From an optimization exercise on the open Yosys and OpenROAD flow, aimed at a short achievable clock period and few clock cycles; shortcuts taken in it are not production practice. Where RTL was checked, it was by simulation tests only, not by an equivalence proof against the original. Some runs may be left out. An edit can pass the tests and still lose a function that they never use. For runs 2 to 5, only the layout was checked, not whether the RTL still works.

$ cat flow/design.v
module ALU(A,B,ALUfun,S,sign);
    input [31:0] A,B;
    input [5:0]  ALUfun;
    input        sign;
    output [31:0] S;
    wire  [31:0] addout,compareout,logicout,shifterout;
    wire         Z,V,N;
    adder addmodule(.A(A),.B(B),.S(addout),.addorsub(ALUfun[0]),. Z(Z),.V(V),.N(N),.sign(sign));
    cmp comparemodule(.V(V),.Z(Z),.N(N),.ALUfun(ALUfun[2:0]),.S(compareout));
    logicer logicmodule(.A(A),.B(B),.ALUfun(ALUfun[3:0]),.Z(logicout));
    shifter shiftmodule(.A(A),.B(B),.Z(shifterout),.ALUfun(ALUfun[1:0]));
    mux_4 m(.A(addout),.B(logicout),.C(shifterout),.D(compareout),.s(ALUfun[5:4]),.Z(S));
endmodule
module mux_4(A,B,C,D,s,Z);
	input      [31:0] A,B,C,D;
	input      [1:0]  s;
	output reg [31:0] Z;
	always@(*)
	case(s)
		2'b00:Z = A;
		2'b01:Z = B;
		2'b10:Z = C;
		default:Z = D;
	endcase
endmodule
module adder(A,B,S,addorsub,Z,V,N,sign);
	input      [31:0] A,B;
	input             sign,addorsub;
	output reg        Z,V,N;
	output reg [31:0] S;
	reg               C;	 
	always @(*)
	begin
	case(addorsub)
		1'b0:
		begin
			{C, S} = {1'b0, A} + {1'b0, B};
			Z = (S == 0);
			V = (A[31] == B[31]) && (S[31] != A[31]);
			N = sign ? (S[31] ^ V) : 1'b0;
		end
		default:
		begin
			{C, S} = {1'b0, A} + {1'b0, ~B} + 33'd1;
			Z = (S == 0);
			V = (A[31] != B[31]) && (S[31] != A[31]);
			N = sign ? (S[31] ^ V) : ~C;	 
		end
	endcase
	end
endmodule
module cmp(Z,V,N,ALUfun,S);
	input             Z,V,N;
	input      [2:0]  ALUfun;
	output reg [31:0] S;
	always @(*)
	case(ALUfun)
		3'b001:
			if(Z == 0)
				S = 1;
			else
				S = 0;
		3'b000:
			if(Z == 0)
				S = 0;
			else
				S = 1;
		3'b010:
			if(N == 1)
				S = 1;
			else
				S = 0;
		3'b011:
			if(Z == 1)
				S = 1;
			else
				S = 0;
		3'b101:
		   if(N == 1)  
		      S = 1;
		   else
		      S = 0;
		3'b111:
		   if(N == 1)  
		      S = 0;
		   else
		      S = 1;
		default:
		      S = 0;
	endcase
endmodule
module logicer(A,B,ALUfun,Z);
	input [31:0]A,B;
	input [3:0]	ALUfun;
	output reg [31:0] Z;
	always@(*)
	case(ALUfun)
		4'b1000:
			Z = A&B;
		4'b1110:
			Z = A|B;
		4'b0110:
			Z = A^B;
		4'b0001:
			Z = ~(A|B);
		4'b1010:
			Z = A;
		default:
			Z = 0;
	endcase
endmodule
module shifter(A,B,Z,ALUfun);
	input      [31:0] A,B;
	input      [1:0]  ALUfun;
	output reg [31:0] Z;
	always@(*)
	begin
	case(ALUfun)
		2'b00:
			Z <= (B << A[4:0]);
		2'b01:
			Z <= (B >> A[4:0]);
		2'b11:
			Z <= ({{32{B[31]}}, B} >> A[4:0]);
		default:
			Z <= 0;
	endcase
	end
endmodule
module ALUControl(ALUOp, Funct, ALUCtl, Sign);
	input      [4:0] ALUOp;
	input      [5:0] Funct;
	output reg [5:0] ALUCtl;
	output Sign;
	parameter aluAND = 6'b011_000;
	parameter aluOR  = 6'b011_110;
	parameter aluADD = 6'b000_000;
	parameter aluSUB = 6'b000_001;
	parameter aluNOR = 6'b010_001;
	parameter aluXOR = 6'b010_110;
	parameter aluSLL = 6'b100_000;
	parameter aluSRL = 6'b100_001;
	parameter aluSRA = 6'b100_011;
	parameter aluA   = 6'b011_010; 
	parameter aluEQ  = 6'b110_011;
	parameter aluNEQ = 6'b110_001;
	parameter aluLT  = 6'b110_101;
	parameter aluLEZ = 6'b111_101;
	parameter aluGEZ = 6'b111_001;
	parameter aluGTZ = 6'b111_111;
	assign Sign = (ALUOp[3:0] == 3'b0010)? ~Funct[0]: ~ALUOp[4];
	reg [5:0] aluFunct;
	always @(*)
		case (Funct)
			6'b00_0000: aluFunct <= aluSLL;
			6'b00_0010: aluFunct <= aluSRL;
			6'b00_0011: aluFunct <= aluSRA;
			6'b10_0000: aluFunct <= aluADD;
			6'b10_0001: aluFunct <= aluADD;
			6'b10_0010: aluFunct <= aluSUB;
			6'b10_0011: aluFunct <= aluSUB;
			6'b10_0100: aluFunct <= aluAND;
			6'b10_0101: aluFunct <= aluOR;
			6'b10_0110: aluFunct <= aluXOR;
			6'b10_0111: aluFunct <= aluNOR;
			6'b10_1010: aluFunct <= aluLT;	 
			6'b10_1011: aluFunct <= aluLT;	 
			default: aluFunct <= aluADD;
		endcase
	always @(*)
		case (ALUOp[3:0])
			4'b0000: ALUCtl <= aluADD;
			4'b0001: ALUCtl <= aluEQ; 
			4'b0100: ALUCtl <= aluAND;
			4'b0101: ALUCtl <= aluLT;
			4'b0010: ALUCtl <= aluFunct;
			4'b0011: ALUCtl <= aluNEQ; 
			4'b0110: ALUCtl <= aluLEZ; 
			4'b0111: ALUCtl <= aluGTZ; 
			4'b1000: ALUCtl <= aluGEZ; 
			default: ALUCtl <= aluADD;
		endcase
endmodule
module Control(Instruction,
	            PCSrc, Branch, RegWrite, RegDst, 
	            MemRead, MemWrite, MemtoReg, 
	            ALUSrc1, ALUSrc2, ExtOp, LuOp, ALUOp);
   input      [31:0] Instruction;
	output reg [2:0]  PCSrc;
	output reg        Branch;
	output reg        RegWrite;
	output reg [1:0]  RegDst;
	output reg        MemRead;
	output reg        MemWrite;
	output reg [1:0]  MemtoReg;
	output reg        ALUSrc1;
	output reg        ALUSrc2;
	output reg        ExtOp;
	output reg        LuOp;
	output     [4:0]  ALUOp;
	always @(*)
	begin
       case (Instruction[31:26]) 
	        6'h23: PCSrc <= 3'b000;
		     6'h2b: PCSrc <= 3'b000;
		     6'h0f: PCSrc <= 3'b000;
		     6'h08: PCSrc <= 3'b000;
		     6'h09: PCSrc <= 3'b000;
		     6'h0c: PCSrc <= 3'b000;
		     6'h0a: PCSrc <= 3'b000;
		     6'h0b: PCSrc <= 3'b000;
		     6'h04: PCSrc <= 3'b011; 
		     6'h02: PCSrc <= 3'b001; 
		     6'h03: PCSrc <= 3'b001; 
		     6'h06: PCSrc <= 3'b011; 
		     6'h07: PCSrc <= 3'b011; 
		     6'h01: begin
			             if(Instruction[20:16] == 00001) 
							     PCSrc <= 3'b011; 
							 else 
							     PCSrc <= 3'b000;
						end
			  6'h05: PCSrc <= 3'b011; 
		     6'h0: case (Instruction[5:0]) 
		               6'h20: PCSrc <= 3'b000;
					      6'h21: PCSrc <= 3'b000;
					      6'h22: PCSrc <= 3'b000;
					      6'h23: PCSrc <= 3'b000;
					      6'h24: PCSrc <= 3'b000;
					      6'h25: PCSrc <= 3'b000;
					      6'h26: PCSrc <= 3'b000;
					      6'h27: PCSrc <= 3'b000;
					      6'h00: PCSrc <= 3'b000;
					      6'h02: PCSrc <= 3'b000;
					      6'h03: PCSrc <= 3'b000;
					      6'h2a: PCSrc <= 3'b000;
					      6'h2b: PCSrc <= 3'b000;
					      6'h08: PCSrc <= 3'b010; 
					      6'h09: PCSrc <= 3'b010; 
					      default: begin 
							             PCSrc <= 3'b000;
										end
				     endcase 
		     default: begin 
			               PCSrc <= 3'b000;
						  end
	    endcase
		case (Instruction[31:26])
			6'b000_100: Branch <= 1;   
			6'b000_101: Branch <= 1;   
			6'b000_110: Branch <= 1;   
			6'b000_111: Branch <= 1;   
			6'b000_001: Branch <= 1;   
			default: Branch <= 0;
		endcase
		case (Instruction[31:26])
			6'b101_011: RegWrite <= 0;   
			6'b000_100: RegWrite <= 0;   
			6'b000_101: RegWrite <= 0;   
			6'b000_110: RegWrite <= 0;   
			6'b000_111: RegWrite <= 0;   
			6'b000_001: RegWrite <= 0;   
			6'b000_010: RegWrite <= 0;   
			6'b000_000: begin 
			                 if (Instruction[5:0]==6'b001_000) RegWrite <= 0;   
			                 else RegWrite <= 1;
							end
			default: RegWrite <= 1;
		endcase
		case (Instruction[31:26])
			6'b100_011: RegDst <= 0;   
			6'b001_111: RegDst <= 0;   
			6'b001_000: RegDst <= 0;   
			6'b001_001: RegDst <= 0;   
			6'b001_100: RegDst <= 0;   
			6'b001_010: RegDst <= 0;   
			6'b001_011: RegDst <= 0;   
			6'b000_011: RegDst <= 2;   
			default: RegDst <= 1;
		endcase
		case (Instruction[31:26])
			6'b100_011: MemRead <= 1;   
			default: MemRead <= 0;
		endcase
		case (Instruction[31:26])
			6'b101_011: MemWrite <= 1;   
			default: MemWrite <= 0;
		endcase
		case (Instruction[31:26])
			6'b100_011: MemtoReg <= 1;   
			6'b000_011: MemtoReg <= 2;   
			6'b000_000: begin 
			                 if (Instruction[5:0]==6'b001_001) MemtoReg <= 2;   
			                 else MemtoReg <= 0;
							end
			default: MemtoReg <= 0;
		endcase
		case (Instruction[31:26])
			6'b000_000: begin
			                 if (Instruction[5:0]==6'b000_000) ALUSrc1 <= 1;   
								  else if (Instruction[5:0]==6'b000_010) ALUSrc1 <= 1;   
								  else if (Instruction[5:0]==6'b000_011) ALUSrc1 <= 1;   
								  else ALUSrc1 <= 0;
							end
			default: ALUSrc1 <= 0;
		endcase
		case (Instruction[31:26])
			6'b100_011: ALUSrc2 <= 1;   
			6'b101_011: ALUSrc2 <= 1;   
			6'b001_111: ALUSrc2 <= 1;   
			6'b001_000: ALUSrc2 <= 1;   
			6'b001_001: ALUSrc2 <= 1;   
			6'b001_100: ALUSrc2 <= 1;   
			6'b001_010: ALUSrc2 <= 1;   
			6'b001_011: ALUSrc2 <= 1;   
			default: ALUSrc2 <= 0;
		endcase
		case (Instruction[31:26])
			6'b001_100: ExtOp <= 0;   
			default: ExtOp <= 1;
		endcase
		case (Instruction[31:26])
			6'b001_111: LuOp <= 1;   
			default: LuOp <= 0;
		endcase		
	end
	assign ALUOp[3:0] = 
		(Instruction[31:26] == 6'h00)? 4'b0010: 
		(Instruction[31:26] == 6'h04)? 4'b0001:    
		(Instruction[31:26] == 6'h05)? 4'b0011:    
		(Instruction[31:26] == 6'h06)? 4'b0110:    
		(Instruction[31:26] == 6'h07)? 4'b0111:    
		(Instruction[31:26] == 6'h01)? 4'b1000:    
		(Instruction[31:26] == 6'h0c)? 4'b0100:    
		(Instruction[31:26] == 6'h0a || Instruction[31:26] == 6'h0b)? 4'b0101:    
		4'b0000;
	assign ALUOp[4] = Instruction[26];
endmodule
module RegisterFile(reset, clk, RegWrite,
                    Read_register1, Read_register2, 
						  Write_register1,
						  Write_data1,
						  Read_data1, Read_data2);
	input             reset, clk;
	input             RegWrite;
	input      [4:0]  Read_register1, Read_register2, Write_register1;
	input      [31:0] Write_data1;
	output     [31:0] Read_data1, Read_data2;
	reg    [31:0] RF_data[31:1];
	assign Read_data1 = (Read_register1 == 5'b00000)? 32'h00000000: RF_data[Read_register1];
	assign Read_data2 = (Read_register2 == 5'b00000)? 32'h00000000: RF_data[Read_register2];
	integer i;
	always @(negedge reset or negedge clk)
		if (~reset)
			 for (i = 1; i < 32; i = i + 1)
				  RF_data[i] <= 32'h00000000;
		else begin
		    if (RegWrite && (Write_register1 != 5'b00000))
			     RF_data[Write_register1] <= Write_data1;
		end
endmodule
module IF (
    input clk,       
    input rst_n,     
    input PC_IF_ID_Write,           
    input [31:0] branch_target,
    input [31:0] jump_target,   
    input [31:0] jr_target,     
    input [2:0] select_PC_next,  
    input [31:0] instruction,    
    output [31:0] PC_out,        
    output reg [63:0] IF_ID      
);
reg [31:0] PC;
wire [31:0] PC_plus4;
wire flush_IF_ID;                
assign PC_plus4 = {PC[31], PC[30:0] + 31'd4};    
assign PC_out = PC;
assign flush_IF_ID = (|select_PC_next) & PC_IF_ID_Write;
always @(posedge clk or negedge rst_n) begin
    if(~rst_n) begin
        PC <= 32'h8000_0000;
        IF_ID <= 0;
    end else begin
        if(PC_IF_ID_Write) begin    
            case (select_PC_next)
                3'b000  : PC <= PC_plus4;
                3'b100  : PC <= branch_target;   
                3'b010  : PC <= jump_target;     
                3'b001  : PC <= jr_target;       
                default : PC <= 32'hffff_ffff;   
            endcase
            if(flush_IF_ID) IF_ID <= {PC_plus4, 32'd0};
            else IF_ID <= {PC_plus4, instruction};
        end
    end
end
endmodule
module ID (
    input clk,     
    input rst_n,   
    input [31:0] instruction,    
    input [31:0] PC_plus4,       
    input WB_RegWrite,           
    input [4:0] WB_WriteRegister,    
    input [31:0] WB_RegWriteData,    
    input [4:0] EX_WriteRegister,    
    input [31:0] EX_ALUResult,       
    input [4:0] MEM_WriteRegister,   
    input [31:0] MEM_ALUResult,      
    input MEM_RegWrite,              
    input MEM_MemRead,               
    output Z,    
    output J,    
    output JR,   
    output PC_IF_ID_Write,   
    output [31:0] branch_target, 
    output [31:0] jump_target, 
    output [31:0] jr_target,
    output reg [190:0] ID_EX
);
wire [1:0] ID_MemtoReg;    
wire ID_RegWrite; 
wire ID_MemRead; 
wire ID_MemWrite;
wire [5:0] ID_ALUCtl;
wire ID_ALUSign;         
wire ID_ALUSrc1;
wire ID_ALUSrc2;
wire [1:0] ID_RegDst;    
wire [2:0] PCSrc;
wire Branch;
wire ExtOp;          
wire LuOp;
wire [4:0] ALUOp;
wire [4:0] ID_Rd;
wire [4:0] ID_Rs; 
wire [4:0] ID_Rt; 
wire [31:0] ID_RsData;
wire [31:0] ID_RtData;
assign ID_Rd = instruction[15:11];
assign ID_Rs = instruction[25:21];
assign ID_Rt = instruction[20:16];
Control C1(
    .Instruction(instruction), 
    .PCSrc      (PCSrc),
    .Branch     (Branch),
    .RegWrite   (ID_RegWrite),
    .RegDst     (ID_RegDst),
    .MemRead    (ID_MemRead),
    .MemWrite   (ID_MemWrite),
    .MemtoReg   (ID_MemtoReg),
    .ALUSrc1    (ID_ALUSrc1),
    .ALUSrc2    (ID_ALUSrc2),
    .ExtOp      (ExtOp),
    .LuOp       (LuOp),
    .ALUOp      (ALUOp)
);
ALUControl AC1(
    .ALUOp (ALUOp),
    .Funct (instruction[5:0]),
    .ALUCtl(ID_ALUCtl),
    .Sign  (ID_ALUSign)
);
RegisterFile R1(
    .reset          (rst_n),
    .clk            (clk),
    .RegWrite       (WB_RegWrite),
    .Read_register1 (ID_Rs),
    .Read_register2 (ID_Rt),
    .Write_register1(WB_WriteRegister),
    .Write_data1    (WB_RegWriteData),
    .Read_data1     (ID_RsData),
    .Read_data2     (ID_RtData)
);
wire [1:0] forwardRs, forwardRt;
wire [31:0] RsData, RtData;
assign RsData = (forwardRs == 2'b00) ? ID_RsData :
                (forwardRs == 2'b01) ? EX_ALUResult :
                (forwardRs == 2'b10) ? MEM_ALUResult :
                32'hffff_ffff;   
assign RtData = (forwardRt == 2'b00) ? ID_RtData :
                (forwardRt == 2'b01) ? EX_ALUResult :
                (forwardRt == 2'b10) ? MEM_ALUResult :
                32'hffff_ffff;   
ZeroTest Z1(
    .ALUOp (ALUOp),
    .RsData(RsData),
    .RtData(RtData),
    .Z     (Z)
);
wire [31:0] imm32;
wire [31:0] LuOut;   
wire [31:0] shamt32;
assign imm32 = ExtOp ? {{16{instruction[15]}}, instruction[15:0]} :
                       {16'b0, instruction[15:0]};
assign LuOut = LuOp ? {instruction[15:0], 16'b0} : imm32;
assign shamt32 = {27'b0, instruction[10:6]};                       
assign branch_target = PC_plus4 + {imm32[29:0], 2'b00};
assign J = (PCSrc == 3'b001);
assign jump_target = {PC_plus4[31:28], instruction[25:0], 2'b00};
assign JR = (PCSrc == 3'b010);
assign jr_target = RsData;
wire bubble;     
HazardDetector H1(
    .EX_MemRead      (ID_EX[155]),
    .EX_WriteRegister(EX_WriteRegister),
    .MEM_MemRead     (MEM_MemRead),
    .MEM_WriteRegister(MEM_WriteRegister),
    .ID_UseRegs      (Branch | JR),
    .ID_Rs           (ID_Rs),
    .ID_Rt           (ID_Rt),
    .PC_IF_ID_Write  (PC_IF_ID_Write),
    .bubble          (bubble)
);
IDForward IDF1(
    .bubble           (bubble),
    .ALUOp            (ALUOp),
    .ID_Rs            (ID_Rs),
    .ID_Rt            (ID_Rt),
    .EX_RegWrite      (ID_EX[156]),
    .MEM_RegWrite     (MEM_RegWrite),
    .EX_WriteRegister (EX_WriteRegister),
    .MEM_WriteRegister(MEM_WriteRegister),
    .forwardRs        (forwardRs),
    .forwardRt        (forwardRt)
);
always @(posedge clk or negedge rst_n) begin
    if(~rst_n) begin
        ID_EX <= 0;
    end else begin
        ID_EX[31:0] <= ID_RtData;
        ID_EX[63:32] <= ID_RsData;
        ID_EX[68:64] <= ID_Rt;
        ID_EX[73:69] <= ID_Rs;
        ID_EX[78:74] <= ID_Rd;
        ID_EX[110:79] <= LuOut;
        ID_EX[142:111] <= shamt32;
        if(~bubble) begin
            ID_EX[153:143] <= {ID_ALUCtl, ID_ALUSign, ID_ALUSrc1, ID_ALUSrc2, ID_RegDst};    
            ID_EX[155:154] <= {ID_MemRead, ID_MemWrite};     
            ID_EX[158:156] <= {ID_MemtoReg, ID_RegWrite};    
        end else begin
            ID_EX[158:143] <= 0;
        end
        ID_EX[190:159] <= PC_plus4;      
    end
end
endmodule
module ZeroTest (
    input [4:0] ALUOp,
    input [31:0] RsData,
    input [31:0] RtData,
    output reg Z     
);
wire eq;     
wire zero;   
assign eq = (RsData == RtData);
assign zero = (RsData == 32'd0);
always @(*) begin
    case (ALUOp[3:0])
        4'b0001 : Z <= eq;   
        4'b0011 : Z <= ~eq;  
        4'b0110 : Z <= RsData[31] | zero;     
        4'b0111 : Z <= ~RsData[31] & ~zero;   
        4'b1000 : Z <= ~RsData[31] | zero;    
        default : Z <= 0;
    endcase
end
endmodule
module HazardDetector (
    input EX_MemRead,    
    input [4:0] EX_WriteRegister, 
    input MEM_MemRead,   
    input [4:0] MEM_WriteRegister,
    input ID_UseRegs,    
    input [4:0] ID_Rs,
    input [4:0] ID_Rt,
    output PC_IF_ID_Write,
    output bubble    
);
assign bubble = (EX_MemRead == 1
                && (EX_WriteRegister == ID_Rs
                || EX_WriteRegister == ID_Rt))
             || (ID_UseRegs && MEM_MemRead
                && MEM_WriteRegister != 0
                && (MEM_WriteRegister == ID_Rs
                || MEM_WriteRegister == ID_Rt));
assign PC_IF_ID_Write = ~bubble;
endmodule
module IDForward (
    input bubble,    
    input [4:0] ALUOp,
    input [4:0] ID_Rs,
    input [4:0] ID_Rt,
    input EX_RegWrite,
    input MEM_RegWrite,
    input [4:0] EX_WriteRegister,
    input [4:0] MEM_WriteRegister,
    output reg [1:0] forwardRs,      
    output reg [1:0] forwardRt       
);
always @(*) begin
    forwardRs <= 2'b00;
    if (~bubble) begin
        if (EX_RegWrite && EX_WriteRegister != 0 && EX_WriteRegister == ID_Rs) begin
            forwardRs <= 2'b01;
        end else if (MEM_RegWrite && MEM_WriteRegister != 0 && MEM_WriteRegister == ID_Rs) begin
            forwardRs <= 2'b10;
        end else begin
            forwardRs <= 2'b00;
        end
    end
end
always @(*) begin
    forwardRt <= 2'b00;
    if (~bubble && (ALUOp[3:0] == 4'b0001 || ALUOp[3:0] == 4'b0011)) begin   
        if (EX_RegWrite && EX_WriteRegister != 0 && EX_WriteRegister == ID_Rt) begin
            forwardRt <= 2'b01;
        end else if (MEM_RegWrite && MEM_WriteRegister != 0 && MEM_WriteRegister == ID_Rt) begin
            forwardRt <= 2'b10;
        end else begin
            forwardRt <= 2'b00;
        end
    end
end
endmodule
module EX (
    input clk,     
    input rst_n,   
    input [5:0] EX_ALUCtl,   
    input EX_ALUSign,        
    input EX_ALUSrc1,        
    input EX_ALUSrc2,        
    input [1:0] EX_RegDst,   
    input [31:0] EX_Shamt32,     
    input [31:0] EX_LuOut,       
    input [4:0] EX_Rd,       
    input [4:0] EX_Rs,       
    input [4:0] EX_Rt,       
    input [31:0] EX_RsData,  
    input [31:0] EX_RtData,  
    input MEM_RegWrite,
    input [4:0] MEM_WriteRegister,
    input [31:0] MEM_RegWriteData,
    input WB_RegWrite,
    input [4:0] WB_WriteRegister, 
    input [31:0] WB_RegWriteData,
    input EX_MemWrite,           
    input EX_MemRead,            
    input EX_RegWrite,           
    input [1:0] EX_MemtoReg,     
    input [31:0] PC_plus4,       
    output [4:0] EX_WriteRegister,
    output [31:0] EX_ALUResult,      
    output reg [105:0] EX_MEM
);
wire [1:0] forward1, forward2;
Forward F1(
    .MEM_RegWrite     (MEM_RegWrite),
    .MEM_WriteRegister(MEM_WriteRegister),
    .WB_RegWrite      (WB_RegWrite),
    .WB_WriteRegister (WB_WriteRegister),
    .EX_Rs            (EX_Rs),
    .EX_Rt            (EX_Rt),
    .forward1         (forward1),
    .forward2         (forward2)
);
wire [31:0] A, B;    
assign A = (forward1 == 2'b00) ? EX_RsData : 
           (forward1 == 2'b01) ? MEM_RegWriteData :
           (forward1 == 2'b10) ? WB_RegWriteData : 0;
assign B = (forward2 == 2'b00) ? EX_RtData :
           (forward2 == 2'b01) ? MEM_RegWriteData :
           (forward2 == 2'b10) ? WB_RegWriteData : 0;
wire [31:0] operand1, operand2;      
assign operand1 = (EX_ALUSrc1) ? EX_Shamt32 : A;     
assign operand2 = (EX_ALUSrc2) ? EX_LuOut : B;
wire [31:0] EX_MemWriteData;
assign EX_MemWriteData = B;
wire [31:0] ALU_S;
ALU A1(
    .A     (operand1),
    .B     (operand2),
    .sign  (EX_ALUSign),
    .ALUfun(EX_ALUCtl),
    .S     (ALU_S)
);
assign EX_ALUResult = (EX_MemtoReg == 2'b10) ? PC_plus4 : ALU_S;
assign EX_WriteRegister = (EX_RegDst == 2'b00) ? EX_Rt :
                          (EX_RegDst == 2'b01) ? EX_Rd :
                          (EX_RegDst == 2'b10) ? 5'd31 :     
                          5'd26;     
always @(posedge clk or negedge rst_n) begin
    if(~rst_n) begin
        EX_MEM <= 0;
    end else begin
        EX_MEM[31:0] <= EX_MemWriteData;
        EX_MEM[63:32] <= EX_ALUResult;
        EX_MEM[68:64] <= EX_WriteRegister;
        EX_MEM[70:69] <= {EX_MemWrite, EX_MemRead};      
        EX_MEM[73:71] <= {EX_MemtoReg, EX_RegWrite};     
        EX_MEM[105:74] <= PC_plus4;  
    end
end
endmodule
module Forward (
    input MEM_RegWrite,
    input [4:0] MEM_WriteRegister,
    input WB_RegWrite,
    input [4:0] WB_WriteRegister,
    input [4:0] EX_Rs,
    input [4:0] EX_Rt,
    output reg [1:0] forward1,   
    output reg [1:0] forward2    
);
always @(*) begin
    if (MEM_RegWrite && MEM_WriteRegister != 0 && MEM_WriteRegister == EX_Rs) begin
        forward1 <= 2'b01;   
    end else if (WB_RegWrite && WB_WriteRegister != 0 && WB_WriteRegister == EX_Rs) begin
        forward1 <= 2'b10;   
    end else begin
        forward1 <= 2'b00;
    end
end
always @(*) begin
    if (MEM_RegWrite && MEM_WriteRegister != 0 && MEM_WriteRegister == EX_Rt) begin
        forward2 <= 2'b01;   
    end else if (WB_RegWrite && WB_WriteRegister != 0 && WB_WriteRegister == EX_Rt) begin
        forward2 <= 2'b10;   
    end else begin
        forward2 <= 2'b00;
    end
end
endmodule
module MEM (
    input clk,     
    input rst_n,   
    input MEM_MemWrite,          
    input MEM_MemRead,           
    input [31:0] MEM_ALUResult,  
    input [31:0] MEM_WriteData,  
    input [31:0] PC_plus4,       
    input [1:0] MEM_MemtoReg,    
    input MEM_RegWrite,          
    input [4:0] MEM_WriteRegister,   
    input [31:0] MEM_ReadData,   
    output reg [103:0] MEM_WB
);
always @(posedge clk or negedge rst_n) begin
    if(~rst_n) begin
        MEM_WB <= 0;
    end else begin
        MEM_WB[31:0] <= MEM_ALUResult;
        MEM_WB[63:32] <= MEM_ReadData;
        MEM_WB[68:64] <= MEM_WriteRegister;
        MEM_WB[71:69] <= {MEM_MemtoReg, MEM_RegWrite};
        MEM_WB[103:72] <= PC_plus4;
    end
end
endmodule
module cpu_pipeline (
    input clk,           
    input rst_n,         
    output [31:0] imem_addr,     
    input  [31:0] imem_rdata,    
    output [31:0] dmem_addr,     
    output [31:0] dmem_wdata,    
    output        dmem_we,       
    input  [31:0] dmem_rdata     
);
wire [63:0] IF_ID;
wire [190:0] ID_EX;
wire [105:0] EX_MEM;
wire [103:0] MEM_WB;
wire PC_IF_ID_Write;
wire [31:0] branch_target;
wire [31:0] jump_target;
wire [31:0] jr_target;
wire Z, J, JR;   
IF IF1(
    .clk           (clk),
    .rst_n         (rst_n),
    .PC_IF_ID_Write(PC_IF_ID_Write),
    .branch_target (branch_target),
    .jump_target   (jump_target),
    .jr_target     (jr_target),
    .select_PC_next({Z, J, JR}),
    .instruction   (imem_rdata),
    .PC_out        (imem_addr),
    .IF_ID         (IF_ID)
);
wire [4:0] EX_WriteRegister;
wire [31:0] EX_ALUResult;
wire [1:0] WB_MemtoReg;
wire [31:0] WB_RegWriteData;
assign WB_MemtoReg = MEM_WB[71:70];
assign WB_RegWriteData = (WB_MemtoReg == 2'b00) ? MEM_WB[31:0] :     
                         (WB_MemtoReg == 2'b01) ? MEM_WB[63:32] :    
                         (WB_MemtoReg == 2'b10) ? MEM_WB[103:72] :   
                         32'hffffffff;   
ID ID1(
    .clk              (clk),
    .rst_n            (rst_n),
    .instruction      (IF_ID[31:0]),
    .PC_plus4         (IF_ID[63:32]),
    .WB_WriteRegister (MEM_WB[68:64]),
    .WB_RegWrite      (MEM_WB[69]),
    .WB_RegWriteData  (WB_RegWriteData),
    .EX_WriteRegister (EX_WriteRegister),
    .EX_ALUResult     (EX_ALUResult),
    .MEM_RegWrite     (EX_MEM[71]),
    .MEM_MemRead      (EX_MEM[69]),
    .MEM_WriteRegister(EX_MEM[68:64]),
    .MEM_ALUResult    (EX_MEM[63:32]),
    .Z                (Z),
    .J                (J),
    .JR               (JR),
    .PC_IF_ID_Write   (PC_IF_ID_Write),
    .branch_target    (branch_target),
    .jump_target      (jump_target),
    .jr_target        (jr_target),
    .ID_EX            (ID_EX)
);
EX EX1(
    .clk              (clk),
    .rst_n            (rst_n),
    .PC_plus4         (ID_EX[190:159]),
    .EX_MemtoReg      (ID_EX[158:157]),
    .EX_RegWrite      (ID_EX[156]),
    .EX_MemRead       (ID_EX[155]),
    .EX_MemWrite      (ID_EX[154]),
    .EX_ALUCtl        (ID_EX[153:148]),
    .EX_ALUSign       (ID_EX[147]),
    .EX_ALUSrc1       (ID_EX[146]),
    .EX_ALUSrc2       (ID_EX[145]),
    .EX_RegDst        (ID_EX[144:143]),
    .EX_Shamt32       (ID_EX[142:111]),
    .EX_LuOut         (ID_EX[110:79]),
    .EX_Rd            (ID_EX[78:74]),
    .EX_Rs            (ID_EX[73:69]),
    .EX_Rt            (ID_EX[68:64]),
    .EX_RsData        (ID_EX[63:32]),
    .EX_RtData        (ID_EX[31:0]),
    .MEM_RegWrite     (EX_MEM[71]),
    .MEM_WriteRegister(EX_MEM[68:64]),
    .MEM_RegWriteData (EX_MEM[63:32]),
    .WB_RegWrite      (MEM_WB[69]),
    .WB_WriteRegister (MEM_WB[68:64]),
    .WB_RegWriteData  (WB_RegWriteData),
    .EX_WriteRegister (EX_WriteRegister),
    .EX_ALUResult     (EX_ALUResult),
    .EX_MEM           (EX_MEM)
);
MEM MEM1(
    .clk              (clk),
    .rst_n            (rst_n),
    .PC_plus4         (EX_MEM[105:74]),
    .MEM_MemtoReg     (EX_MEM[73:72]),
    .MEM_RegWrite     (EX_MEM[71]),
    .MEM_MemWrite     (EX_MEM[70]),
    .MEM_MemRead      (EX_MEM[69]),
    .MEM_WriteRegister(EX_MEM[68:64]),
    .MEM_ALUResult    (EX_MEM[63:32]),
    .MEM_WriteData    (EX_MEM[31:0]),
    .MEM_ReadData     (dmem_rdata),
    .MEM_WB           (MEM_WB)
);
assign dmem_addr  = EX_MEM[63:32];
assign dmem_wdata = EX_MEM[31:0];
assign dmem_we    = EX_MEM[70];
endmodule
$ cat flow/run.sh
#!/bin/bash
# synth_recipe.tcl (not shown) runs the flow's synth.tcl, then flattens the netlist and writes it again
# the make line also repeats each setting of config.mk as NAME=value (left out here)
make -C /OpenROAD-flow-scripts/flow DESIGN_CONFIG=/design/flow/config.mk WORK_HOME=/design/flow/orfs CLKGATE_MAP_FILE= SYNTH_SCRIPT=/design/flow/synth_recipe.tcl finish
$ cat flow/constraint.sdc
create_clock -name core_clock -period 13.0 [get_ports {clk}]
set_input_delay 2.6000 -clock core_clock [delete_from_list [all_inputs] [get_ports {clk}]]
set_output_delay 2.6000 -clock core_clock [all_outputs]
set_load 0.01 [all_outputs]
$ cat flow/config.mk
export PLATFORM = sky130hd
export DESIGN_NAME = cpu_pipeline
export DESIGN_NICKNAME = cpu_pipeline
export VERILOG_FILES = /design/flow/design.v
export SDC_FILE = /design/flow/constraint.sdc
export NUM_CORES = 8
export LEC_CHECK = 0
export CAP_MARGIN = 20
export CORE_MARGIN = 2
export CORE_UTILIZATION = 40
export PLACE_DENSITY = 0.6
export SETUP_SLACK_MARGIN = 0.3
export SLEW_MARGIN = 20
==> flow_metrics.py, run 1 <==
metrics = {
    "status": {
        "status": "finished clean",
    },
    "synth": {
        "syn-instance-count": 9372,
        "synth_edf_count": 0,
        "synth-main-ff-cell": "dfrtn_1",
        "syn_avg_cell_area_um2": 8.73,
        "ys_top_cells_by_area": "dfrtn_1 (30%), dfrtp_1 (14%), o21ai_0 (7.7%), nand2_1 (7.6%), a22oi_1 (7.5%)",
        "ys_types": 106,
        "ys_ff_latch": 1460,
        "synth_mux_area_share_pct": 3.26,
        "synth_top_cell_area_share_pct": 30.3,
        "ys_async_sr_fraction_pct": 100,
        "ys_warn_count": 16,
        "yosysSeqAreaShare_pct": 44.7,
        "synth_xor_area_share_pct": 1.47,
        "synth_area_um2": 81800,
        "synthAdderAreaFrac_pct": 2.13,
        "synth_top_family_by_area": "compound AO/OA/AOI/OAI gates",
    },
    "finish": {
        "finalNonFillerCells": 12200,
        "nets": 9606,
        "regMostFlops": "ID1.R1.RF_data",
        "seqCellArea_um2": 36500,
        "final_util_pct": 46.6,
        "multi_input_area_um2": 42000,
        "synthToLayoutAreaGrowth_pct": 15.4,
        "largest_reg_flops": 992,
        "reg_top3": "ID1.R1.RF_data (992), ID1.ID_EX (163), EX1.EX_MEM (105)",
        "nFillCells": 19500,
    },
    "place": {
        "place_hpwl_mm": 332,
        "post_dp_cell_area_um2": 88600,
        "portBuffers": 162,
        "gp_congestion": 1.11,
        "dp_slack_ns": 0.760,
    },
    "cts": {
        "clk_latency_ns": 0.88,
        "clock_path_buffers": 3,
        "path_clk_slew_ns": 0.07,
        "cts_tree": "done",
        "cts_root_buf": "clkbuf_16",
        "htreeDepth": 4,
        "numClockSinks": 1460,
        "cts_buffers": 162,
    },
    "setup_path": {
        "crit_type": "flop to flop",
        "crit_family": "simple AND/OR/NAND/NOR gates",
        "start_kind": "flop",
        "slowest_stage": "a21oi_1",
        "critPathCapture": "IF1.IF_ID[24]",
        "slowest_delay_ns": 1.00,
        "ff2ff_setup_slack_ns": 0.75,
        "worst-path-stages": 19,
        "crit_start": "ID1.R1.RF_data[18][16]",
        "endpoint_kind": "flop",
        "crit_fanout": 12,
        "worstPathCellList": "a22oi_1 > nand4_1 > nor2_1 > a21oi_1 > o22a_1 > o21ai_0 > nor4_1 > o2111ai_1 > or4b_1 > nor4_1 > nand4_1 > nor3_2 > buf_4 > mux2i_4 > buf_12 > nor2_2 > nand2_1 > buf_4 > o21ai_0",
        "crit_arrival_ns": 13.00,
        "r2r-start": "ID1.R1.RF_data[18][16]",
        "required_ns": 13.75,
        "path_buf_inv": 3,
    },
    "run": {
        "max-cap-violations": 0,
    },
    "global_route": {
        "antenna_found_initial": 34,
        "grt_pass1_wl_mm": 675,
        "grt_max_degree": 149,
        "grt_overflow_total": 0,
        "grt_pass1_vias": 81400,
    },
    "timing": {
        "setup_viol": 0,
        "setup_slack_ns": 0.749,
        "finalHoldViolCount": 0,
        "slew_headroom_pct": 9.33,
        "tightest_slew_ns": 1.35,
        "clock_skew_ns": 0.130,
        "tns_ns": 0,
        "whs_ns": 0.339,
        "rsz0062_at_grt": "false",
        "slew_violations": 0,
    },
    "route": {
        "viasPerCell": 7.11,
        "drt_iter0_drc": 16100,
        "vias": 87000,
        "drc_errors": 0,
    },
    "floorplanning": {
        "initial_core_util_pct": 40.3,
        "die_area_um2": 208000,
        "die_w_um": 456,
    },
    "min_path": {
        "hold_depth": 0,
        "hp-start": "EX1.EX_MEM[78]",
        "min_path_type": "flop to flop",
    },
}
Testbench counts for the RTL of run 1, summed over its fixed seeds: cycles 286,050.
[run 1: kinds of logic (layout without fill, tap and decap cells)]
| family | Yosys count | in the layout |
|---|---|---|
| other | 0 | 33 |
| AOI/OAI and AO/OA | 3382 | 3382 |
| xor gates and xnor gates | 137 | 137 |
| adders and majority gates | 137 | 137 |
| and+or+nand+nor | 3035 | 3035 |
| buffers and inverters | 1028 | 1194 |
| muxes | 193 | 193 |
| DFF | 1460 | 1460 |
[run 1: worst reg2reg max path: stages, from the launching register on]
cell	delay, ns
dfrtn_1	0.45
a22oi_1	0.10
nand4_1	0.17
nor2_1	0.07
a21oi_1	1.00
o22a_1	0.40
o21ai_0	0.14
nor4_1	0.28
o2111ai_1	0.14
or4b_1	0.49
nor4_1	0.32
nand4_1	0.30
nor3_2	0.35
buf_4	0.20
mux2i_4	0.09
buf_12	0.16
nor2_2	0.30
nand2_1	0.27
buf_4	0.26
o21ai_0	0.21
[run 1: cells in the mapped netlist (107+ instances only)]
cell type  number
a21oi_1       404
ha_1          133
clkbuf_1      710
nor2_1        368
a22oi_1       822
nand3_1       226
dfrtn_1       992
nand2_1      1652
a31oi_1       107
nor3_1        161
dfrtp_1       467
inv_1         139
o21ai_0      1256
nand4_1       152
[run 1: per-layer routing]
metal | global-route usage [%] | wire length, um
met4 | 28.1 | 39000
met1 | 60.3 | 188000
met2 | 61.1 | 189000
met3 | 21.5 | 79400
met5 | 0.804 | 326
[run 1: what timing repair did]
| item | in CTS | in global routing |
|---|---|---|
| gates resized for setup | 0 | 3 |
| buffers inserted | 0 | 2 |
| setup endpoints to repair | 0 | 63 |
| hold buffers | 0 | 0 |
[run 1: cells in the final DEF, fill, tap and decap left out, types with 133 or more instances in the layout]
cell	n
a21oi_1	401
a22oi_1	822
buf_4	559
clkbuf_16	165
clkdlybuf4s50_1	161
dfrtn_1	992
dfrtp_1	461
ha_1	133
inv_1	138
nand2_1	1629
nand3_1	217
nand4_1	152
nor2_1	330
nor3_1	154
o21ai_0	1255
[run 1: cell type report]
cell class / instances / share of cell area [%]
diodes: 33 / 0.0875
clock inverters: 67 / 0.925
multi-input cells: 6884 / 44.4
clock buffers: 232 / 4.95
inverters: 146 / 0.581
repair buffers: 749 / 6.77
flip-flops and latches: 1460 / 38.7
well taps: 2672 / 3.54
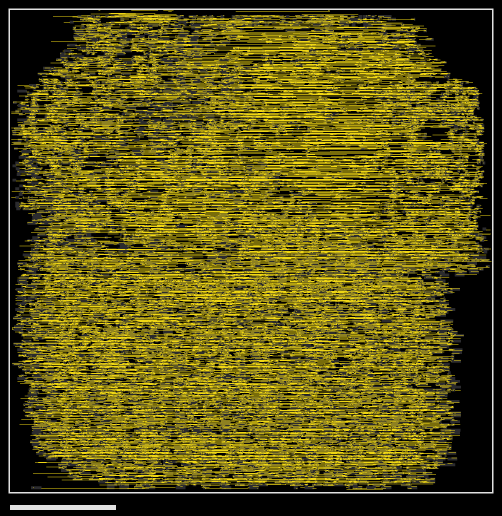
**Above:** run 1 (metal 1).
Scale bar: 100 um. Cells faint in the background.
- share of all routed wire: 38%
- nets with wire on the layer: 9133
- wire length on this layer: 188 mm
- longest straight run: 237 um
final wirelength: 495 mm
met1 usage: 60.3%

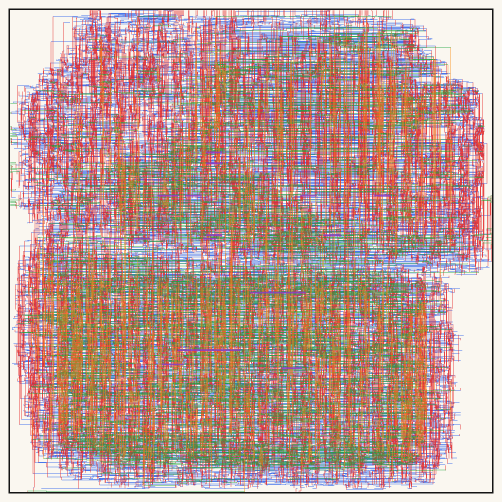
**Above:** run 1 (wiring by layer).
- orange: M4 (wire length 39.0 mm)
- purple: M5 (wire length 327 um)
- blue: M1 (wire length 188 mm)
- green: M3 (wire length 79.4 mm)
- red: M2 (wire length 189 mm)

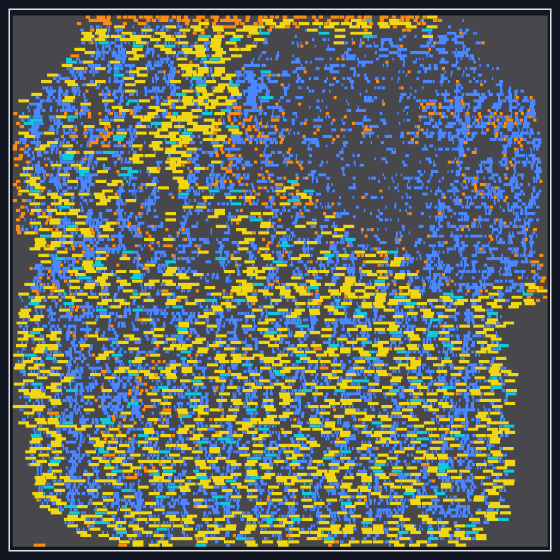
**Above:** run 1 (placement by cell class).
Fill, decap, tap and diode cells in gray.
- cyan: clock drivers and dummy loads (cells 299; share of their area 6.1%)
- blue: remaining logic cells (cells 7030; share of their area 47%)
- yellow: registers (cells 1460; share of their area 40%)
- orange: remaining buffers and delay cells (cells 749; share of their area 7.0%)
Core Region: 203000 um^2
design area: 94400 um^2
Rows: 165
Seq/total area: 38.7%

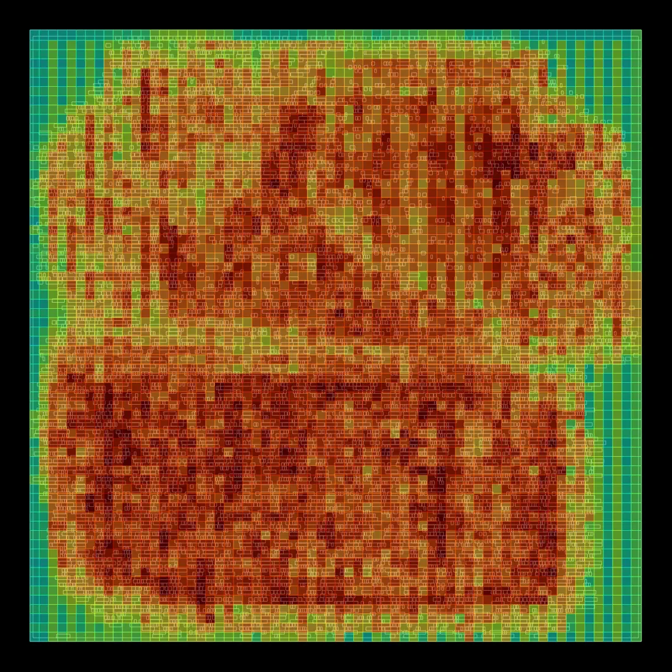
**Above:** run 1 (track usage over the die).
GR peak layer: met2
Global Route Usage Sum: 46.1%

**Run 1: nets reached from selected ports**

Scale bar: 100 um.
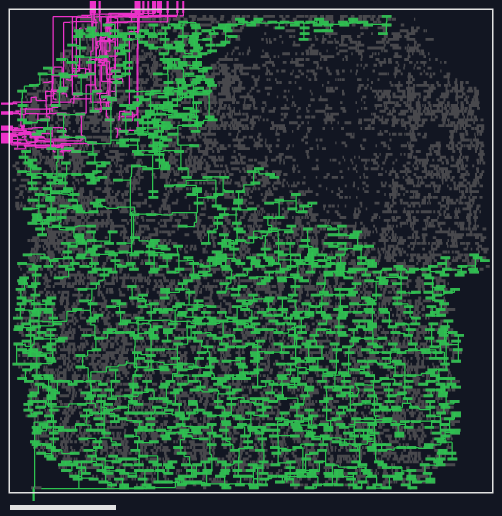

--- run 2 (changed files replaced; the others as in run 1) ---
==> flow/design.v <==
module ALU (
    input  [31:0] A,
    input  [31:0] B,
    input  [4:0]  sh,
    input  op_add, op_sub, op_slt, op_sltu,
    input  op_and, op_or, op_xor, op_nor, op_passb,
    input  op_sll, op_srl, op_sra,
    output [31:0] S
);
wire [31:0] sum  = A + B;
wire [32:0] diff = {1'b0, A} - {1'b0, B};
wire lt_s = (A[31] ^ B[31]) ? A[31] : diff[31];
wire lt_u = diff[32];
wire [31:0] shl = B << sh;
wire [31:0] shr = B >> sh;
wire [31:0] sra = $signed(B) >>> sh;
assign S = ({32{op_add}}   & sum)
         | ({32{op_sub}}   & diff[31:0])
         | ({31'd0, op_slt  & lt_s})
         | ({31'd0, op_sltu & lt_u})
         | ({32{op_and}}   & (A & B))
         | ({32{op_or}}    & (A | B))
         | ({32{op_xor}}   & (A ^ B))
         | ({32{op_nor}}   & ~(A | B))
         | ({32{op_passb}} & B)
         | ({32{op_sll}}   & shl)
         | ({32{op_srl}}   & shr)
         | ({32{op_sra}}   & sra);
endmodule
module ALUControl (
    input  [31:0] ir,
    output op_add, op_sub, op_slt, op_sltu,
    output op_and, op_or, op_xor, op_nor, op_passb,
    output op_sll, op_srl, op_sra
);
wire [5:0] op = ir[31:26];
wire [5:0] fn = ir[5:0];
wire is_r = (op == 6'h00);
assign op_add   = (is_r & (fn == 6'h20 | fn == 6'h21)) | op == 6'h08 | op == 6'h09 |
                  op == 6'h23 | op == 6'h2b;
assign op_sub   = is_r & (fn == 6'h22 | fn == 6'h23);
assign op_slt   = (is_r & fn == 6'h2a) | op == 6'h0a;
assign op_sltu  = (is_r & fn == 6'h2b) | op == 6'h0b;
assign op_and   = (is_r & fn == 6'h24) | op == 6'h0c;
assign op_or    = is_r & fn == 6'h25;
assign op_xor   = is_r & fn == 6'h26;
assign op_nor   = is_r & fn == 6'h27;
assign op_passb = op == 6'h0f | op == 6'h03 | (is_r & fn == 6'h09);
assign op_sll   = is_r & fn == 6'h00;
assign op_srl   = is_r & fn == 6'h02;
assign op_sra   = is_r & fn == 6'h03;
endmodule
module Control (
    input  [31:0] ir,
    output        uses_rs,       
    output        uses_rt,       
    output        b_rt,          
    output        b_sext,        
    output        b_zext,        
    output        b_lui,         
    output        b_pc4,         
    output        writes,        
    output [4:0]  dst,           
    output        is_lw,
    output        is_sw,
    output        is_beq,
    output        is_bne,
    output        is_blez,
    output        is_bgtz,
    output        is_bgez,
    output        is_br,         
    output        is_j,          
    output        is_jr,         
    output        is_jalr,       
    output        is_call,       
    output        is_ctl         
);
wire [5:0] op = ir[31:26];
wire [5:0] fn = ir[5:0];
wire [4:0] rt = ir[20:16];
wire [4:0] rd = ir[15:11];
wire is_r    = (op == 6'h00);
wire r_alu   = is_r & (fn == 6'h20 | fn == 6'h21 | fn == 6'h22 | fn == 6'h23 |
                       fn == 6'h24 | fn == 6'h25 | fn == 6'h26 | fn == 6'h27 |
                       fn == 6'h2a | fn == 6'h2b);
wire r_sh    = is_r & (fn == 6'h00 | fn == 6'h02 | fn == 6'h03);
assign is_jr   = is_r & (fn == 6'h08);
assign is_jalr = is_r & (fn == 6'h09);
wire i_sext  = (op == 6'h08) | (op == 6'h09) | (op == 6'h0a) | (op == 6'h0b);
wire i_andi  = (op == 6'h0c);
wire i_lui   = (op == 6'h0f);
assign is_lw   = (op == 6'h23);
assign is_sw   = (op == 6'h2b);
assign is_beq  = (op == 6'h04);
assign is_bne  = (op == 6'h05);
assign is_blez = (op == 6'h06);
assign is_bgtz = (op == 6'h07);
assign is_bgez = (op == 6'h01);
assign is_br   = is_beq | is_bne | is_blez | is_bgtz | is_bgez;
wire   is_jal  = (op == 6'h03);
assign is_j    = (op == 6'h02) | is_jal;
assign is_call = is_jal | is_jalr;
assign is_ctl  = is_br | is_j | is_jr | is_jalr;
assign uses_rs = r_alu | is_jr | is_jalr | i_sext | i_andi | is_lw | is_sw | is_br;
assign uses_rt = r_alu | r_sh | is_sw | is_beq | is_bne;
assign b_rt   = r_alu | r_sh | is_beq | is_bne;
assign b_sext = i_sext | is_lw | is_sw;
assign b_zext = i_andi;
assign b_lui  = i_lui;
assign b_pc4  = is_call;
assign writes = r_alu | r_sh | is_jalr | i_sext | i_andi | i_lui | is_lw | is_jal;
assign dst    = is_jal ? 5'd31 : (is_r ? rd : rt);
endmodule
module RegisterFile (
    input         clk,
    input         rst_n,
    input         we,
    input  [4:0]  wa,
    input  [31:0] wd,
    input  [4:0]  ra1,
    input  [4:0]  ra2,
    output [31:0] rd1,
    output [31:0] rd2
);
reg [31:0] rf [1:31];
assign rd1 = (ra1 == 5'd0) ? 32'd0 : rf[ra1];
assign rd2 = (ra2 == 5'd0) ? 32'd0 : rf[ra2];
integer i;
always @(posedge clk or negedge rst_n) begin
    if (~rst_n) begin
        for (i = 1; i < 32; i = i + 1)
            rf[i] <= 32'd0;
    end else if (we && wa != 5'd0) begin
        rf[wa] <= wd;
    end
end
endmodule
module IF_BTB #(parameter N = 16, parameter TW = 12) (
    input clk,
    input rst_n,
    input  [TW-1:0] f_tag,
    input  [31:0]   ras,
    output          pt,          
    output [31:0]   ptgt,        
    input           upd,
    input           u_taken,
    input  [TW-1:0] u_tag,
    input  [31:0]   u_tgt,
    input           u_ret
);
reg  [N-1:0] v;
reg  [N-1:0] isret;
reg  [TW-1:0] tag [0:N-1];
reg  [31:0]   tgt [0:N-1];
reg  [1:0]    ctr [0:N-1];
reg  [$clog2(N)-1:0] rr;
wire [N-1:0] hit, hitnz, hitret, um;
wire [31:0]  tsel [0:N];
assign tsel[0] = 32'd0;
genvar i;
generate
for (i = 0; i < N; i = i + 1) begin : g
    assign hit[i]    = v[i] & (tag[i] == f_tag);
    assign hitnz[i]  = hit[i] & (|ctr[i]);
    assign hitret[i] = hit[i] & isret[i];
    assign um[i]     = v[i] & (tag[i] == u_tag);
    assign tsel[i+1] = tsel[i] | ({32{hit[i] & ~isret[i]}} & tgt[i]);
    wire alloc = upd & u_taken & ~(|um) & (rr == i);
    always @(posedge clk) begin
        if (alloc) begin
            tag[i]   <= u_tag;
            tgt[i]   <= u_tgt;
            isret[i] <= u_ret;
            ctr[i]   <= 2'd2;
        end else if (upd & um[i]) begin
            if (u_taken) begin
                tgt[i]   <= u_tgt;
                isret[i] <= u_ret;
                if (ctr[i] != 2'd3) ctr[i] <= ctr[i] + 2'd1;
            end else begin
                if (ctr[i] != 2'd0) ctr[i] <= ctr[i] - 2'd1;
            end
        end
    end
end
endgenerate
assign pt   = |hitnz;
assign ptgt = tsel[N] | ({32{|hitret}} & ras);
always @(posedge clk or negedge rst_n) begin
    if (~rst_n) begin
        v  <= {N{1'b0}};
        rr <= 0;
    end else if (upd & u_taken & ~(|um)) begin
        v[rr] <= 1'b1;
        rr    <= rr + 1'b1;
    end
end
endmodule
module IDForward (
    input  [4:0] r,
    input        e_rw,
    input  [4:0] e_dst,
    input        m_rw,
    input  [4:0] m_dst,
    output       sel_em,
    output       sel_mw
);
wire hit_e = e_rw & (e_dst == r);
assign sel_em = hit_e;
assign sel_mw = ~hit_e & m_rw & (m_dst == r);
endmodule
module BranchCond (
    input  [31:0] A,
    input  [31:0] B,
    input  is_beq, is_bne, is_blez, is_bgtz, is_bgez,
    output taken
);
wire eq   = (A == B);
wire zero = (A == 32'd0);
wire neg  = A[31];
assign taken = (is_beq  & eq)
             | (is_bne  & ~eq)
             | (is_blez & (neg | zero))
             | (is_bgtz & ~neg & ~zero)
             | (is_bgez & ~neg);
endmodule
module MEM (
    input         is_lw,
    input  [31:0] alu_res,
    input  [31:0] rdata,
    output [31:0] res
);
assign res = is_lw ? rdata : alu_res;
endmodule
module cpu_pipeline (
    input clk,           
    input rst_n,         
    output [31:0] imem_addr,     
    input  [31:0] imem_rdata,    
    output [31:0] dmem_addr,     
    output [31:0] dmem_wdata,    
    output        dmem_we,       
    input  [31:0] dmem_rdata     
);
reg  [31:0] pc;
reg         d_valid;
reg  [31:0] d_ir, d_pc, d_pc4, d_pnpc;
reg         d_pt;
reg         e_valid;
reg  [31:0] e_a, e_b, e_sd, e_pc4, e_bt, e_pnpc;
reg  [4:0]  e_sh, e_dst;
reg  [11:0] e_tag;
reg         e_rw, e_lw, e_sw;
reg         e_beq, e_bne, e_blez, e_bgtz, e_bgez, e_br, e_j, e_jr, e_jalr;
reg         e_pt, e_tgt_ok;
reg         e_a_em, e_a_mw, e_b_em, e_b_mw, e_s_em, e_s_mw;
reg         e_add, e_sub, e_slt, e_sltu, e_and, e_or, e_xor, e_nor, e_passb;
reg         e_sll, e_srl, e_sra;
reg  [31:0] m_res, m_sd;
reg         m_we, m_rw, m_lw;
reg  [4:0]  m_dst;
reg  [31:0] w_res;
reg         w_rw;
reg  [4:0]  w_dst;
reg  [31:0] ra;
wire [31:0] f_pc4 = {pc[31], pc[30:0] + 31'd4};
wire        f_pt;
wire [31:0] f_ptgt;
wire [31:0] f_npc = f_pt ? f_ptgt : f_pc4;
wire        d_call;
wire [31:0] ras = (d_valid & d_call) ? d_pc4 : ra;
wire        btb_upd, btb_taken, btb_ret;
wire [31:0] btb_tgt;
IF_BTB #(.N(16), .TW(12)) BTB (
    .clk    (clk),
    .rst_n  (rst_n),
    .f_tag  (pc[13:2]),
    .ras    (ras),
    .pt     (f_pt),
    .ptgt   (f_ptgt),
    .upd    (btb_upd),
    .u_taken(btb_taken),
    .u_tag  (e_tag),
    .u_tgt  (btb_tgt),
    .u_ret  (btb_ret)
);
assign imem_addr = pc;
wire [4:0] d_rs = d_ir[25:21];
wire [4:0] d_rt = d_ir[20:16];
wire [15:0] d_imm = d_ir[15:0];
wire d_uses_rs, d_uses_rt, d_b_rt, d_b_sext, d_b_zext, d_b_lui, d_b_pc4, d_writes;
wire [4:0] d_dst;
wire d_lw, d_sw, d_beq, d_bne, d_blez, d_bgtz, d_bgez, d_br, d_j, d_jr, d_jalr, d_ctl;
Control C1 (
    .ir     (d_ir),
    .uses_rs(d_uses_rs),
    .uses_rt(d_uses_rt),
    .b_rt   (d_b_rt),
    .b_sext (d_b_sext),
    .b_zext (d_b_zext),
    .b_lui  (d_b_lui),
    .b_pc4  (d_b_pc4),
    .writes (d_writes),
    .dst    (d_dst),
    .is_lw  (d_lw),
    .is_sw  (d_sw),
    .is_beq (d_beq),
    .is_bne (d_bne),
    .is_blez(d_blez),
    .is_bgtz(d_bgtz),
    .is_bgez(d_bgez),
    .is_br  (d_br),
    .is_j   (d_j),
    .is_jr  (d_jr),
    .is_jalr(d_jalr),
    .is_call(d_call),
    .is_ctl (d_ctl)
);
wire d_add, d_sub, d_slt, d_sltu, d_and, d_or, d_xor, d_nor, d_passb, d_sll, d_srl, d_sra;
ALUControl AC1 (
    .ir      (d_ir),
    .op_add  (d_add),
    .op_sub  (d_sub),
    .op_slt  (d_slt),
    .op_sltu (d_sltu),
    .op_and  (d_and),
    .op_or   (d_or),
    .op_xor  (d_xor),
    .op_nor  (d_nor),
    .op_passb(d_passb),
    .op_sll  (d_sll),
    .op_srl  (d_srl),
    .op_sra  (d_sra)
);
wire [31:0] rf_rs, rf_rt;
RegisterFile RF (
    .clk  (clk),
    .rst_n(rst_n),
    .we   (w_rw),
    .wa   (w_dst),
    .wd   (w_res),
    .ra1  (d_rs),
    .ra2  (d_rt),
    .rd1  (rf_rs),
    .rd2  (rf_rt)
);
wire [31:0] d_rsv = (w_rw && w_dst == d_rs) ? w_res : rf_rs;
wire [31:0] d_rtv = (w_rw && w_dst == d_rt) ? w_res : rf_rt;
wire d_rw = d_writes & (d_dst != 5'd0);
wire stall = d_valid & e_lw & e_rw &
             ((d_uses_rs & (e_dst == d_rs)) | (d_uses_rt & (e_dst == d_rt)));
wire [31:0] d_jt = {d_pc4[31:28], d_ir[25:0], 2'b00};
wire [31:0] d_bt = d_pc4 + {{14{d_imm[15]}}, d_imm, 2'b00};
wire red_j  = d_j & ~(d_pt & (d_pnpc == d_jt));
wire red_b  = d_br & ~d_pt & d_imm[15];           
wire red_jr = d_jr & ~d_pt;                       
wire red_nc = d_pt & ~d_ctl;                      
wire d_red  = d_valid & (red_j | red_b | red_jr | red_nc);
wire [31:0] d_rtgt = red_j  ? d_jt :
                     red_b  ? d_bt :
                     red_jr ? ra   : d_pc4;
wire a_em, a_mw, b_em, b_mw, s_em, s_mw;
IDForward FA (.r(d_rs), .e_rw(e_rw), .e_dst(e_dst), .m_rw(m_rw), .m_dst(m_dst), .sel_em(a_em), .sel_mw(a_mw));
IDForward FB (.r(d_rt), .e_rw(e_rw), .e_dst(e_dst), .m_rw(m_rw), .m_dst(m_dst), .sel_em(b_em), .sel_mw(b_mw));
assign s_em = b_em;
assign s_mw = b_mw;
wire [31:0] d_bval = d_b_rt   ? d_rtv :
                     d_b_sext ? {{16{d_imm[15]}}, d_imm} :
                     d_b_zext ? {16'd0, d_imm} :
                     d_b_lui  ? {d_imm, 16'd0} :
                                d_pc4;
wire [31:0] A  = ({32{e_a_em}} & m_res) | ({32{e_a_mw}} & w_res) | ({32{~e_a_em & ~e_a_mw}} & e_a);
wire [31:0] B  = ({32{e_b_em}} & m_res) | ({32{e_b_mw}} & w_res) | ({32{~e_b_em & ~e_b_mw}} & e_b);
wire [31:0] SD = ({32{e_s_em}} & m_res) | ({32{e_s_mw}} & w_res) | ({32{~e_s_em & ~e_s_mw}} & e_sd);
wire [31:0] e_res;
ALU A1 (
    .A(A), .B(B), .sh(e_sh),
    .op_add(e_add), .op_sub(e_sub), .op_slt(e_slt), .op_sltu(e_sltu),
    .op_and(e_and), .op_or(e_or), .op_xor(e_xor), .op_nor(e_nor), .op_passb(e_passb),
    .op_sll(e_sll), .op_srl(e_srl), .op_sra(e_sra),
    .S(e_res)
);
wire taken;
BranchCond BC (
    .A(A), .B(B),
    .is_beq(e_beq), .is_bne(e_bne), .is_blez(e_blez), .is_bgtz(e_bgtz), .is_bgez(e_bgez),
    .taken(taken)
);
wire e_jrx = e_jr | e_jalr;
wire e_mis = e_valid & ((e_br & (taken ? ~(e_pt & e_tgt_ok) : e_pt)) |
                        (e_jrx & (A != e_pnpc)));
wire [31:0] e_tgt = e_jrx ? A : (taken ? e_bt : e_pc4);
assign btb_upd   = e_valid & (e_br | e_j | e_jrx);
assign btb_taken = ~e_br | taken;
assign btb_tgt   = e_jrx ? A : e_bt;
assign btb_ret   = e_jr;
wire [31:0] m_out;
MEM MEM1 (.is_lw(m_lw), .alu_res(m_res), .rdata(dmem_rdata), .res(m_out));
assign dmem_addr  = m_res;
assign dmem_wdata = m_sd;
assign dmem_we    = m_we;
wire d_go = d_valid & ~stall & ~e_mis;    
always @(posedge clk or negedge rst_n) begin
    if (~rst_n) begin
        pc      <= 32'h8000_0000;
        d_valid <= 1'b0;
    end else if (e_mis) begin
        pc      <= e_tgt;
        d_valid <= 1'b0;
    end else if (stall) begin
        pc      <= pc;
    end else if (d_red) begin
        pc      <= d_rtgt;
        d_valid <= 1'b0;
    end else begin
        pc      <= f_npc;
        d_valid <= 1'b1;
    end
end
always @(posedge clk) begin
    if (~stall) begin
        d_ir   <= imem_rdata;
        d_pc   <= pc;
        d_pc4  <= f_pc4;
        d_pnpc <= f_npc;
        d_pt   <= f_pt;
    end
end
always @(posedge clk or negedge rst_n) begin
    if (~rst_n) begin
        ra <= 32'd0;
    end else if (d_go & d_call) begin
        ra <= d_pc4;
    end
end
always @(posedge clk or negedge rst_n) begin
    if (~rst_n) begin
        e_valid <= 1'b0;
        e_rw <= 1'b0; e_lw <= 1'b0; e_sw <= 1'b0;
        e_br <= 1'b0; e_j <= 1'b0; e_jr <= 1'b0; e_jalr <= 1'b0;
    end else begin
        e_valid <= d_go;
        e_rw    <= d_go & d_rw;
        e_lw    <= d_go & d_lw;
        e_sw    <= d_go & d_sw;
        e_br    <= d_go & d_br;
        e_j     <= d_go & d_j;
        e_jr    <= d_go & d_jr;
        e_jalr  <= d_go & d_jalr;
    end
end
always @(posedge clk) begin
    e_a    <= d_rsv;
    e_b    <= d_bval;
    e_sd   <= d_rtv;
    e_sh   <= d_ir[10:6];
    e_dst  <= d_dst;
    e_pc4  <= d_pc4;
    e_bt   <= d_br ? d_bt : d_jt;
    e_pnpc <= d_red ? d_rtgt : d_pnpc;
    e_pt   <= d_pt | red_j | red_b | red_jr;
    e_tgt_ok <= red_b | (d_pnpc == d_bt);
    e_tag  <= d_pc[13:2];
    e_beq  <= d_beq; e_bne <= d_bne; e_blez <= d_blez; e_bgtz <= d_bgtz; e_bgez <= d_bgez;
    e_a_em <= a_em;
    e_a_mw <= a_mw;
    e_b_em <= b_em & d_b_rt;
    e_b_mw <= b_mw & d_b_rt;
    e_s_em <= s_em;
    e_s_mw <= s_mw;
    e_add <= d_add; e_sub <= d_sub; e_slt <= d_slt; e_sltu <= d_sltu;
    e_and <= d_and; e_or <= d_or; e_xor <= d_xor; e_nor <= d_nor; e_passb <= d_passb;
    e_sll <= d_sll; e_srl <= d_srl; e_sra <= d_sra;
end
always @(posedge clk or negedge rst_n) begin
    if (~rst_n) begin
        m_we <= 1'b0;
        m_rw <= 1'b0;
    end else begin
        m_we <= e_sw;
        m_rw <= e_rw;
    end
end
always @(posedge clk) begin
    m_res <= e_res;
    m_sd  <= SD;
    m_lw  <= e_lw;
    m_dst <= e_dst;
end
always @(posedge clk or negedge rst_n) begin
    if (~rst_n) begin
        w_rw <= 1'b0;
    end else begin
        w_rw <= m_rw;
    end
end
always @(posedge clk) begin
    w_res <= m_out;
    w_dst <= m_dst;
end
endmodule
==> flow/config.mk <==
export PLATFORM = sky130hd
export DESIGN_NAME = cpu_pipeline
export DESIGN_NICKNAME = cpu_pipeline
export VERILOG_FILES = /design/flow/design.v
export SDC_FILE = /design/flow/constraint.sdc
export NUM_CORES = 8
export LEC_CHECK = 0
export ABC_CLOCK_PERIOD_IN_PS = 3000
export CAP_MARGIN = 20
export CORE_MARGIN = 2
export CORE_UTILIZATION = 40
export PLACE_DENSITY = 0.6
export SETUP_SLACK_MARGIN = 5
export SLEW_MARGIN = 20
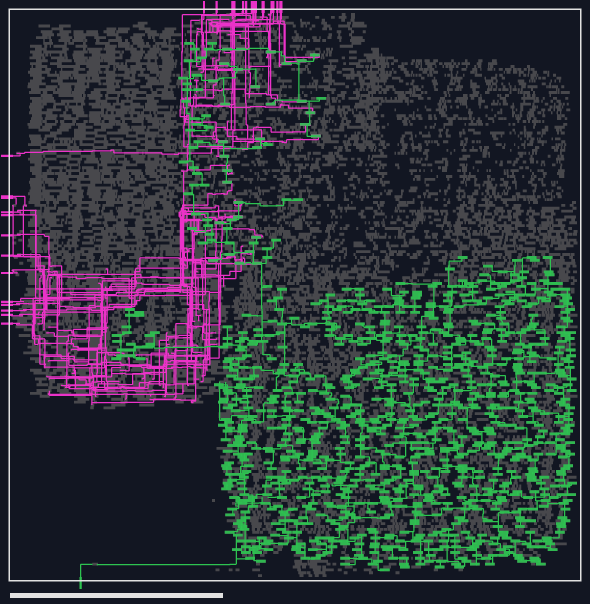
**Above:** run 2 (nets reached from selected ports).
Scale bar: 200 um.
- magenta: imem_addr (bits 32; direction output; edge 19 top, 13 left; end cells 32; buffers 44; wire 13200 um)
- green: rst_n (bits 1; direction input; edge bottom; end cells 1088; buffers 9; wire 8930 um)
Ports: 163
port bufs: 162

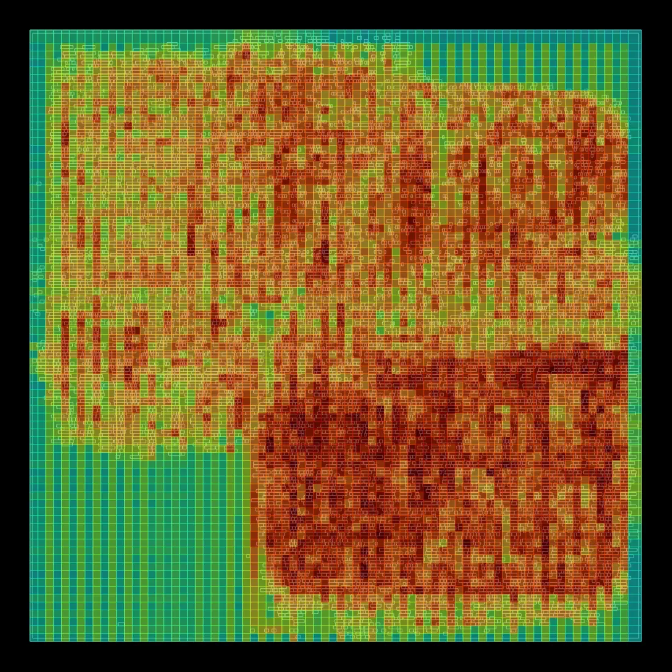
**Above:** run 2 (track usage over the die).
met1 usage: 48.3%
met3 Use GR: 11.6%
Global Route Usage Sum: 36.1%
met2 capacity usage during global routing: 50.5%

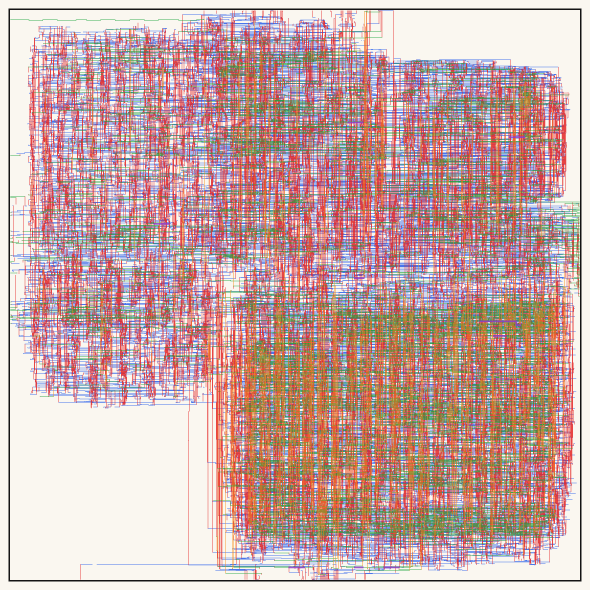
**Above:** run 2 (wiring by layer).
- green: M3 (wire length 71.3 mm)
- orange: M4 (wire length 40.2 mm)
- blue: M1 (wire length 206 mm)
- red: M2 (wire length 216 mm)
- purple: M5 (wire length 137 um)

==> flow_metrics.py, run 2 <==
metrics = {
    "finish": {
        "final_cell_mix": "mux2_2 (1124), dfrtp_1 (1086), edfxtp_1 (829)",
        "nets": 10000,
        "regMostFlops": "RF.rf",
        "largest_reg_flops": 992,
        "reg_top3": "RF.rf (992), BTB.tgt (512), BTB.tag (192)",
        "synthToLayoutAreaGrowth_pct": 13.5,
        "final_common_cell": "mux2_2",
        "seqCellArea_um2": 59700,
        "final_util_pct": 45.6,
        "nFillCells": 25700,
        "finalNonFillerCells": 13800,
    },
    "route": {
        "drt-total-wl_mm": 534,
        "drt_iter0_drc": 16000,
        "vias": 94300,
        "viasPerCell": 6.83,
        "drc_errors": 0,
    },
    "place": {
        "post_dp_cell_area_um2": 120000,
        "dp_slack_ns": 4.20,
        "place_hpwl_mm": 331,
        "gp_congestion": 1.02,
    },
    "cts": {
        "numClockSinks": 2295,
        "cts_tree": "done",
        "clk_latency_ns": 0.99,
        "clock_path_buffers": 4,
        "path_clk_slew_ns": 0.06,
        "htreeDepth": 4,
        "cts_root_buf": "clkbuf_16",
        "cts-hold-fix-buffers": 0,
        "cts_buffers": 242,
    },
    "timing": {
        "whs_ns": 0.337,
        "slew_headroom_pct": 8.25,
        "tightest_slew_ns": 1.37,
        "setup_slack_ns": 5.13,
        "clock_skew_ns": 0.132,
        "final.min_clock_period_ns": 7.87,
        "finalHoldViolCount": 0,
        "rsz0062_at_grt": "true",
        "setup_viol": 0,
        "tns_ns": 0,
        "slew_violations": 0,
    },
    "synth": {
        "syn-instance-count": 9936,
        "yosysSeqAreaShare_pct": 52.7,
        "syn_avg_cell_area_um2": 11.4,
        "synth_top_cell_area_share_pct": 24.0,
        "synth_edf_count": 829,
        "synth-main-ff-cell": "dfrtp_1",
        "synthTopCellsByCount": "mux2_2 (1124), dfrtp_1 (1087), edfxtp_1 (829), a22oi_1 (750), clkbuf_1 (696)",
        "ys_top_cells_by_area": "dfrtp_1 (24%), edfxtp_1 (22%), mux2_2 (11%), dfxtp_1 (6.7%), a22oi_1 (5.0%)",
        "ys_async_sr_fraction_pct": 47.4,
        "synth_area_um2": 113000,
        "ys_warn_count": 7,
        "ys_types": 90,
        "ys_ff_latch": 2295,
    },
    "setup_path": {
        "crit_family": "simple AND/OR/NAND/NOR gates",
        "path_buf_inv": 5,
        "start_kind": "flop",
        "slowest_delay_ns": 0.64,
        "worstPathCellList": "buf_4 > nor2_2 > buf_4 > a21oi_1 > inv_1 > ha_1 > or4_1 > nor3_1 > nand3_1 > nor4_1 > mux2_2 > a21oi_4 > and2_2 > buf_4 > nor3_4 > nand2_1 > nor2_4 > o21a_2 > buf_4",
        "crit_fanout": 37,
        "slowest_stage": "or4_1",
        "crit_arrival_ns": 8.39,
        "required_ns": 13.51,
        "crit_type": "flop to flop",
        "endpoint_kind": "flop",
    },
    "min_path": {
        "min_path_type": "flop to flop",
    },
    "global_route": {
        "antenna_found_initial": 41,
        "grt_pass1_wl_mm": 732,
        "grt_pass1_vias": 90300,
        "grt_overflow_total": 0,
        "grt_max_degree": 182,
    },
    "floorplanning": {
        "die_w_um": 536,
        "initial_core_util_pct": 40.2,
        "core_um2": 282000,
        "std_cell_rows": 195,
    },
    "run": {
        "max-cap-violations": 0,
    },
    "status": {
        "status": "finished clean",
    },
}
==> run 2: cell types whose count changed after synthesis, sizes merged, moves of 90 or more <==
cell	before	now
nand4	152	272
nor2	368	458
a221oi	48	245
dfrtp	467	1087
xnor2	85	442
mux2i	90	192
dfrtn	992	0
a22o	46	262
edfxtp	0	829
nand2	1653	623
mux2	51	1134
dfxtp	0	378
o21ai	1272	296
==> run 2: worst paths after layout <==
kind,from,end,slack [ns],cells after the start
setup / recovery,e_a_mw,BTB.tgt[9][7],5.13,19
hold / removal,d_pc[8],e_tag[6],0.34,0
setup reg to reg,e_a_mw,BTB.tgt[9][7],5.13,19
hold reg to reg,d_pc[8],e_tag[6],0.34,0
max in group asynchronous,rst_n,pc[13],8.87,3
min in group asynchronous,rst_n,RF.rf[17][0],1.65,1
==> run 2: layout make-up <==
cell class,instances,area share [%]
Antenna cell,28,0.0546
Clock buffer,334,5.32
Clock inverter,115,1.10
Inverter,140,0.413
Multi-Input combinational cell,6655,39.6
Sequential cell,2295,46.5
Tap cell,3743,3.65
Timing Repair Buffer,499,3.31
==> run 2: per-layer routing <==
metal  share of wire, %  GRT usage (%)  vias up  wire, um
met2                 40           50.5     7338    216000
met4                7.5           21.6       18     40200
met5              0.025         0.0500        -       136
met1                 39           48.3    47500    206000
li1                   -              -    37500         -
met3                 13           11.6     1936     71300
==> run 2: what timing repair did <==
| action | CTS | global route |
|---|---|---|
| setup endpoints to repair | 177 | 436 |
| gates resized for setup | 9 | 7 |
| pin swaps | 0 | 1 |
| buffers inserted | 0 | 0 |
==> run 2: kinds of logic after synthesis <==
| family | count (synthesis) | synth area share [%] |
|---|---|---|
| AO/OA/AOI/OAI | 2620 | 16.5 |
| XOR/XNOR | 568 | 4.40 |
| adder cells (fa/ha/maj) | 140 | 1.57 |
| buffers and inverters | 986 | 3.33 |
| flip-flops | 2295 | 52.7 |
| multiplexers | 1330 | 13.1 |
| AND/OR/NAND/NOR | 1997 | 8.36 |
**Run 2: metal 1**

Scale bar: 200 um. Cells faint in the background.
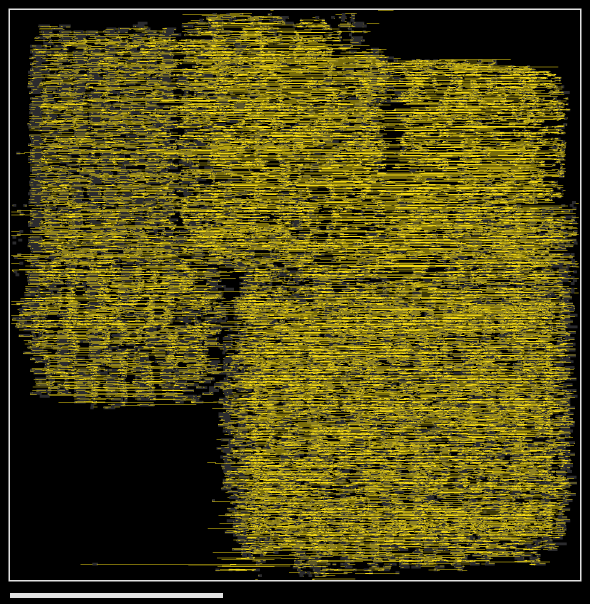

--- run 3 (changed files replaced; the others as in run 2) ---
removed: flow/run.sh
==> flow/design.v <==
module ALU (
    input  [31:0] A,
    input  [31:0] B,
    input  [4:0]  sh,
    input  arith,                
    input  sub,                  
    input  op_slt, op_sltu,
    input  op_and, op_or, op_xor, op_nor, op_passb,
    input  op_sll, op_srl, op_sra,
    output [31:0] S
);
wire [31:0] Bx = B ^ {32{sub}};
wire [31:0] p0 = A ^ Bx;
wire [31:0] g0 = A & Bx;
wire [32*6-1:0] G, P;
assign G[31:0] = {g0[31:1], g0[0] | (p0[0] & sub)};
assign P[31:0] = p0;
genvar i, l;
generate
for (l = 0; l < 5; l = l + 1) begin : lv
    for (i = 0; i < 32; i = i + 1) begin : b
        if (i < (1 << l)) begin : pass
            assign G[32*(l+1)+i] = G[32*l+i];
            assign P[32*(l+1)+i] = P[32*l+i];
        end else begin : op
            assign G[32*(l+1)+i] = G[32*l+i] | (P[32*l+i] & G[32*l+i-(1<<l)]);
            assign P[32*(l+1)+i] = P[32*l+i] & P[32*l+i-(1<<l)];
        end
    end
end
endgenerate
wire [31:0] c    = G[32*5 +: 32];            
wire [31:0] sum  = p0 ^ {c[30:0], sub};
wire        lt_s = (A[31] ^ B[31]) ? A[31] : sum[31];
wire        lt_u = ~c[31];
wire [31:0] shl = B << sh;
wire [31:0] shr = B >> sh;
wire [31:0] sra = $signed(B) >>> sh;
wire [31:0] other = ({32{op_and}}   & (A & B))
                  | ({32{op_or}}    & (A | B))
                  | ({32{op_xor}}   & (A ^ B))
                  | ({32{op_nor}}   & ~(A | B))
                  | ({32{op_passb}} & B)
                  | ({32{op_sll}}   & shl)
                  | ({32{op_srl}}   & shr)
                  | ({32{op_sra}}   & sra);
assign S = ({32{arith}} & sum) | other | {31'd0, (op_slt & lt_s) | (op_sltu & lt_u)};
endmodule
module ALUControl (
    input  [31:0] ir,
    output op_add, op_sub, op_slt, op_sltu,
    output op_and, op_or, op_xor, op_nor, op_passb,
    output op_sll, op_srl, op_sra
);
wire [5:0] op = ir[31:26];
wire [5:0] fn = ir[5:0];
wire is_r = (op == 6'h00);
assign op_add   = (is_r & (fn == 6'h20 | fn == 6'h21)) | op == 6'h08 | op == 6'h09 |
                  op == 6'h23 | op == 6'h2b;
assign op_sub   = is_r & (fn == 6'h22 | fn == 6'h23);
assign op_slt   = (is_r & fn == 6'h2a) | op == 6'h0a;
assign op_sltu  = (is_r & fn == 6'h2b) | op == 6'h0b;
assign op_and   = (is_r & fn == 6'h24) | op == 6'h0c;
assign op_or    = is_r & fn == 6'h25;
assign op_xor   = is_r & fn == 6'h26;
assign op_nor   = is_r & fn == 6'h27;
assign op_passb = op == 6'h0f | op == 6'h03 | (is_r & fn == 6'h09);
assign op_sll   = is_r & fn == 6'h00;
assign op_srl   = is_r & fn == 6'h02;
assign op_sra   = is_r & fn == 6'h03;
endmodule
module Control (
    input  [31:0] ir,
    output        uses_rs,       
    output        uses_rt,       
    output        b_rt,          
    output        b_sext,        
    output        b_zext,        
    output        b_lui,         
    output        b_pc4,         
    output        writes,        
    output [4:0]  dst,           
    output        is_lw,
    output        is_sw,
    output        is_beq,
    output        is_bne,
    output        is_blez,
    output        is_bgtz,
    output        is_bgez,
    output        is_br,         
    output        is_j,          
    output        is_jr,         
    output        is_jalr,       
    output        is_call,       
    output        is_ctl         
);
wire [5:0] op = ir[31:26];
wire [5:0] fn = ir[5:0];
wire [4:0] rt = ir[20:16];
wire [4:0] rd = ir[15:11];
wire is_r    = (op == 6'h00);
wire r_alu   = is_r & (fn == 6'h20 | fn == 6'h21 | fn == 6'h22 | fn == 6'h23 |
                       fn == 6'h24 | fn == 6'h25 | fn == 6'h26 | fn == 6'h27 |
                       fn == 6'h2a | fn == 6'h2b);
wire r_sh    = is_r & (fn == 6'h00 | fn == 6'h02 | fn == 6'h03);
assign is_jr   = is_r & (fn == 6'h08);
assign is_jalr = is_r & (fn == 6'h09);
wire i_sext  = (op == 6'h08) | (op == 6'h09) | (op == 6'h0a) | (op == 6'h0b);
wire i_andi  = (op == 6'h0c);
wire i_lui   = (op == 6'h0f);
assign is_lw   = (op == 6'h23);
assign is_sw   = (op == 6'h2b);
assign is_beq  = (op == 6'h04);
assign is_bne  = (op == 6'h05);
assign is_blez = (op == 6'h06);
assign is_bgtz = (op == 6'h07);
assign is_bgez = (op == 6'h01);
assign is_br   = is_beq | is_bne | is_blez | is_bgtz | is_bgez;
wire   is_jal  = (op == 6'h03);
assign is_j    = (op == 6'h02) | is_jal;
assign is_call = is_jal | is_jalr;
assign is_ctl  = is_br | is_j | is_jr | is_jalr;
assign uses_rs = r_alu | is_jr | is_jalr | i_sext | i_andi | is_lw | is_sw | is_br;
assign uses_rt = r_alu | r_sh | is_sw | is_beq | is_bne;
assign b_rt   = r_alu | r_sh | is_beq | is_bne;
assign b_sext = i_sext | is_lw | is_sw;
assign b_zext = i_andi;
assign b_lui  = i_lui;
assign b_pc4  = is_call;
assign writes = r_alu | r_sh | is_jalr | i_sext | i_andi | i_lui | is_lw | is_jal;
assign dst    = is_jal ? 5'd31 : (is_r ? rd : rt);
endmodule
module RegisterFile (
    input         clk,
    input         rst_n,
    input         we,
    input  [4:0]  wa,
    input  [31:0] wd,
    input  [4:0]  ra1,
    input  [4:0]  ra2,
    output [31:0] rd1,
    output [31:0] rd2
);
reg [31:0] rf [0:31];
reg [31:0] written;
wire [31:0] q [0:31];
genvar i;
generate
for (i = 0; i < 32; i = i + 1) begin : g
    assign q[i] = rf[i] & {32{written[i]}};
end
endgenerate
assign rd1 = q[ra1];
assign rd2 = q[ra2];
always @(posedge clk or negedge rst_n) begin
    if (~rst_n) begin
        written <= 32'd0;
    end else if (we && wa != 5'd0) begin
        written[wa] <= 1'b1;
    end
end
always @(posedge clk) begin
    if (we && wa != 5'd0)
        rf[wa] <= wd;
end
endmodule
module IF_BTB #(parameter N = 16, parameter TW = 12) (
    input clk,
    input rst_n,
    input  [TW-1:0] f_tag,
    output          pt,          
    output          pret,        
    output [TW-1:0] ptgt,        
    input           upd,
    input           u_taken,
    input  [TW-1:0] u_tag,
    input  [TW-1:0] u_tgt,
    input           u_ret
);
reg  [N-1:0]  v;
reg  [N-1:0]  isret;
reg  [TW-1:0] tag [0:N-1];
reg  [TW-1:0] tgt [0:N-1];
reg  [1:0]    ctr [0:N-1];
reg  [$clog2(N)-1:0] rr;
wire [N-1:0] hit, hitnz, hitret, um;
wire [TW-1:0] tsel [0:N];
assign tsel[0] = {TW{1'b0}};
genvar i;
generate
for (i = 0; i < N; i = i + 1) begin : g
    assign hit[i]    = v[i] & (tag[i] == f_tag);
    assign hitnz[i]  = hit[i] & (|ctr[i]);
    assign hitret[i] = hit[i] & isret[i];
    assign um[i]     = v[i] & (tag[i] == u_tag);
    assign tsel[i+1] = tsel[i] | ({TW{hit[i]}} & tgt[i]);
    wire alloc = upd & u_taken & ~(|um) & (rr == i);
    always @(posedge clk) begin
        if (alloc) begin
            tag[i]   <= u_tag;
            tgt[i]   <= u_tgt;
            isret[i] <= u_ret;
            ctr[i]   <= 2'd2;
        end else if (upd & um[i]) begin
            if (u_taken) begin
                tgt[i]   <= u_tgt;
                isret[i] <= u_ret;
                if (ctr[i] != 2'd3) ctr[i] <= ctr[i] + 2'd1;
            end else begin
                if (ctr[i] != 2'd0) ctr[i] <= ctr[i] - 2'd1;
            end
        end
    end
end
endgenerate
assign pt   = |hitnz;
assign pret = |hitret;
assign ptgt = tsel[N];
always @(posedge clk or negedge rst_n) begin
    if (~rst_n) begin
        v  <= {N{1'b0}};
        rr <= 0;
    end else if (upd & u_taken & ~(|um)) begin
        v[rr] <= 1'b1;
        rr    <= rr + 1'b1;
    end
end
endmodule
module IDForward (
    input  [4:0] r,
    input        e_rw,
    input  [4:0] e_dst,
    input        m_rw,
    input  [4:0] m_dst,
    output       sel_em,
    output       sel_mw
);
wire hit_e = e_rw & (e_dst == r);
assign sel_em = hit_e;
assign sel_mw = ~hit_e & m_rw & (m_dst == r);
endmodule
module BranchCond (
    input  [31:0] m,             
    input  [31:0] w,             
    input  [31:0] ra,            
    input  [31:0] rb,            
    input  [31:0] pnpc,          
    input  a_m, a_w, a_r,        
    input  [8:0] ab,             
    input  is_beq, is_bne, is_blez, is_bgtz, is_bgez,
    output taken,
    output jr_ne                 
);
wire eq_mw = (m == w);
wire eq_mr = (m == rb);
wire eq_wr = (w == rb);
wire eq_rm = (ra == m);
wire eq_rw = (ra == w);
wire eq_rr = (ra == rb);
wire eq = ab[0] | (ab[1] & eq_mw) | (ab[2] & eq_mr) |
          (ab[3] & eq_mw) | ab[4] | (ab[5] & eq_wr) |
          (ab[6] & eq_rm) | (ab[7] & eq_rw) | (ab[8] & eq_rr);
wire zero = (a_m & (m == 32'd0)) | (a_w & (w == 32'd0)) | (a_r & (ra == 32'd0));
wire neg  = (a_m & m[31]) | (a_w & w[31]) | (a_r & ra[31]);
assign jr_ne = (a_m & (m != pnpc)) | (a_w & (w != pnpc)) | (a_r & (ra != pnpc));
assign taken = (is_beq  & eq)
             | (is_bne  & ~eq)
             | (is_blez & (neg | zero))
             | (is_bgtz & ~neg & ~zero)
             | (is_bgez & ~neg);
endmodule
module MEM (
    input         is_lw,
    input  [31:0] alu_res,
    input  [31:0] rdata,
    output [31:0] res
);
assign res = is_lw ? rdata : alu_res;
endmodule
module cpu_pipeline (
    input clk,           
    input rst_n,         
    output [31:0] imem_addr,     
    input  [31:0] imem_rdata,    
    output [31:0] dmem_addr,     
    output [31:0] dmem_wdata,    
    output        dmem_we,       
    input  [31:0] dmem_rdata     
);
reg  [31:0] pc;
reg         d_valid;
reg  [31:0] d_ir, d_pc4, d_pnpc;
reg  [11:0] d_tag;
reg         d_pt;
reg  [31:0] e_a, e_b, e_sd, e_pc4, e_bt, e_pnpc;
reg  [4:0]  e_sh, e_dst;
reg  [11:0] e_tag;
reg         e_rw, e_lw, e_sw, e_br, e_j, e_jr, e_jalr;
reg         e_beq, e_bne, e_blez, e_bgtz, e_bgez;
reg         e_pt, e_ptok;
reg         e_a_m, e_a_w, e_a_r, e_b_m, e_b_w, e_b_r, e_s_m, e_s_w, e_s_r;
reg  [8:0]  e_ab;
reg         e_add, e_sub, e_slt, e_sltu, e_and, e_or, e_xor, e_nor, e_passb;
reg         e_sll, e_srl, e_sra;
reg  [31:0] m_res, m_sd;
reg         m_we, m_rw, m_lw;
reg  [4:0]  m_dst;
reg  [31:0] w_res;
reg         w_rw;
reg  [4:0]  w_dst;
reg  [31:0] ra;
reg         u_upd, u_taken, u_ret;
reg  [11:0] u_tag, u_tgt;
wire [31:0] f_pc4 = {pc[31], pc[30:0] + 31'd4};
wire        f_pt, f_pret;
wire [11:0] f_ptgt;
IF_BTB #(.N(16), .TW(12)) BTB (
    .clk    (clk),
    .rst_n  (rst_n),
    .f_tag  (pc[13:2]),
    .pt     (f_pt),
    .pret   (f_pret),
    .ptgt   (f_ptgt),
    .upd    (u_upd),
    .u_taken(u_taken),
    .u_tag  (u_tag),
    .u_tgt  (u_tgt),
    .u_ret  (u_ret)
);
wire        d_call;
wire [31:0] ras   = (d_valid & d_call) ? d_pc4 : ra;
wire [31:0] f_npc = ~f_pt  ? f_pc4 :
                    f_pret ? ras   : {pc[31:14], f_ptgt, 2'b00};
assign imem_addr = pc;
wire [4:0]  d_rs  = d_ir[25:21];
wire [4:0]  d_rt  = d_ir[20:16];
wire [15:0] d_imm = d_ir[15:0];
wire d_uses_rs, d_uses_rt, d_b_rt, d_b_sext, d_b_zext, d_b_lui, d_b_pc4, d_writes;
wire [4:0] d_dst;
wire d_lw, d_sw, d_beq, d_bne, d_blez, d_bgtz, d_bgez, d_br, d_j, d_jr, d_jalr, d_ctl;
Control C1 (
    .ir     (d_ir),
    .uses_rs(d_uses_rs),
    .uses_rt(d_uses_rt),
    .b_rt   (d_b_rt),
    .b_sext (d_b_sext),
    .b_zext (d_b_zext),
    .b_lui  (d_b_lui),
    .b_pc4  (d_b_pc4),
    .writes (d_writes),
    .dst    (d_dst),
    .is_lw  (d_lw),
    .is_sw  (d_sw),
    .is_beq (d_beq),
    .is_bne (d_bne),
    .is_blez(d_blez),
    .is_bgtz(d_bgtz),
    .is_bgez(d_bgez),
    .is_br  (d_br),
    .is_j   (d_j),
    .is_jr  (d_jr),
    .is_jalr(d_jalr),
    .is_call(d_call),
    .is_ctl (d_ctl)
);
wire d_add, d_sub, d_slt, d_sltu, d_and, d_or, d_xor, d_nor, d_passb, d_sll, d_srl, d_sra;
ALUControl AC1 (
    .ir      (d_ir),
    .op_add  (d_add),
    .op_sub  (d_sub),
    .op_slt  (d_slt),
    .op_sltu (d_sltu),
    .op_and  (d_and),
    .op_or   (d_or),
    .op_xor  (d_xor),
    .op_nor  (d_nor),
    .op_passb(d_passb),
    .op_sll  (d_sll),
    .op_srl  (d_srl),
    .op_sra  (d_sra)
);
wire [31:0] rf_rs, rf_rt;
RegisterFile RF (
    .clk  (clk),
    .rst_n(rst_n),
    .we   (w_rw),
    .wa   (w_dst),
    .wd   (w_res),
    .ra1  (d_rs),
    .ra2  (d_rt),
    .rd1  (rf_rs),
    .rd2  (rf_rt)
);
wire [31:0] d_rsv = (w_rw && w_dst == d_rs) ? w_res : rf_rs;
wire [31:0] d_rtv = (w_rw && w_dst == d_rt) ? w_res : rf_rt;
wire d_rw = d_writes & (d_dst != 5'd0);
wire stall = d_valid & e_lw &
             ((d_uses_rs & (e_dst == d_rs)) | (d_uses_rt & (e_dst == d_rt)));
wire [31:0] d_jt = {d_pc4[31:28], d_ir[25:0], 2'b00};
wire [31:0] d_bt = d_pc4 + {{14{d_imm[15]}}, d_imm, 2'b00};
wire red_j  = d_j & ~(d_pt & (d_pnpc == d_jt));
wire red_b  = d_br & ~d_pt & d_imm[15];           
wire red_jr = d_jr & ~d_pt;                       
wire red_nc = d_pt & ~d_ctl;                      
wire d_red  = d_valid & (red_j | red_b | red_jr | red_nc);
wire [31:0] d_rtgt = red_j  ? d_jt :
                     red_b  ? d_bt :
                     red_jr ? ra   : d_pc4;
wire a_em, a_mw, b_em, b_mw;
IDForward FA (.r(d_rs), .e_rw(e_rw), .e_dst(e_dst), .m_rw(m_rw), .m_dst(m_dst), .sel_em(a_em), .sel_mw(a_mw));
IDForward FB (.r(d_rt), .e_rw(e_rw), .e_dst(e_dst), .m_rw(m_rw), .m_dst(m_dst), .sel_em(b_em), .sel_mw(b_mw));
wire a_rg = ~a_em & ~a_mw;
wire b_rg = ~b_em & ~b_mw;
wire [31:0] d_bval = d_b_rt   ? d_rtv :
                     d_b_sext ? {{16{d_imm[15]}}, d_imm} :
                     d_b_zext ? {16'd0, d_imm} :
                     d_b_lui  ? {d_imm, 16'd0} :
                                d_pc4;
wire [31:0] A  = ({32{e_a_m}} & m_res) | ({32{e_a_w}} & w_res) | ({32{e_a_r}} & e_a);
wire [31:0] B  = ({32{e_b_m}} & m_res) | ({32{e_b_w}} & w_res) | ({32{e_b_r}} & e_b);
wire [31:0] SD = ({32{e_s_m}} & m_res) | ({32{e_s_w}} & w_res) | ({32{e_s_r}} & e_sd);
wire [31:0] e_res;
ALU A1 (
    .A(A), .B(B), .sh(e_sh),
    .arith(e_add), .sub(e_sub), .op_slt(e_slt), .op_sltu(e_sltu),
    .op_and(e_and), .op_or(e_or), .op_xor(e_xor), .op_nor(e_nor), .op_passb(e_passb),
    .op_sll(e_sll), .op_srl(e_srl), .op_sra(e_sra),
    .S(e_res)
);
wire taken, jr_ne;
BranchCond BC (
    .m(m_res), .w(w_res), .ra(e_a), .rb(e_b), .pnpc(e_pnpc),
    .a_m(e_a_m), .a_w(e_a_w), .a_r(e_a_r), .ab(e_ab),
    .is_beq(e_beq), .is_bne(e_bne), .is_blez(e_blez), .is_bgtz(e_bgtz), .is_bgez(e_bgez),
    .taken(taken), .jr_ne(jr_ne)
);
wire e_jrx   = e_jr | e_jalr;
wire mis_t   = e_br & taken & ~e_ptok;    
wire mis_nt  = e_br & ~taken & e_pt;      
wire mis_jr  = e_jrx & jr_ne;             
wire e_mis   = mis_t | mis_nt | mis_jr;
wire [31:0] m_out;
MEM MEM1 (.is_lw(m_lw), .alu_res(m_res), .rdata(dmem_rdata), .res(m_out));
assign dmem_addr  = m_res;
assign dmem_wdata = m_sd;
assign dmem_we    = m_we;
wire d_go = d_valid & ~stall & ~e_mis;    
wire [31:0] pc_fd = stall ? pc : d_red ? d_rtgt : f_npc;
wire [31:0] pc_next = ({32{mis_jr}} & A) | ({32{mis_t}} & e_bt) | ({32{mis_nt}} & e_pc4) |
                      ({32{~e_mis}} & pc_fd);
always @(posedge clk or negedge rst_n) begin
    if (~rst_n) begin
        pc      <= 32'h8000_0000;
        d_valid <= 1'b0;
    end else begin
        pc      <= pc_next;
        d_valid <= ~e_mis & (stall | ~d_red);
    end
end
always @(posedge clk) begin
    if (~stall) begin
        d_ir   <= imem_rdata;
        d_tag  <= pc[13:2];
        d_pc4  <= f_pc4;
        d_pnpc <= f_npc;
        d_pt   <= f_pt;
    end
end
always @(posedge clk or negedge rst_n) begin
    if (~rst_n) begin
        ra <= 32'd0;
    end else if (d_valid & d_call) begin
        ra <= d_pc4;
    end
end
always @(posedge clk or negedge rst_n) begin
    if (~rst_n) begin
        e_rw <= 1'b0; e_lw <= 1'b0; e_sw <= 1'b0;
        e_br <= 1'b0; e_j <= 1'b0; e_jr <= 1'b0; e_jalr <= 1'b0;
    end else begin
        e_rw    <= d_go & d_rw;
        e_lw    <= d_go & d_lw & d_rw;
        e_sw    <= d_go & d_sw;
        e_br    <= d_go & d_br;
        e_j     <= d_go & d_j;
        e_jr    <= d_go & d_jr;
        e_jalr  <= d_go & d_jalr;
    end
end
always @(posedge clk) begin
    e_a    <= d_rsv;
    e_b    <= d_bval;
    e_sd   <= d_rtv;
    e_sh   <= d_ir[10:6];
    e_dst  <= d_dst;
    e_pc4  <= d_pc4;
    e_bt   <= d_br ? d_bt : d_jt;
    e_pnpc <= d_red ? d_rtgt : d_pnpc;
    e_pt   <= d_pt | red_b;
    e_ptok <= red_b | (d_pt & (d_pnpc == d_bt));
    e_tag  <= d_tag;
    e_beq  <= d_beq; e_bne <= d_bne; e_blez <= d_blez; e_bgtz <= d_bgtz; e_bgez <= d_bgez;
    e_a_m  <= a_em;
    e_a_w  <= a_mw;
    e_a_r  <= a_rg;
    e_b_m  <= b_em & d_b_rt;
    e_b_w  <= b_mw & d_b_rt;
    e_b_r  <= b_rg | ~d_b_rt;
    e_s_m  <= b_em;
    e_s_w  <= b_mw;
    e_s_r  <= b_rg;
    e_ab   <= {a_rg & b_rg, a_rg & b_mw, a_rg & b_em,
               a_mw & b_rg, a_mw & b_mw, a_mw & b_em,
               a_em & b_rg, a_em & b_mw, a_em & b_em};
    e_add <= d_add | d_sub; e_sub <= d_sub | d_slt | d_sltu; e_slt <= d_slt; e_sltu <= d_sltu;
    e_and <= d_and; e_or <= d_or; e_xor <= d_xor; e_nor <= d_nor; e_passb <= d_passb;
    e_sll <= d_sll; e_srl <= d_srl; e_sra <= d_sra;
end
always @(posedge clk or negedge rst_n) begin
    if (~rst_n) begin
        u_upd <= 1'b0;
    end else begin
        u_upd <= e_br | e_j | e_jrx;
    end
end
always @(posedge clk) begin
    u_taken <= ~e_br | taken;
    u_tgt   <= e_jrx ? A[13:2] : e_bt[13:2];
    u_ret   <= e_jr;
    u_tag   <= e_tag;
end
always @(posedge clk or negedge rst_n) begin
    if (~rst_n) begin
        m_we <= 1'b0;
        m_rw <= 1'b0;
    end else begin
        m_we <= e_sw;
        m_rw <= e_rw;
    end
end
always @(posedge clk) begin
    m_res <= e_res;
    m_sd  <= SD;
    m_lw  <= e_lw;
    m_dst <= e_dst;
end
always @(posedge clk or negedge rst_n) begin
    if (~rst_n) begin
        w_rw <= 1'b0;
    end else begin
        w_rw <= m_rw;
    end
end
always @(posedge clk) begin
    w_res <= m_out;
    w_dst <= m_dst;
end
endmodule
==> flow/flow/run.sh <==
#!/bin/bash
set -euo pipefail
MARGIN=${MARGIN:-9}
sed -e "s/SETUP_SLACK_MARGIN=[-0-9.]*/SETUP_SLACK_MARGIN=$MARGIN/" standard.sh > standard_margin.sh
grep -q "SETUP_SLACK_MARGIN=$MARGIN" standard_margin.sh
bash standard_margin.sh finish > flow_make.log 2>&1
==> flow/standard.sh <==
#!/bin/bash
# synth_recipe.tcl (not shown) runs the flow's synth.tcl, then flattens the netlist and writes it again
# the make line also repeats each setting of config.mk as NAME=value (left out here)
make -C /OpenROAD-flow-scripts/flow DESIGN_CONFIG=/design/flow/config.mk WORK_HOME=/design/flow/orfs CLKGATE_MAP_FILE= SYNTH_SCRIPT=/design/flow/synth_recipe.tcl "${@:-finish}"
==> flow/config.mk <==
export PLATFORM = sky130hd
export DESIGN_NAME = cpu_pipeline
export DESIGN_NICKNAME = cpu_pipeline
export VERILOG_FILES = /design/flow/design.v
export SDC_FILE = /design/flow/constraint.sdc
export NUM_CORES = 8
export LEC_CHECK = 0
export ABC_CLOCK_PERIOD_IN_PS = 3500
export CAP_MARGIN = 20
export CORE_MARGIN = 2
export CORE_UTILIZATION = 40
export PLACE_DENSITY = 0.6
export SETUP_SLACK_MARGIN = 5
export SLEW_MARGIN = 20
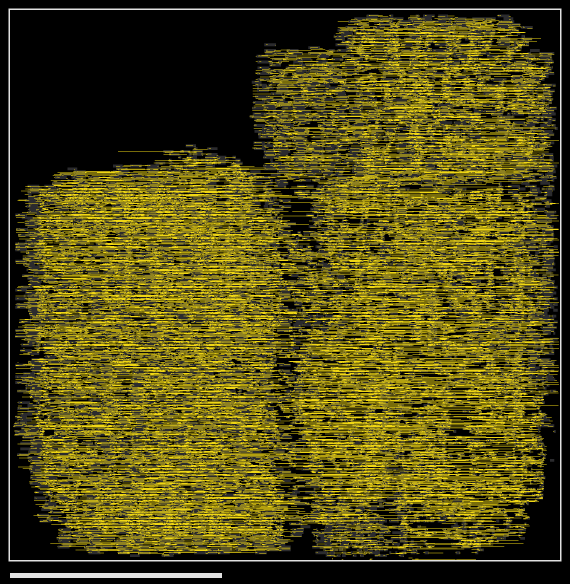
**Above:** run 3 (metal 1).
Scale bar: 200 um. Cells faint in the background.
- wire length on this layer: 200 mm
- longest straight run: 121 um

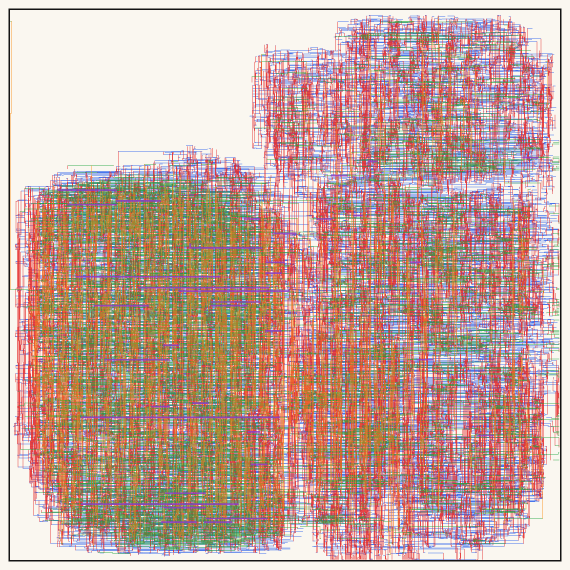
**Above:** run 3 (wiring by layer).
- blue: M1 (wire length 200 mm)
- red: M2 (wire length 225 mm)
- orange: M4 (wire length 53.7 mm)
- green: M3 (wire length 97.0 mm)
- purple: M5 (wire length 1520 um)
final wirelength: 577 mm
DR vias: 102000
Global Route Usage Sum: 41.0%

==> flow_metrics.py, run 3 <==
metrics = {
    "route": {
        "ant_nets": 0,
        "drtPass1Iterations": 13,
        "viasPerCell": 7.23,
        "drt_iter0_drc": 22300,
        "drc_errors": 0,
    },
    "timing": {
        "tightest_slew_ns": 1.26,
        "whs_ns": 0.326,
        "setup_viol": 0,
        "slew_headroom_pct": 15.9,
        "tns_ns": 0,
        "slew_violations": 0,
        "final.min_clock_period_ns": 4.36,
        "rsz0062_at_grt": "true",
    },
    "setup_path": {
        "crit_fanout": 3,
        "slowest_stage": "dfrtp_4",
        "worstPathCellList": "buf_12 > buf_6",
        "start_kind": "flop",
        "crit_arrival_ns": 1.76,
        "ff2ff_setup_slack_ns": 8.70,
        "path_buf_inv": 2,
        "endpoint_kind": "output pin",
        "crit_type": "flop to output pin",
        "reg2reg_depth": 9,
        "slowest_delay_ns": 0.53,
        "r2r-start": "d_ir[21]",
        "required_ns": 10.40,
        "reg2reg_to": "e_a[16]",
        "crit_family": "flip-flops",
    },
    "floorplanning": {
        "num_io_pins": 163,
        "core_um2": 263000,
        "die_w_um": 518,
        "initial_core_util_pct": 40.3,
    },
    "finish": {
        "nets": 10500,
        "final_common_cell": "nand3_1",
        "reg_top3": "RF.rf (1024), BTB.tag (192), BTB.tgt (192)",
        "final_cell_mix": "nand3_1 (2100), edfxtp_1 (1533), nand4_1 (577)",
        "largest_reg_flops": 1024,
    },
    "synth": {
        "ys_top_cells_by_area": "edfxtp_1 (44%), nand3_1 (9.9%), dfxtp_1 (7.9%), xor2_1 (3.9%), nand4_1 (3.4%)",
        "synth_area_um2": 106000,
        "synth-main-ff-cell": "edfxtp_1",
        "synthTopCellsByCount": "nand3_1 (2102), edfxtp_1 (1533), clkbuf_1 (741), nand4_1 (577), nand2_1 (515)",
        "yosysSeqAreaShare_pct": 54.4,
        "ys_ff_latch": 2077,
        "synth_top_cell_area_share_pct": 43.5,
        "syn_avg_cell_area_um2": 10.4,
        "ys_async_sr_fraction_pct": 6.16,
        "ys_types": 95,
        "synth_edf_count": 1533,
        "ys_warn_count": 6,
        "syn-instance-count": 10200,
    },
    "global_route": {
        "grt_overflow_total": 0,
        "antenna_found_initial": 51,
        "grt_pass1_wl_mm": 773,
        "grt_pass1_vias": 93400,
    },
    "min_path": {
        "hold_depth": 0,
        "min_path_type": "flop to flop",
        "hp-start": "e_tag[1]",
        "hold_end": "u_tag[1]",
    },
    "status": {
        "status": "finished clean",
    },
    "cts": {
        "htreeDepth": 4,
        "clock_path_buffers": 4,
        "cts-hold-fix-buffers": 0,
        "cts_buffers": 228,
        "path_clk_slew_ns": 0.07,
        "cts_root_buf": "clkbuf_16",
        "numClockSinks": 2077,
        "clk_latency_ns": 0.96,
    },
    "run": {
        "max-cap-violations": 0,
    },
    "place": {
        "gp_congestion": 1.02,
        "place_hpwl_mm": 340,
        "portBuffers": 162,
    },
}
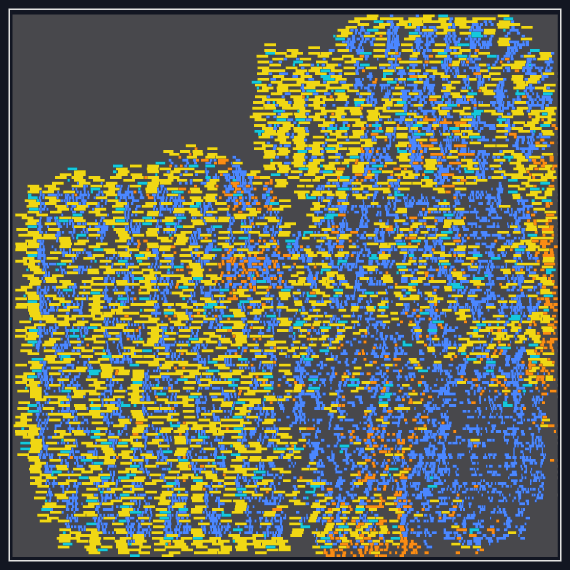
**Above:** run 3 (placement by cell class).
Fill, decap, tap and diode cells in gray.
- yellow: registers (cells 2077; share of their area 48%)
- blue: remaining logic cells (cells 7215; share of their area 39%)
- cyan: clock drivers and dummy loads (cells 428; share of their area 6.6%)
- orange: remaining buffers and delay cells (cells 806; share of their area 6.4%)
share of the core filled with cells: 47.4%
Seq/total area: 46.4%
design area: 125000 um^2
Rows: 188

run 3: worst max-delay path by stage:
stage / start / endpoint / cells past startpoint
after floorplan: w_res[5] / m_res[30] / 16
after global placement: e_b_w / m_res[30] / 16
after detailed placement: e_b_w / m_res[30] / 16
after CTS: pc[11] / imem_addr[11] / 2
after global routing: pc[11] / imem_addr[11] / 2
final: pc[11] / imem_addr[11] / 2
run 3: cell families (layout without fill, tap and decap cells):
family / Yosys count / in the layout / share of synthesized area (%)
buffers and inverters: 1051 / 1415 / 3.86
muxes: 212 / 212 / 2.17
AOI/OAI and AO/OA: 1437 / 1437 / 9.40
xor gates and xnor gates: 879 / 879 / 7.33
adders and majority gates: 138 / 138 / 1.65
DFF: 2077 / 2077 / 54.4
and+or+nand+nor: 4365 / 4368 / 21.2
other: 0 / 33 / 0
run 3: cell type report:
class	count	area (um^2)
inverter	180	692
antenna	33	82.6
timing repair buffer	806	7640
tap	3515	4400
sequential	2077	57800
fill	24000	138000
clock inverter	157	1780
timing repair inverter	1	8.76
multi-input combinational	7034	46000
clock buffer	271	6180
run 3: per-stage QoR:
stage / setup slack [ns] / cells / instance area (um^2)
6_report: 8.64 / 14100 / 125000
5_1_grt: 8.62 / 14100 / 125000
4_1_cts: 8.61 / 14000 / 123000
3_5_place_dp: 7.53 / 13400 / 112000
3_3_place_gp: 7.30 / 13400 / 112000
2_1_floorplan: 9.01 / 10200 / 106000
run 3: what timing repair did:
action | 4_1_cts | 5_1_grt
gates cloned | 13 | 2
endpoints found under the setup margin | 618 | 851
pin swaps | 40 | 27
resized for setup | 813 | 180
buffers inserted | 188 | 42
run 3: worst register-to-register path, cell delays in order, from the launching register on:
cell	delay (ns)
edfxtp_1	0.32
buf_4	0.37
nand2_1	0.67
nor2_4	0.67
buf_4	0.69
nand3_1	0.19
nand4_1	0.16
nor4_1	0.10
a22o_1	0.33
o21ai_0	0.67
run 3: metal layers:
metal | GRT usage [%] | share of wire [%]
met5 | 3.91 | 0.26
met4 | 28.3 | 9.3
met3 | 19.4 | 17
met1 | 50.6 | 35
met2 | 55.8 | 39
**Run 3: track usage over the die**

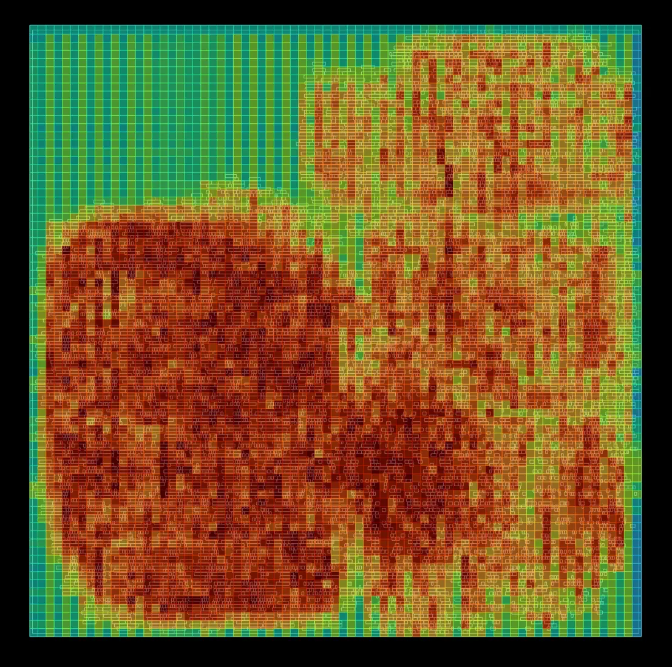

==> inputs of run 4 (changes only) <==
==> flow/run.sh (new file) <==
#!/bin/bash
# synth_recipe.tcl (not shown) runs the flow's synth.tcl, then flattens the netlist and writes it again
# the make line also repeats each setting of config.mk as NAME=value (left out here)
make -C /OpenROAD-flow-scripts/flow DESIGN_CONFIG=/design/flow/config.mk WORK_HOME=/design/flow/orfs CLKGATE_MAP_FILE= SYNTH_SCRIPT=/design/flow/synth_recipe.tcl finish
removed: flow/flow/run.sh
removed: flow/standard.sh
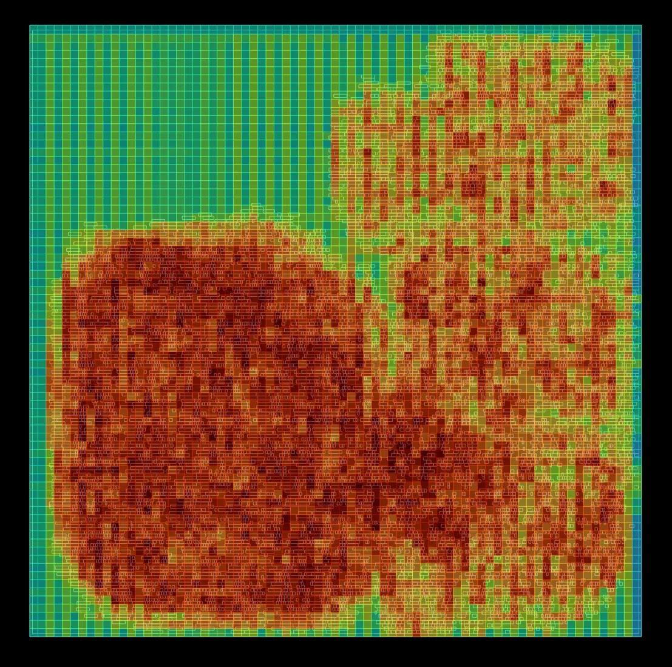
**Above:** run 4 (track usage over the die).
met2 capacity usage during global routing: 53.1%
met3 Use GR: 19.6%
Global Route Usage Sum: 39.4%
DR WL/cell: 40.1 um

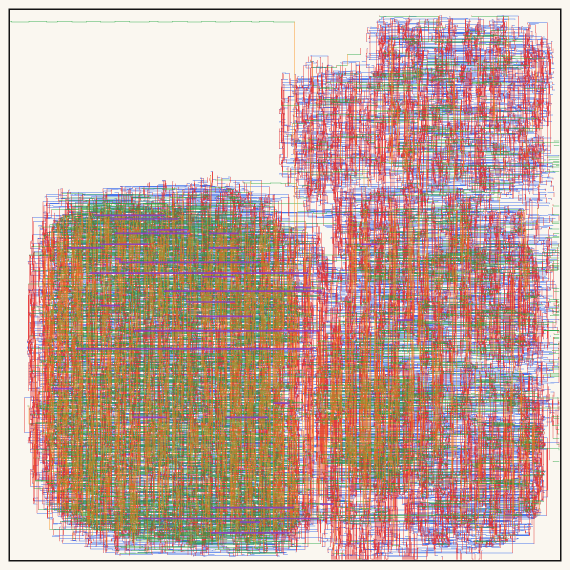
**Above:** run 4 (wiring by layer).
- orange: M4 (wire length 54.8 mm)
- purple: M5 (wire length 1880 um)
- red: M2 (wire length 212 mm)
- green: M3 (wire length 96.6 mm)
- blue: M1 (wire length 190 mm)
final wirelength: 554 mm
DR vias: 101000

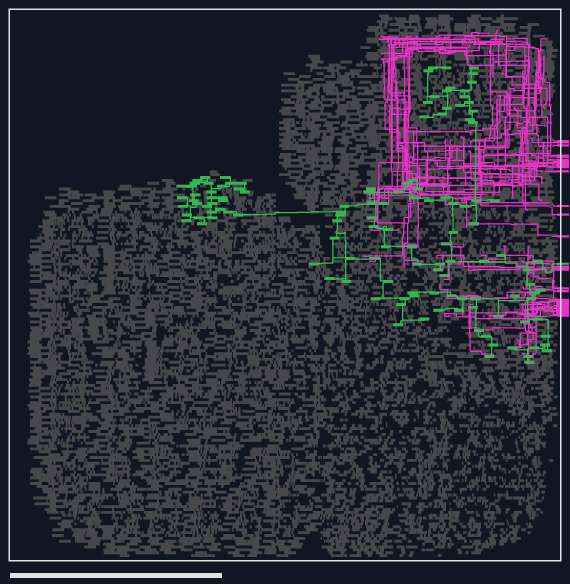
**Above:** run 4 (nets reached from selected ports).
Scale bar: 200 um.
- magenta: imem_addr (bits 32; direction output; edge right; end cells 32; buffers 44; wire 11600 um)
- green: rst_n (bits 1; direction input; edge right; end cells 128; buffers 2; wire 1840 um)

==> flow_metrics.py, run 4 <==
metrics = {
    "status": {
        "status": "finished clean",
    },
    "route": {
        "drc_errors": 0,
        "routed-wl-met2_mm": 212,
        "ant_nets": 0,
        "drtPass1Iterations": 17,
        "wl_met1_mm": 190,
        "highest_layer": "met5",
        "wl_met3_mm": 96.6,
    },
    "synth": {
        "ys_warn_count": 6,
        "ys_top_cells_by_area": "edfxtp_1 (44%), nand3_1 (9.9%), dfxtp_1 (7.9%), xor2_1 (3.9%), nand4_1 (3.4%)",
        "syn-instance-count": 10200,
        "yosysSeqAreaShare_pct": 54.4,
        "ys_ff_latch": 2077,
        "synth_area_um2": 106000,
        "synth_edf_count": 1533,
        "ys_async_sr_fraction_pct": 6.16,
        "ys_types": 95,
    },
    "setup_path": {
        "required_ns": 10.40,
        "endpoint_kind": "output pin",
        "crit_arrival_ns": 2.72,
        "slowest_stage": "dfxtp_1",
        "crit_type": "flop to output pin",
    },
    "finish": {
        "final_common_cell": "nand3_1",
        "reg_top3": "RF.rf (1024), BTB.tag (192), BTB.tgt (192)",
        "largest_reg_flops": 1024,
    },
    "timing": {
        "setup_viol": 0,
        "whs_ns": 0.326,
        "slew_headroom_pct": 12.8,
        "slew_violations": 0,
        "final.min_clock_period_ns": 5.32,
        "setup_slack_ns": 7.68,
        "tightest_slew_ns": 1.31,
        "tns_ns": 0,
    },
    "cts": {
        "clk_latency_ns": 0.99,
        "numClockSinks": 2077,
        "cts-hold-fix-buffers": 0,
        "htreeDepth": 4,
        "cts_buffers": 226,
        "clock_path_buffers": 4,
    },
    "global_route": {
        "antenna_found_initial": 56,
        "grt_overflow_total": 0,
        "grt_pass1_wl_mm": 747,
        "busiest_layer": "met2",
    },
    "place": {
        "portBuffers": 162,
        "gp_congestion": 1.03,
        "post_dp_cell_area_um2": 112000,
        "dp_slack_ns": 7.62,
        "place_hpwl_mm": 331,
    },
    "min_path": {
        "min_path_type": "flop to flop",
    },
    "floorplanning": {
        "num_io_pins": 163,
    },
}
## run 4: cell count changes in the layout (fill, tap and decap cells not counted), moves of 15 or more
| cell | delta |
|---|---|
| dfxtp_4 | -30 |
| clkbuf_1 | +27 |
| dfrtp_2 | -30 |
| clkdlybuf4s50_1 | +97 |
| a221oi_1 | +15 |
| dfxtp_2 | -24 |
| dfrtp_1 | +31 |
| buf_6 | -133 |
| buf_4 | -135 |
| dfxtp_1 | +54 |
| diode_2 | +17 |
| buf_2 | -19 |
| buf_12 | -45 |
## run 4: worst paths after layout
kind / start / endpoint / slack, ns / depth (start not counted)
setup reg to reg: w_res[0] / m_res[30] / 7.90 / 14
min in group asynchronous: rst_n / pc[21] / 1.84 / 1
setup / recovery: m_res[9] / dmem_addr[9] / 7.68 / 1
max in group asynchronous: rst_n / RF.written[0] / 9.65 / 2
hold reg to reg: e_tag[10] / u_tag[10] / 0.33 / 0
hold / removal: e_tag[10] / u_tag[10] / 0.33 / 0
## run 4: area by class of cell
class,instances,area (um^2)
Clock buffer,300,6250
Tap cell,3515,4400
Antenna cell,50,125
Fill cell,24300,143000
Sequential cell,2077,57700
Multi-Input combinational cell,7031,45000
Timing Repair Buffer,545,4510
Clock inverter,113,1070
Inverter,180,676
## run 4: kinds of logic (layout without fill, tap and decap cells)
family / count (synthesis) / after routing / share of synthesized area (%)
AO/OA/AOI/OAI: 1437 / 1437 / 9.40
XOR/XNOR: 879 / 879 / 7.33
adder cells (fa/ha/maj): 138 / 138 / 1.65
buffers and inverters: 1051 / 1138 / 3.86
flip-flops: 2077 / 2077 / 54.4
multiplexers: 212 / 212 / 2.17
other: 0 / 50 / 0
AND/OR/NAND/NOR: 4365 / 4365 / 21.2
**Run 4: metal 1**

Scale bar: 200 um. Cells faint in the background.
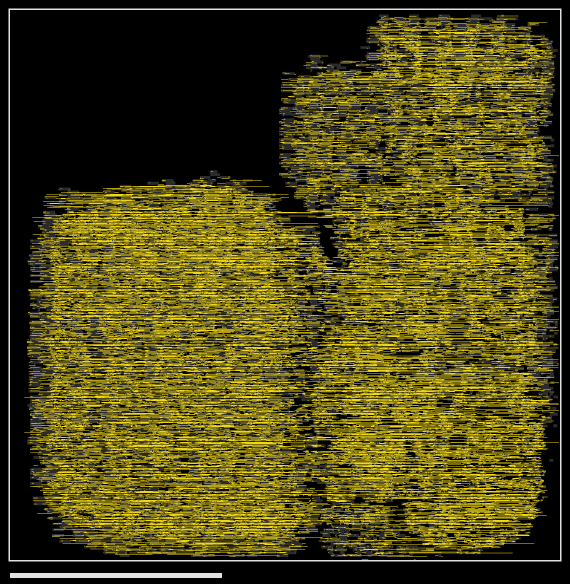

## Run 5: large edit since run 4, in outline
flow/design.v: 558 -> 621 lines; modules unchanged: 6
  RegisterFile: edited, 34 -> 37 lines
  IF_BTB: edited, 62 -> 95 lines
  cpu_pipeline: edited, 279 -> 306 lines
==> module RegisterFile as of run 5 <==
module RegisterFile (
    input         clk,
    input         rst_n,
    input         we,
    input  [4:0]  wa,
    input  [31:0] wd,
    input  [31:0] ra1,           
    input  [31:0] ra2,           
    output [31:0] rd1,
    output [31:0] rd2
);
reg  [31:0] rf [1:31];
reg  [31:1] written;
wire [31:0] q1 [0:31];
wire [31:0] q2 [0:31];
assign q1[0] = 32'd0;
assign q2[0] = 32'd0;
genvar i;
generate
for (i = 1; i < 32; i = i + 1) begin : g
    assign q1[i] = q1[i-1] | (rf[i] & {32{written[i] & ra1[i]}});
    assign q2[i] = q2[i-1] | (rf[i] & {32{written[i] & ra2[i]}});
    always @(posedge clk) begin
        if (we && wa == i)
            rf[i] <= wd;
    end
    always @(posedge clk or negedge rst_n) begin
        if (~rst_n)
            written[i] <= 1'b0;
        else if (we && wa == i)
            written[i] <= 1'b1;
    end
end
endgenerate
assign rd1 = q1[31];
assign rd2 = q2[31];
endmodule
==> flow/flow/run.sh (new file) <==
#!/bin/bash
set -euo pipefail
MARGIN=${MARGIN:-9}
sed -e "s/SETUP_SLACK_MARGIN=[-0-9.]*/SETUP_SLACK_MARGIN=$MARGIN/" standard.sh > standard_margin.sh
grep -q "SETUP_SLACK_MARGIN=$MARGIN" standard_margin.sh
bash standard_margin.sh finish > flow_make.log 2>&1
==> flow/standard.sh (new file) <==
#!/bin/bash
# synth_recipe.tcl (not shown) runs the flow's synth.tcl, then flattens the netlist and writes it again
# the make line also repeats each setting of config.mk as NAME=value (left out here)
make -C /OpenROAD-flow-scripts/flow DESIGN_CONFIG=/design/flow/config.mk WORK_HOME=/design/flow/orfs CLKGATE_MAP_FILE= SYNTH_SCRIPT=/design/flow/synth_recipe.tcl "${@:-finish}"
--- a/flow/config.mk
+++ b/flow/config.mk
@@ -6,5 +6,4 @@
 export NUM_CORES = 8
 export LEC_CHECK = 0
-export ABC_CLOCK_PERIOD_IN_PS = 3500
 export CAP_MARGIN = 20
 export CORE_MARGIN = 2
removed: flow/run.sh
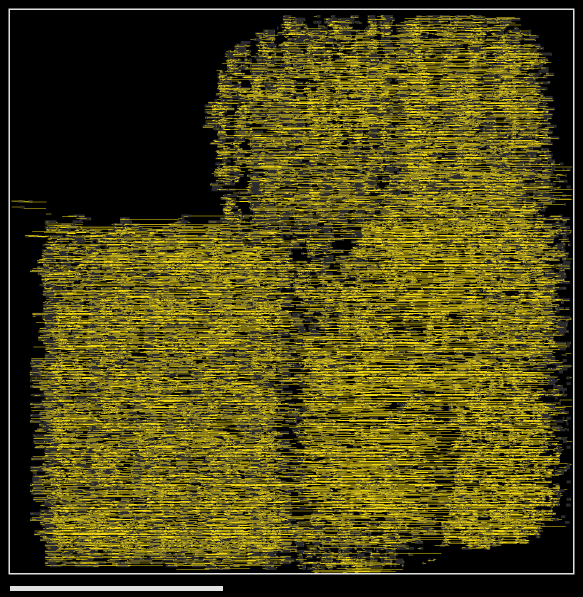
**Above:** run 5 (metal 1).
Scale bar: 200 um. Cells faint in the background.
- share of all routed wire: 36%
- longest straight run: 124 um

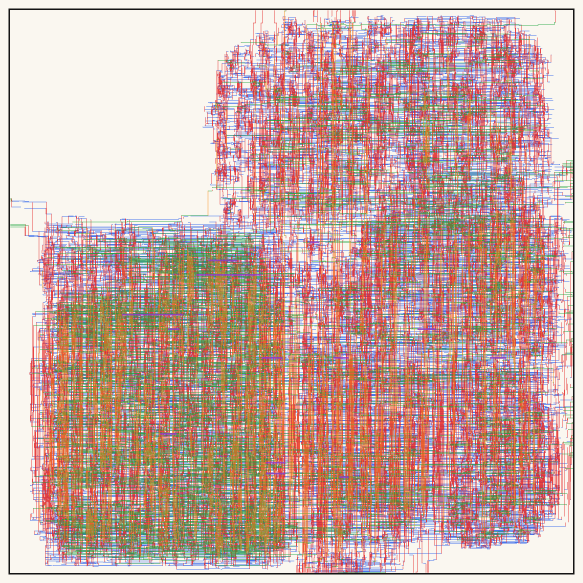
**Above:** run 5 (wiring by layer).
- green: M3 (wire length 81.8 mm)
- blue: M1 (wire length 192 mm)
- orange: M4 (wire length 45.9 mm)
- purple: M5 (wire length 271 um)
- red: M2 (wire length 216 mm)
DR vias: 93500
final wirelength: 536 mm

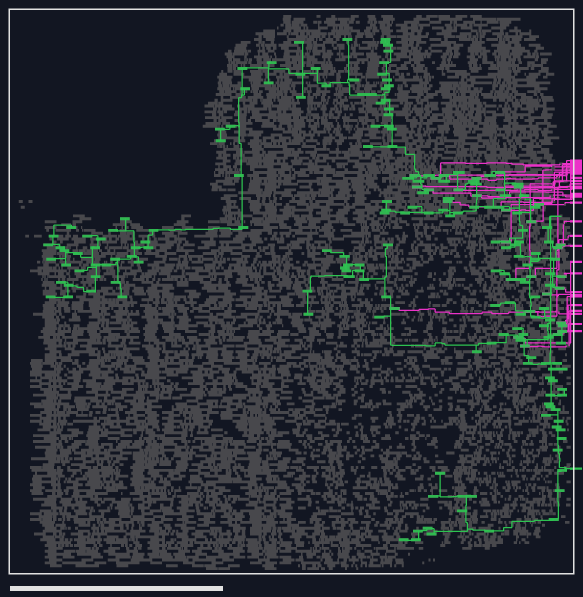
**Above:** run 5 (nets reached from selected ports).
Scale bar: 200 um.
- green: rst_n (bits 1; direction input; edge right; end cells 207; buffers 3; wire 3150 um)
- magenta: imem_addr (bits 32; direction output; edge right; end cells 32; buffers 32; wire 2620 um)

==> flow_metrics.py, run 5 <==
metrics = {
    "finish": {
        "final_cell_mix": "edfxtp_1 (1644), xnor2_1 (520), a22oi_1 (506)",
        "synthToLayoutAreaGrowth_pct": 19.4,
        "final_util_pct": 48.1,
        "seqCellArea_um2": 64800,
        "regMostFlops": "RF.rf",
        "largest_reg_flops": 992,
        "reg_top3": "RF.rf (992), BTB.tag (192), BTB.tgt (192)",
        "final_common_cell": "edfxtp_1",
        "nFillCells": 24000,
        "multi_input_area_um2": 45100,
    },
    "synth": {
        "synthTopCellsByCount": "edfxtp_1 (1644), xnor2_1 (567), clkbuf_1 (546), nor2_1 (536), a22oi_1 (508)",
        "synth-main-ff-cell": "edfxtp_1",
        "ys_warn_count": 9,
        "synth-simple-area-share_pct": 10.7,
        "syn-instance-count": 9326,
        "synth_edf_count": 1644,
        "synth_top_family_by_area": "compound AO/OA/AOI/OAI gates",
        "synth_area_leader_cell": "edfxtp_1",
        "synth_compound_area_share_pct": 16.1,
        "synth_area_um2": 111000,
        "ys_ff_latch": 2347,
        "synth_mux_area_share_pct": 2.15,
        "synth_top_cell_area_share_pct": 44.7,
        "ys_types": 94,
        "synth_xor_area_share_pct": 7.45,
        "ys_async_sr_fraction_pct": 8.82,
        "ys_top_cells_by_area": "edfxtp_1 (45%), dfxtp_1 (9.0%), xnor2_1 (4.5%), dfrtp_1 (4.0%), a22oi_1 (3.5%)",
        "synthAdderAreaFrac_pct": 1.70,
        "yosysSeqAreaShare_pct": 58.4,
        "synth_nets": 9541,
    },
    "cts": {
        "clk_latency_ns": 0.94,
        "cts-hold-fix-buffers": 0,
        "clock_path_buffers": 4,
        "cts_buffers": 262,
        "path_clk_slew_ns": 0.06,
        "htreeDepth": 5,
        "numClockSinks": 2347,
    },
    "timing": {
        "slew_violations": 0,
        "tns_ns": 0,
        "finalHoldViolCount": 0,
        "whs_ns": 0.323,
        "fmax_mhz": 229,
        "tightest_slew_ns": 1.32,
        "slew_headroom_pct": 11.6,
        "setup_viol": 0,
        "final.min_clock_period_ns": 4.36,
        "setup_slack_ns": 8.64,
    },
    "global_route": {
        "busiest_layer": "met2",
        "grt_usage_pct": 36.6,
        "grt_max_degree": 141,
        "grt.met1_usage_pct": 46.9,
        "antenna_found_initial": 38,
        "grt_use_met3_pct": 13.8,
        "grt_overflow_total": 0,
        "grt_pass1_wl_mm": 717,
        "use_met2_pct": 51.4,
    },
    "setup_path": {
        "ff2ff_setup_slack_ns": 8.64,
        "endpoint_kind": "flop",
        "reg2reg_depth": 16,
        "crit_arrival_ns": 5.17,
        "reg2reg_to": "pcn[31]",
        "required_ns": 13.81,
        "crit_type": "flop to flop",
        "start_kind": "flop",
        "r2r-start": "e_a[11]",
    },
    "floorplanning": {
        "std_cell_rows": 192,
        "num_io_pins": 163,
        "die_w_um": 530,
    },
    "place": {
        "post_dp_cell_area_um2": 116000,
        "dp_slack_ns": 7.39,
        "portBuffers": 162,
        "place_hpwl_mm": 316,
        "gp_congestion": 1.01,
    },
    "min_path": {
        "hold_end": "u_tag[9]",
        "hp-start": "e_tag[9]",
        "hold_depth": 0,
        "min_path_type": "flop to flop",
    },
    "route": {
        "drtPass1Iterations": 11,
        "ant_nets": 0,
        "drc_errors": 0,
        "drt-wirelength-per-cell_um": 39.7,
    },
    "run": {
        "max-cap-violations": 0,
    },
    "status": {
        "status": "finished clean",
    },
}
[run 5: cell types whose count changed after synthesis, sizes merged, moves of 157 or more]
| cell | before | now |
|---|---|---|
| nand3 | 2102 | 255 |
| clkbuf | 741 | 546 |
| xnor2 | 410 | 567 |
| a22oi | 35 | 508 |
| nand4 | 577 | 220 |
| a22o | 114 | 310 |
| a221oi | 87 | 320 |
[run 5: cells by family after synthesis]
| logic type | Yosys count |
|---|---|
| XOR/XNOR | 940 |
| AO/OA/AOI/OAI | 2386 |
| buffers and inverters | 969 |
| flip-flops | 2347 |
| multiplexers | 218 |
| AND/OR/NAND/NOR | 2317 |
| adder cells (fa/ha/maj) | 149 |
[run 5: final cells by class]
type                    count  area share, %
well taps                3686           3.50
diodes                     19         0.0360
inverters                 234          0.684
clock inverters           140           1.11
multi-input cells        6014           34.2
clock buffers             337           5.50
flip-flops and latches   2347           49.1
repair buffers            710           5.93
[run 5: critical path, stage by stage, from the launching register on]
cell and delay [ns]:
dfxtp_2 0.54, xor2_1 0.26, nor4_1 0.57, nand4_1 0.27, nor3_1 0.42, or3_1 0.33, or4_4 0.21, nand2_8 0.06
buf_12 0.16, buf_12 0.12, mux2i_4 0.18, buf_12 0.15, buf_12 0.14, a21o_4 0.30, buf_6 0.15, a311oi_4 0.22
a211o_1 0.15
[run 5: timing repair]
item	CTS	global route
cloned	34	5
setup endpoints to repair	909	475
gates resized for setup	919	293
buffers inserted	188	82
pin swaps	66	102
hold endpoints to repair	0	0
[run 5: layer usage]
layer	up-vias	part of all wire [%]
met1	46100	36
met4	26	8.6
met3	2356	15
li1	36300	-
met2	8695	40
met5	-	0.051
[run 5: how the worst max path moves through the flow]
stage              end  slack, ns  startpoint
3_3_place_gp      e_lw       7.51     e_a[10]
2_1_floorplan   pc[18]       8.82    d_ir[30]
6_report       pcn[31]       8.64     e_a[11]
4_1_cts        dmem_we       8.83        m_we
5_1_grt        pcn[31]       8.70   m_res[11]
3_5_place_dp      e_lw       7.39   m_res[11]

==> gallery <==
Placement by cell class.
Fill, decap, tap and diode cells in gray.
picture 1
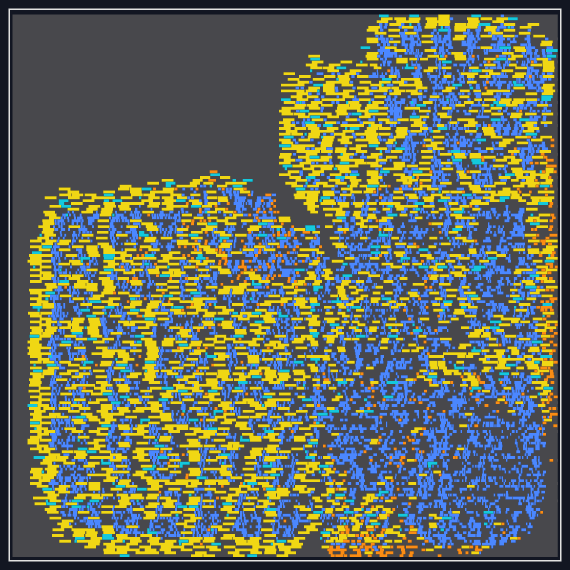
picture 2
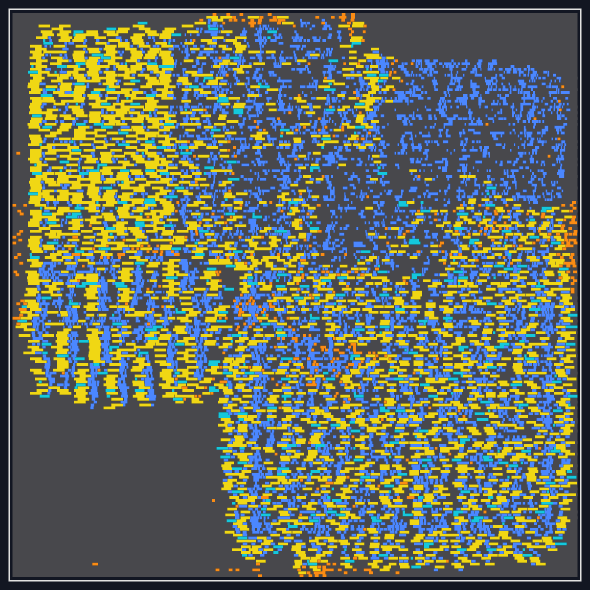
picture 2: run 2
picture 1: run 4

[separate check: timing with driven ports]
The results above use ideal ports. As a check the final layouts listed here were re-extracted and re-timed, cells and wires unchanged. Step 1: set_driving_cell puts a clkbuf_16 on clk and a buf_2 on each other input, an assumption about the parent block. Step 2, shift: input delay + t, output delay - t, t = (earliest + latest rising clock arrival at the registers) / 2. This alone moves slack from input paths to output paths. a / b / c = ideal / step 1 / step 2; a / b = the first two.
run | shift t [ns] | setup WS [ns] | worst hold slack (ns)
run 2 | 1.026 | 5.125 / 5.125 / 5.125 | 0.337 / 0.337 / 0.337
run 3 | 1.030 | 8.636 / 8.534 / 8.678 | 0.326 / 0.326 / 0.326
run 4 | 0.986 | 7.677 / 7.581 / 7.904 | 0.326 / 0.326 / 0.326
run 5 | 1.009 | 8.641 / 8.641 / 8.281 | 0.323 / 0.323 / 0.323
After both steps setup and hold are still met in every run listed. The setup slack of run 5, which loses most, moves by 0.000 ns with the drivers and by -0.360 ns with both steps. The worst setup slack also covers recovery checks on asynchronous resets.
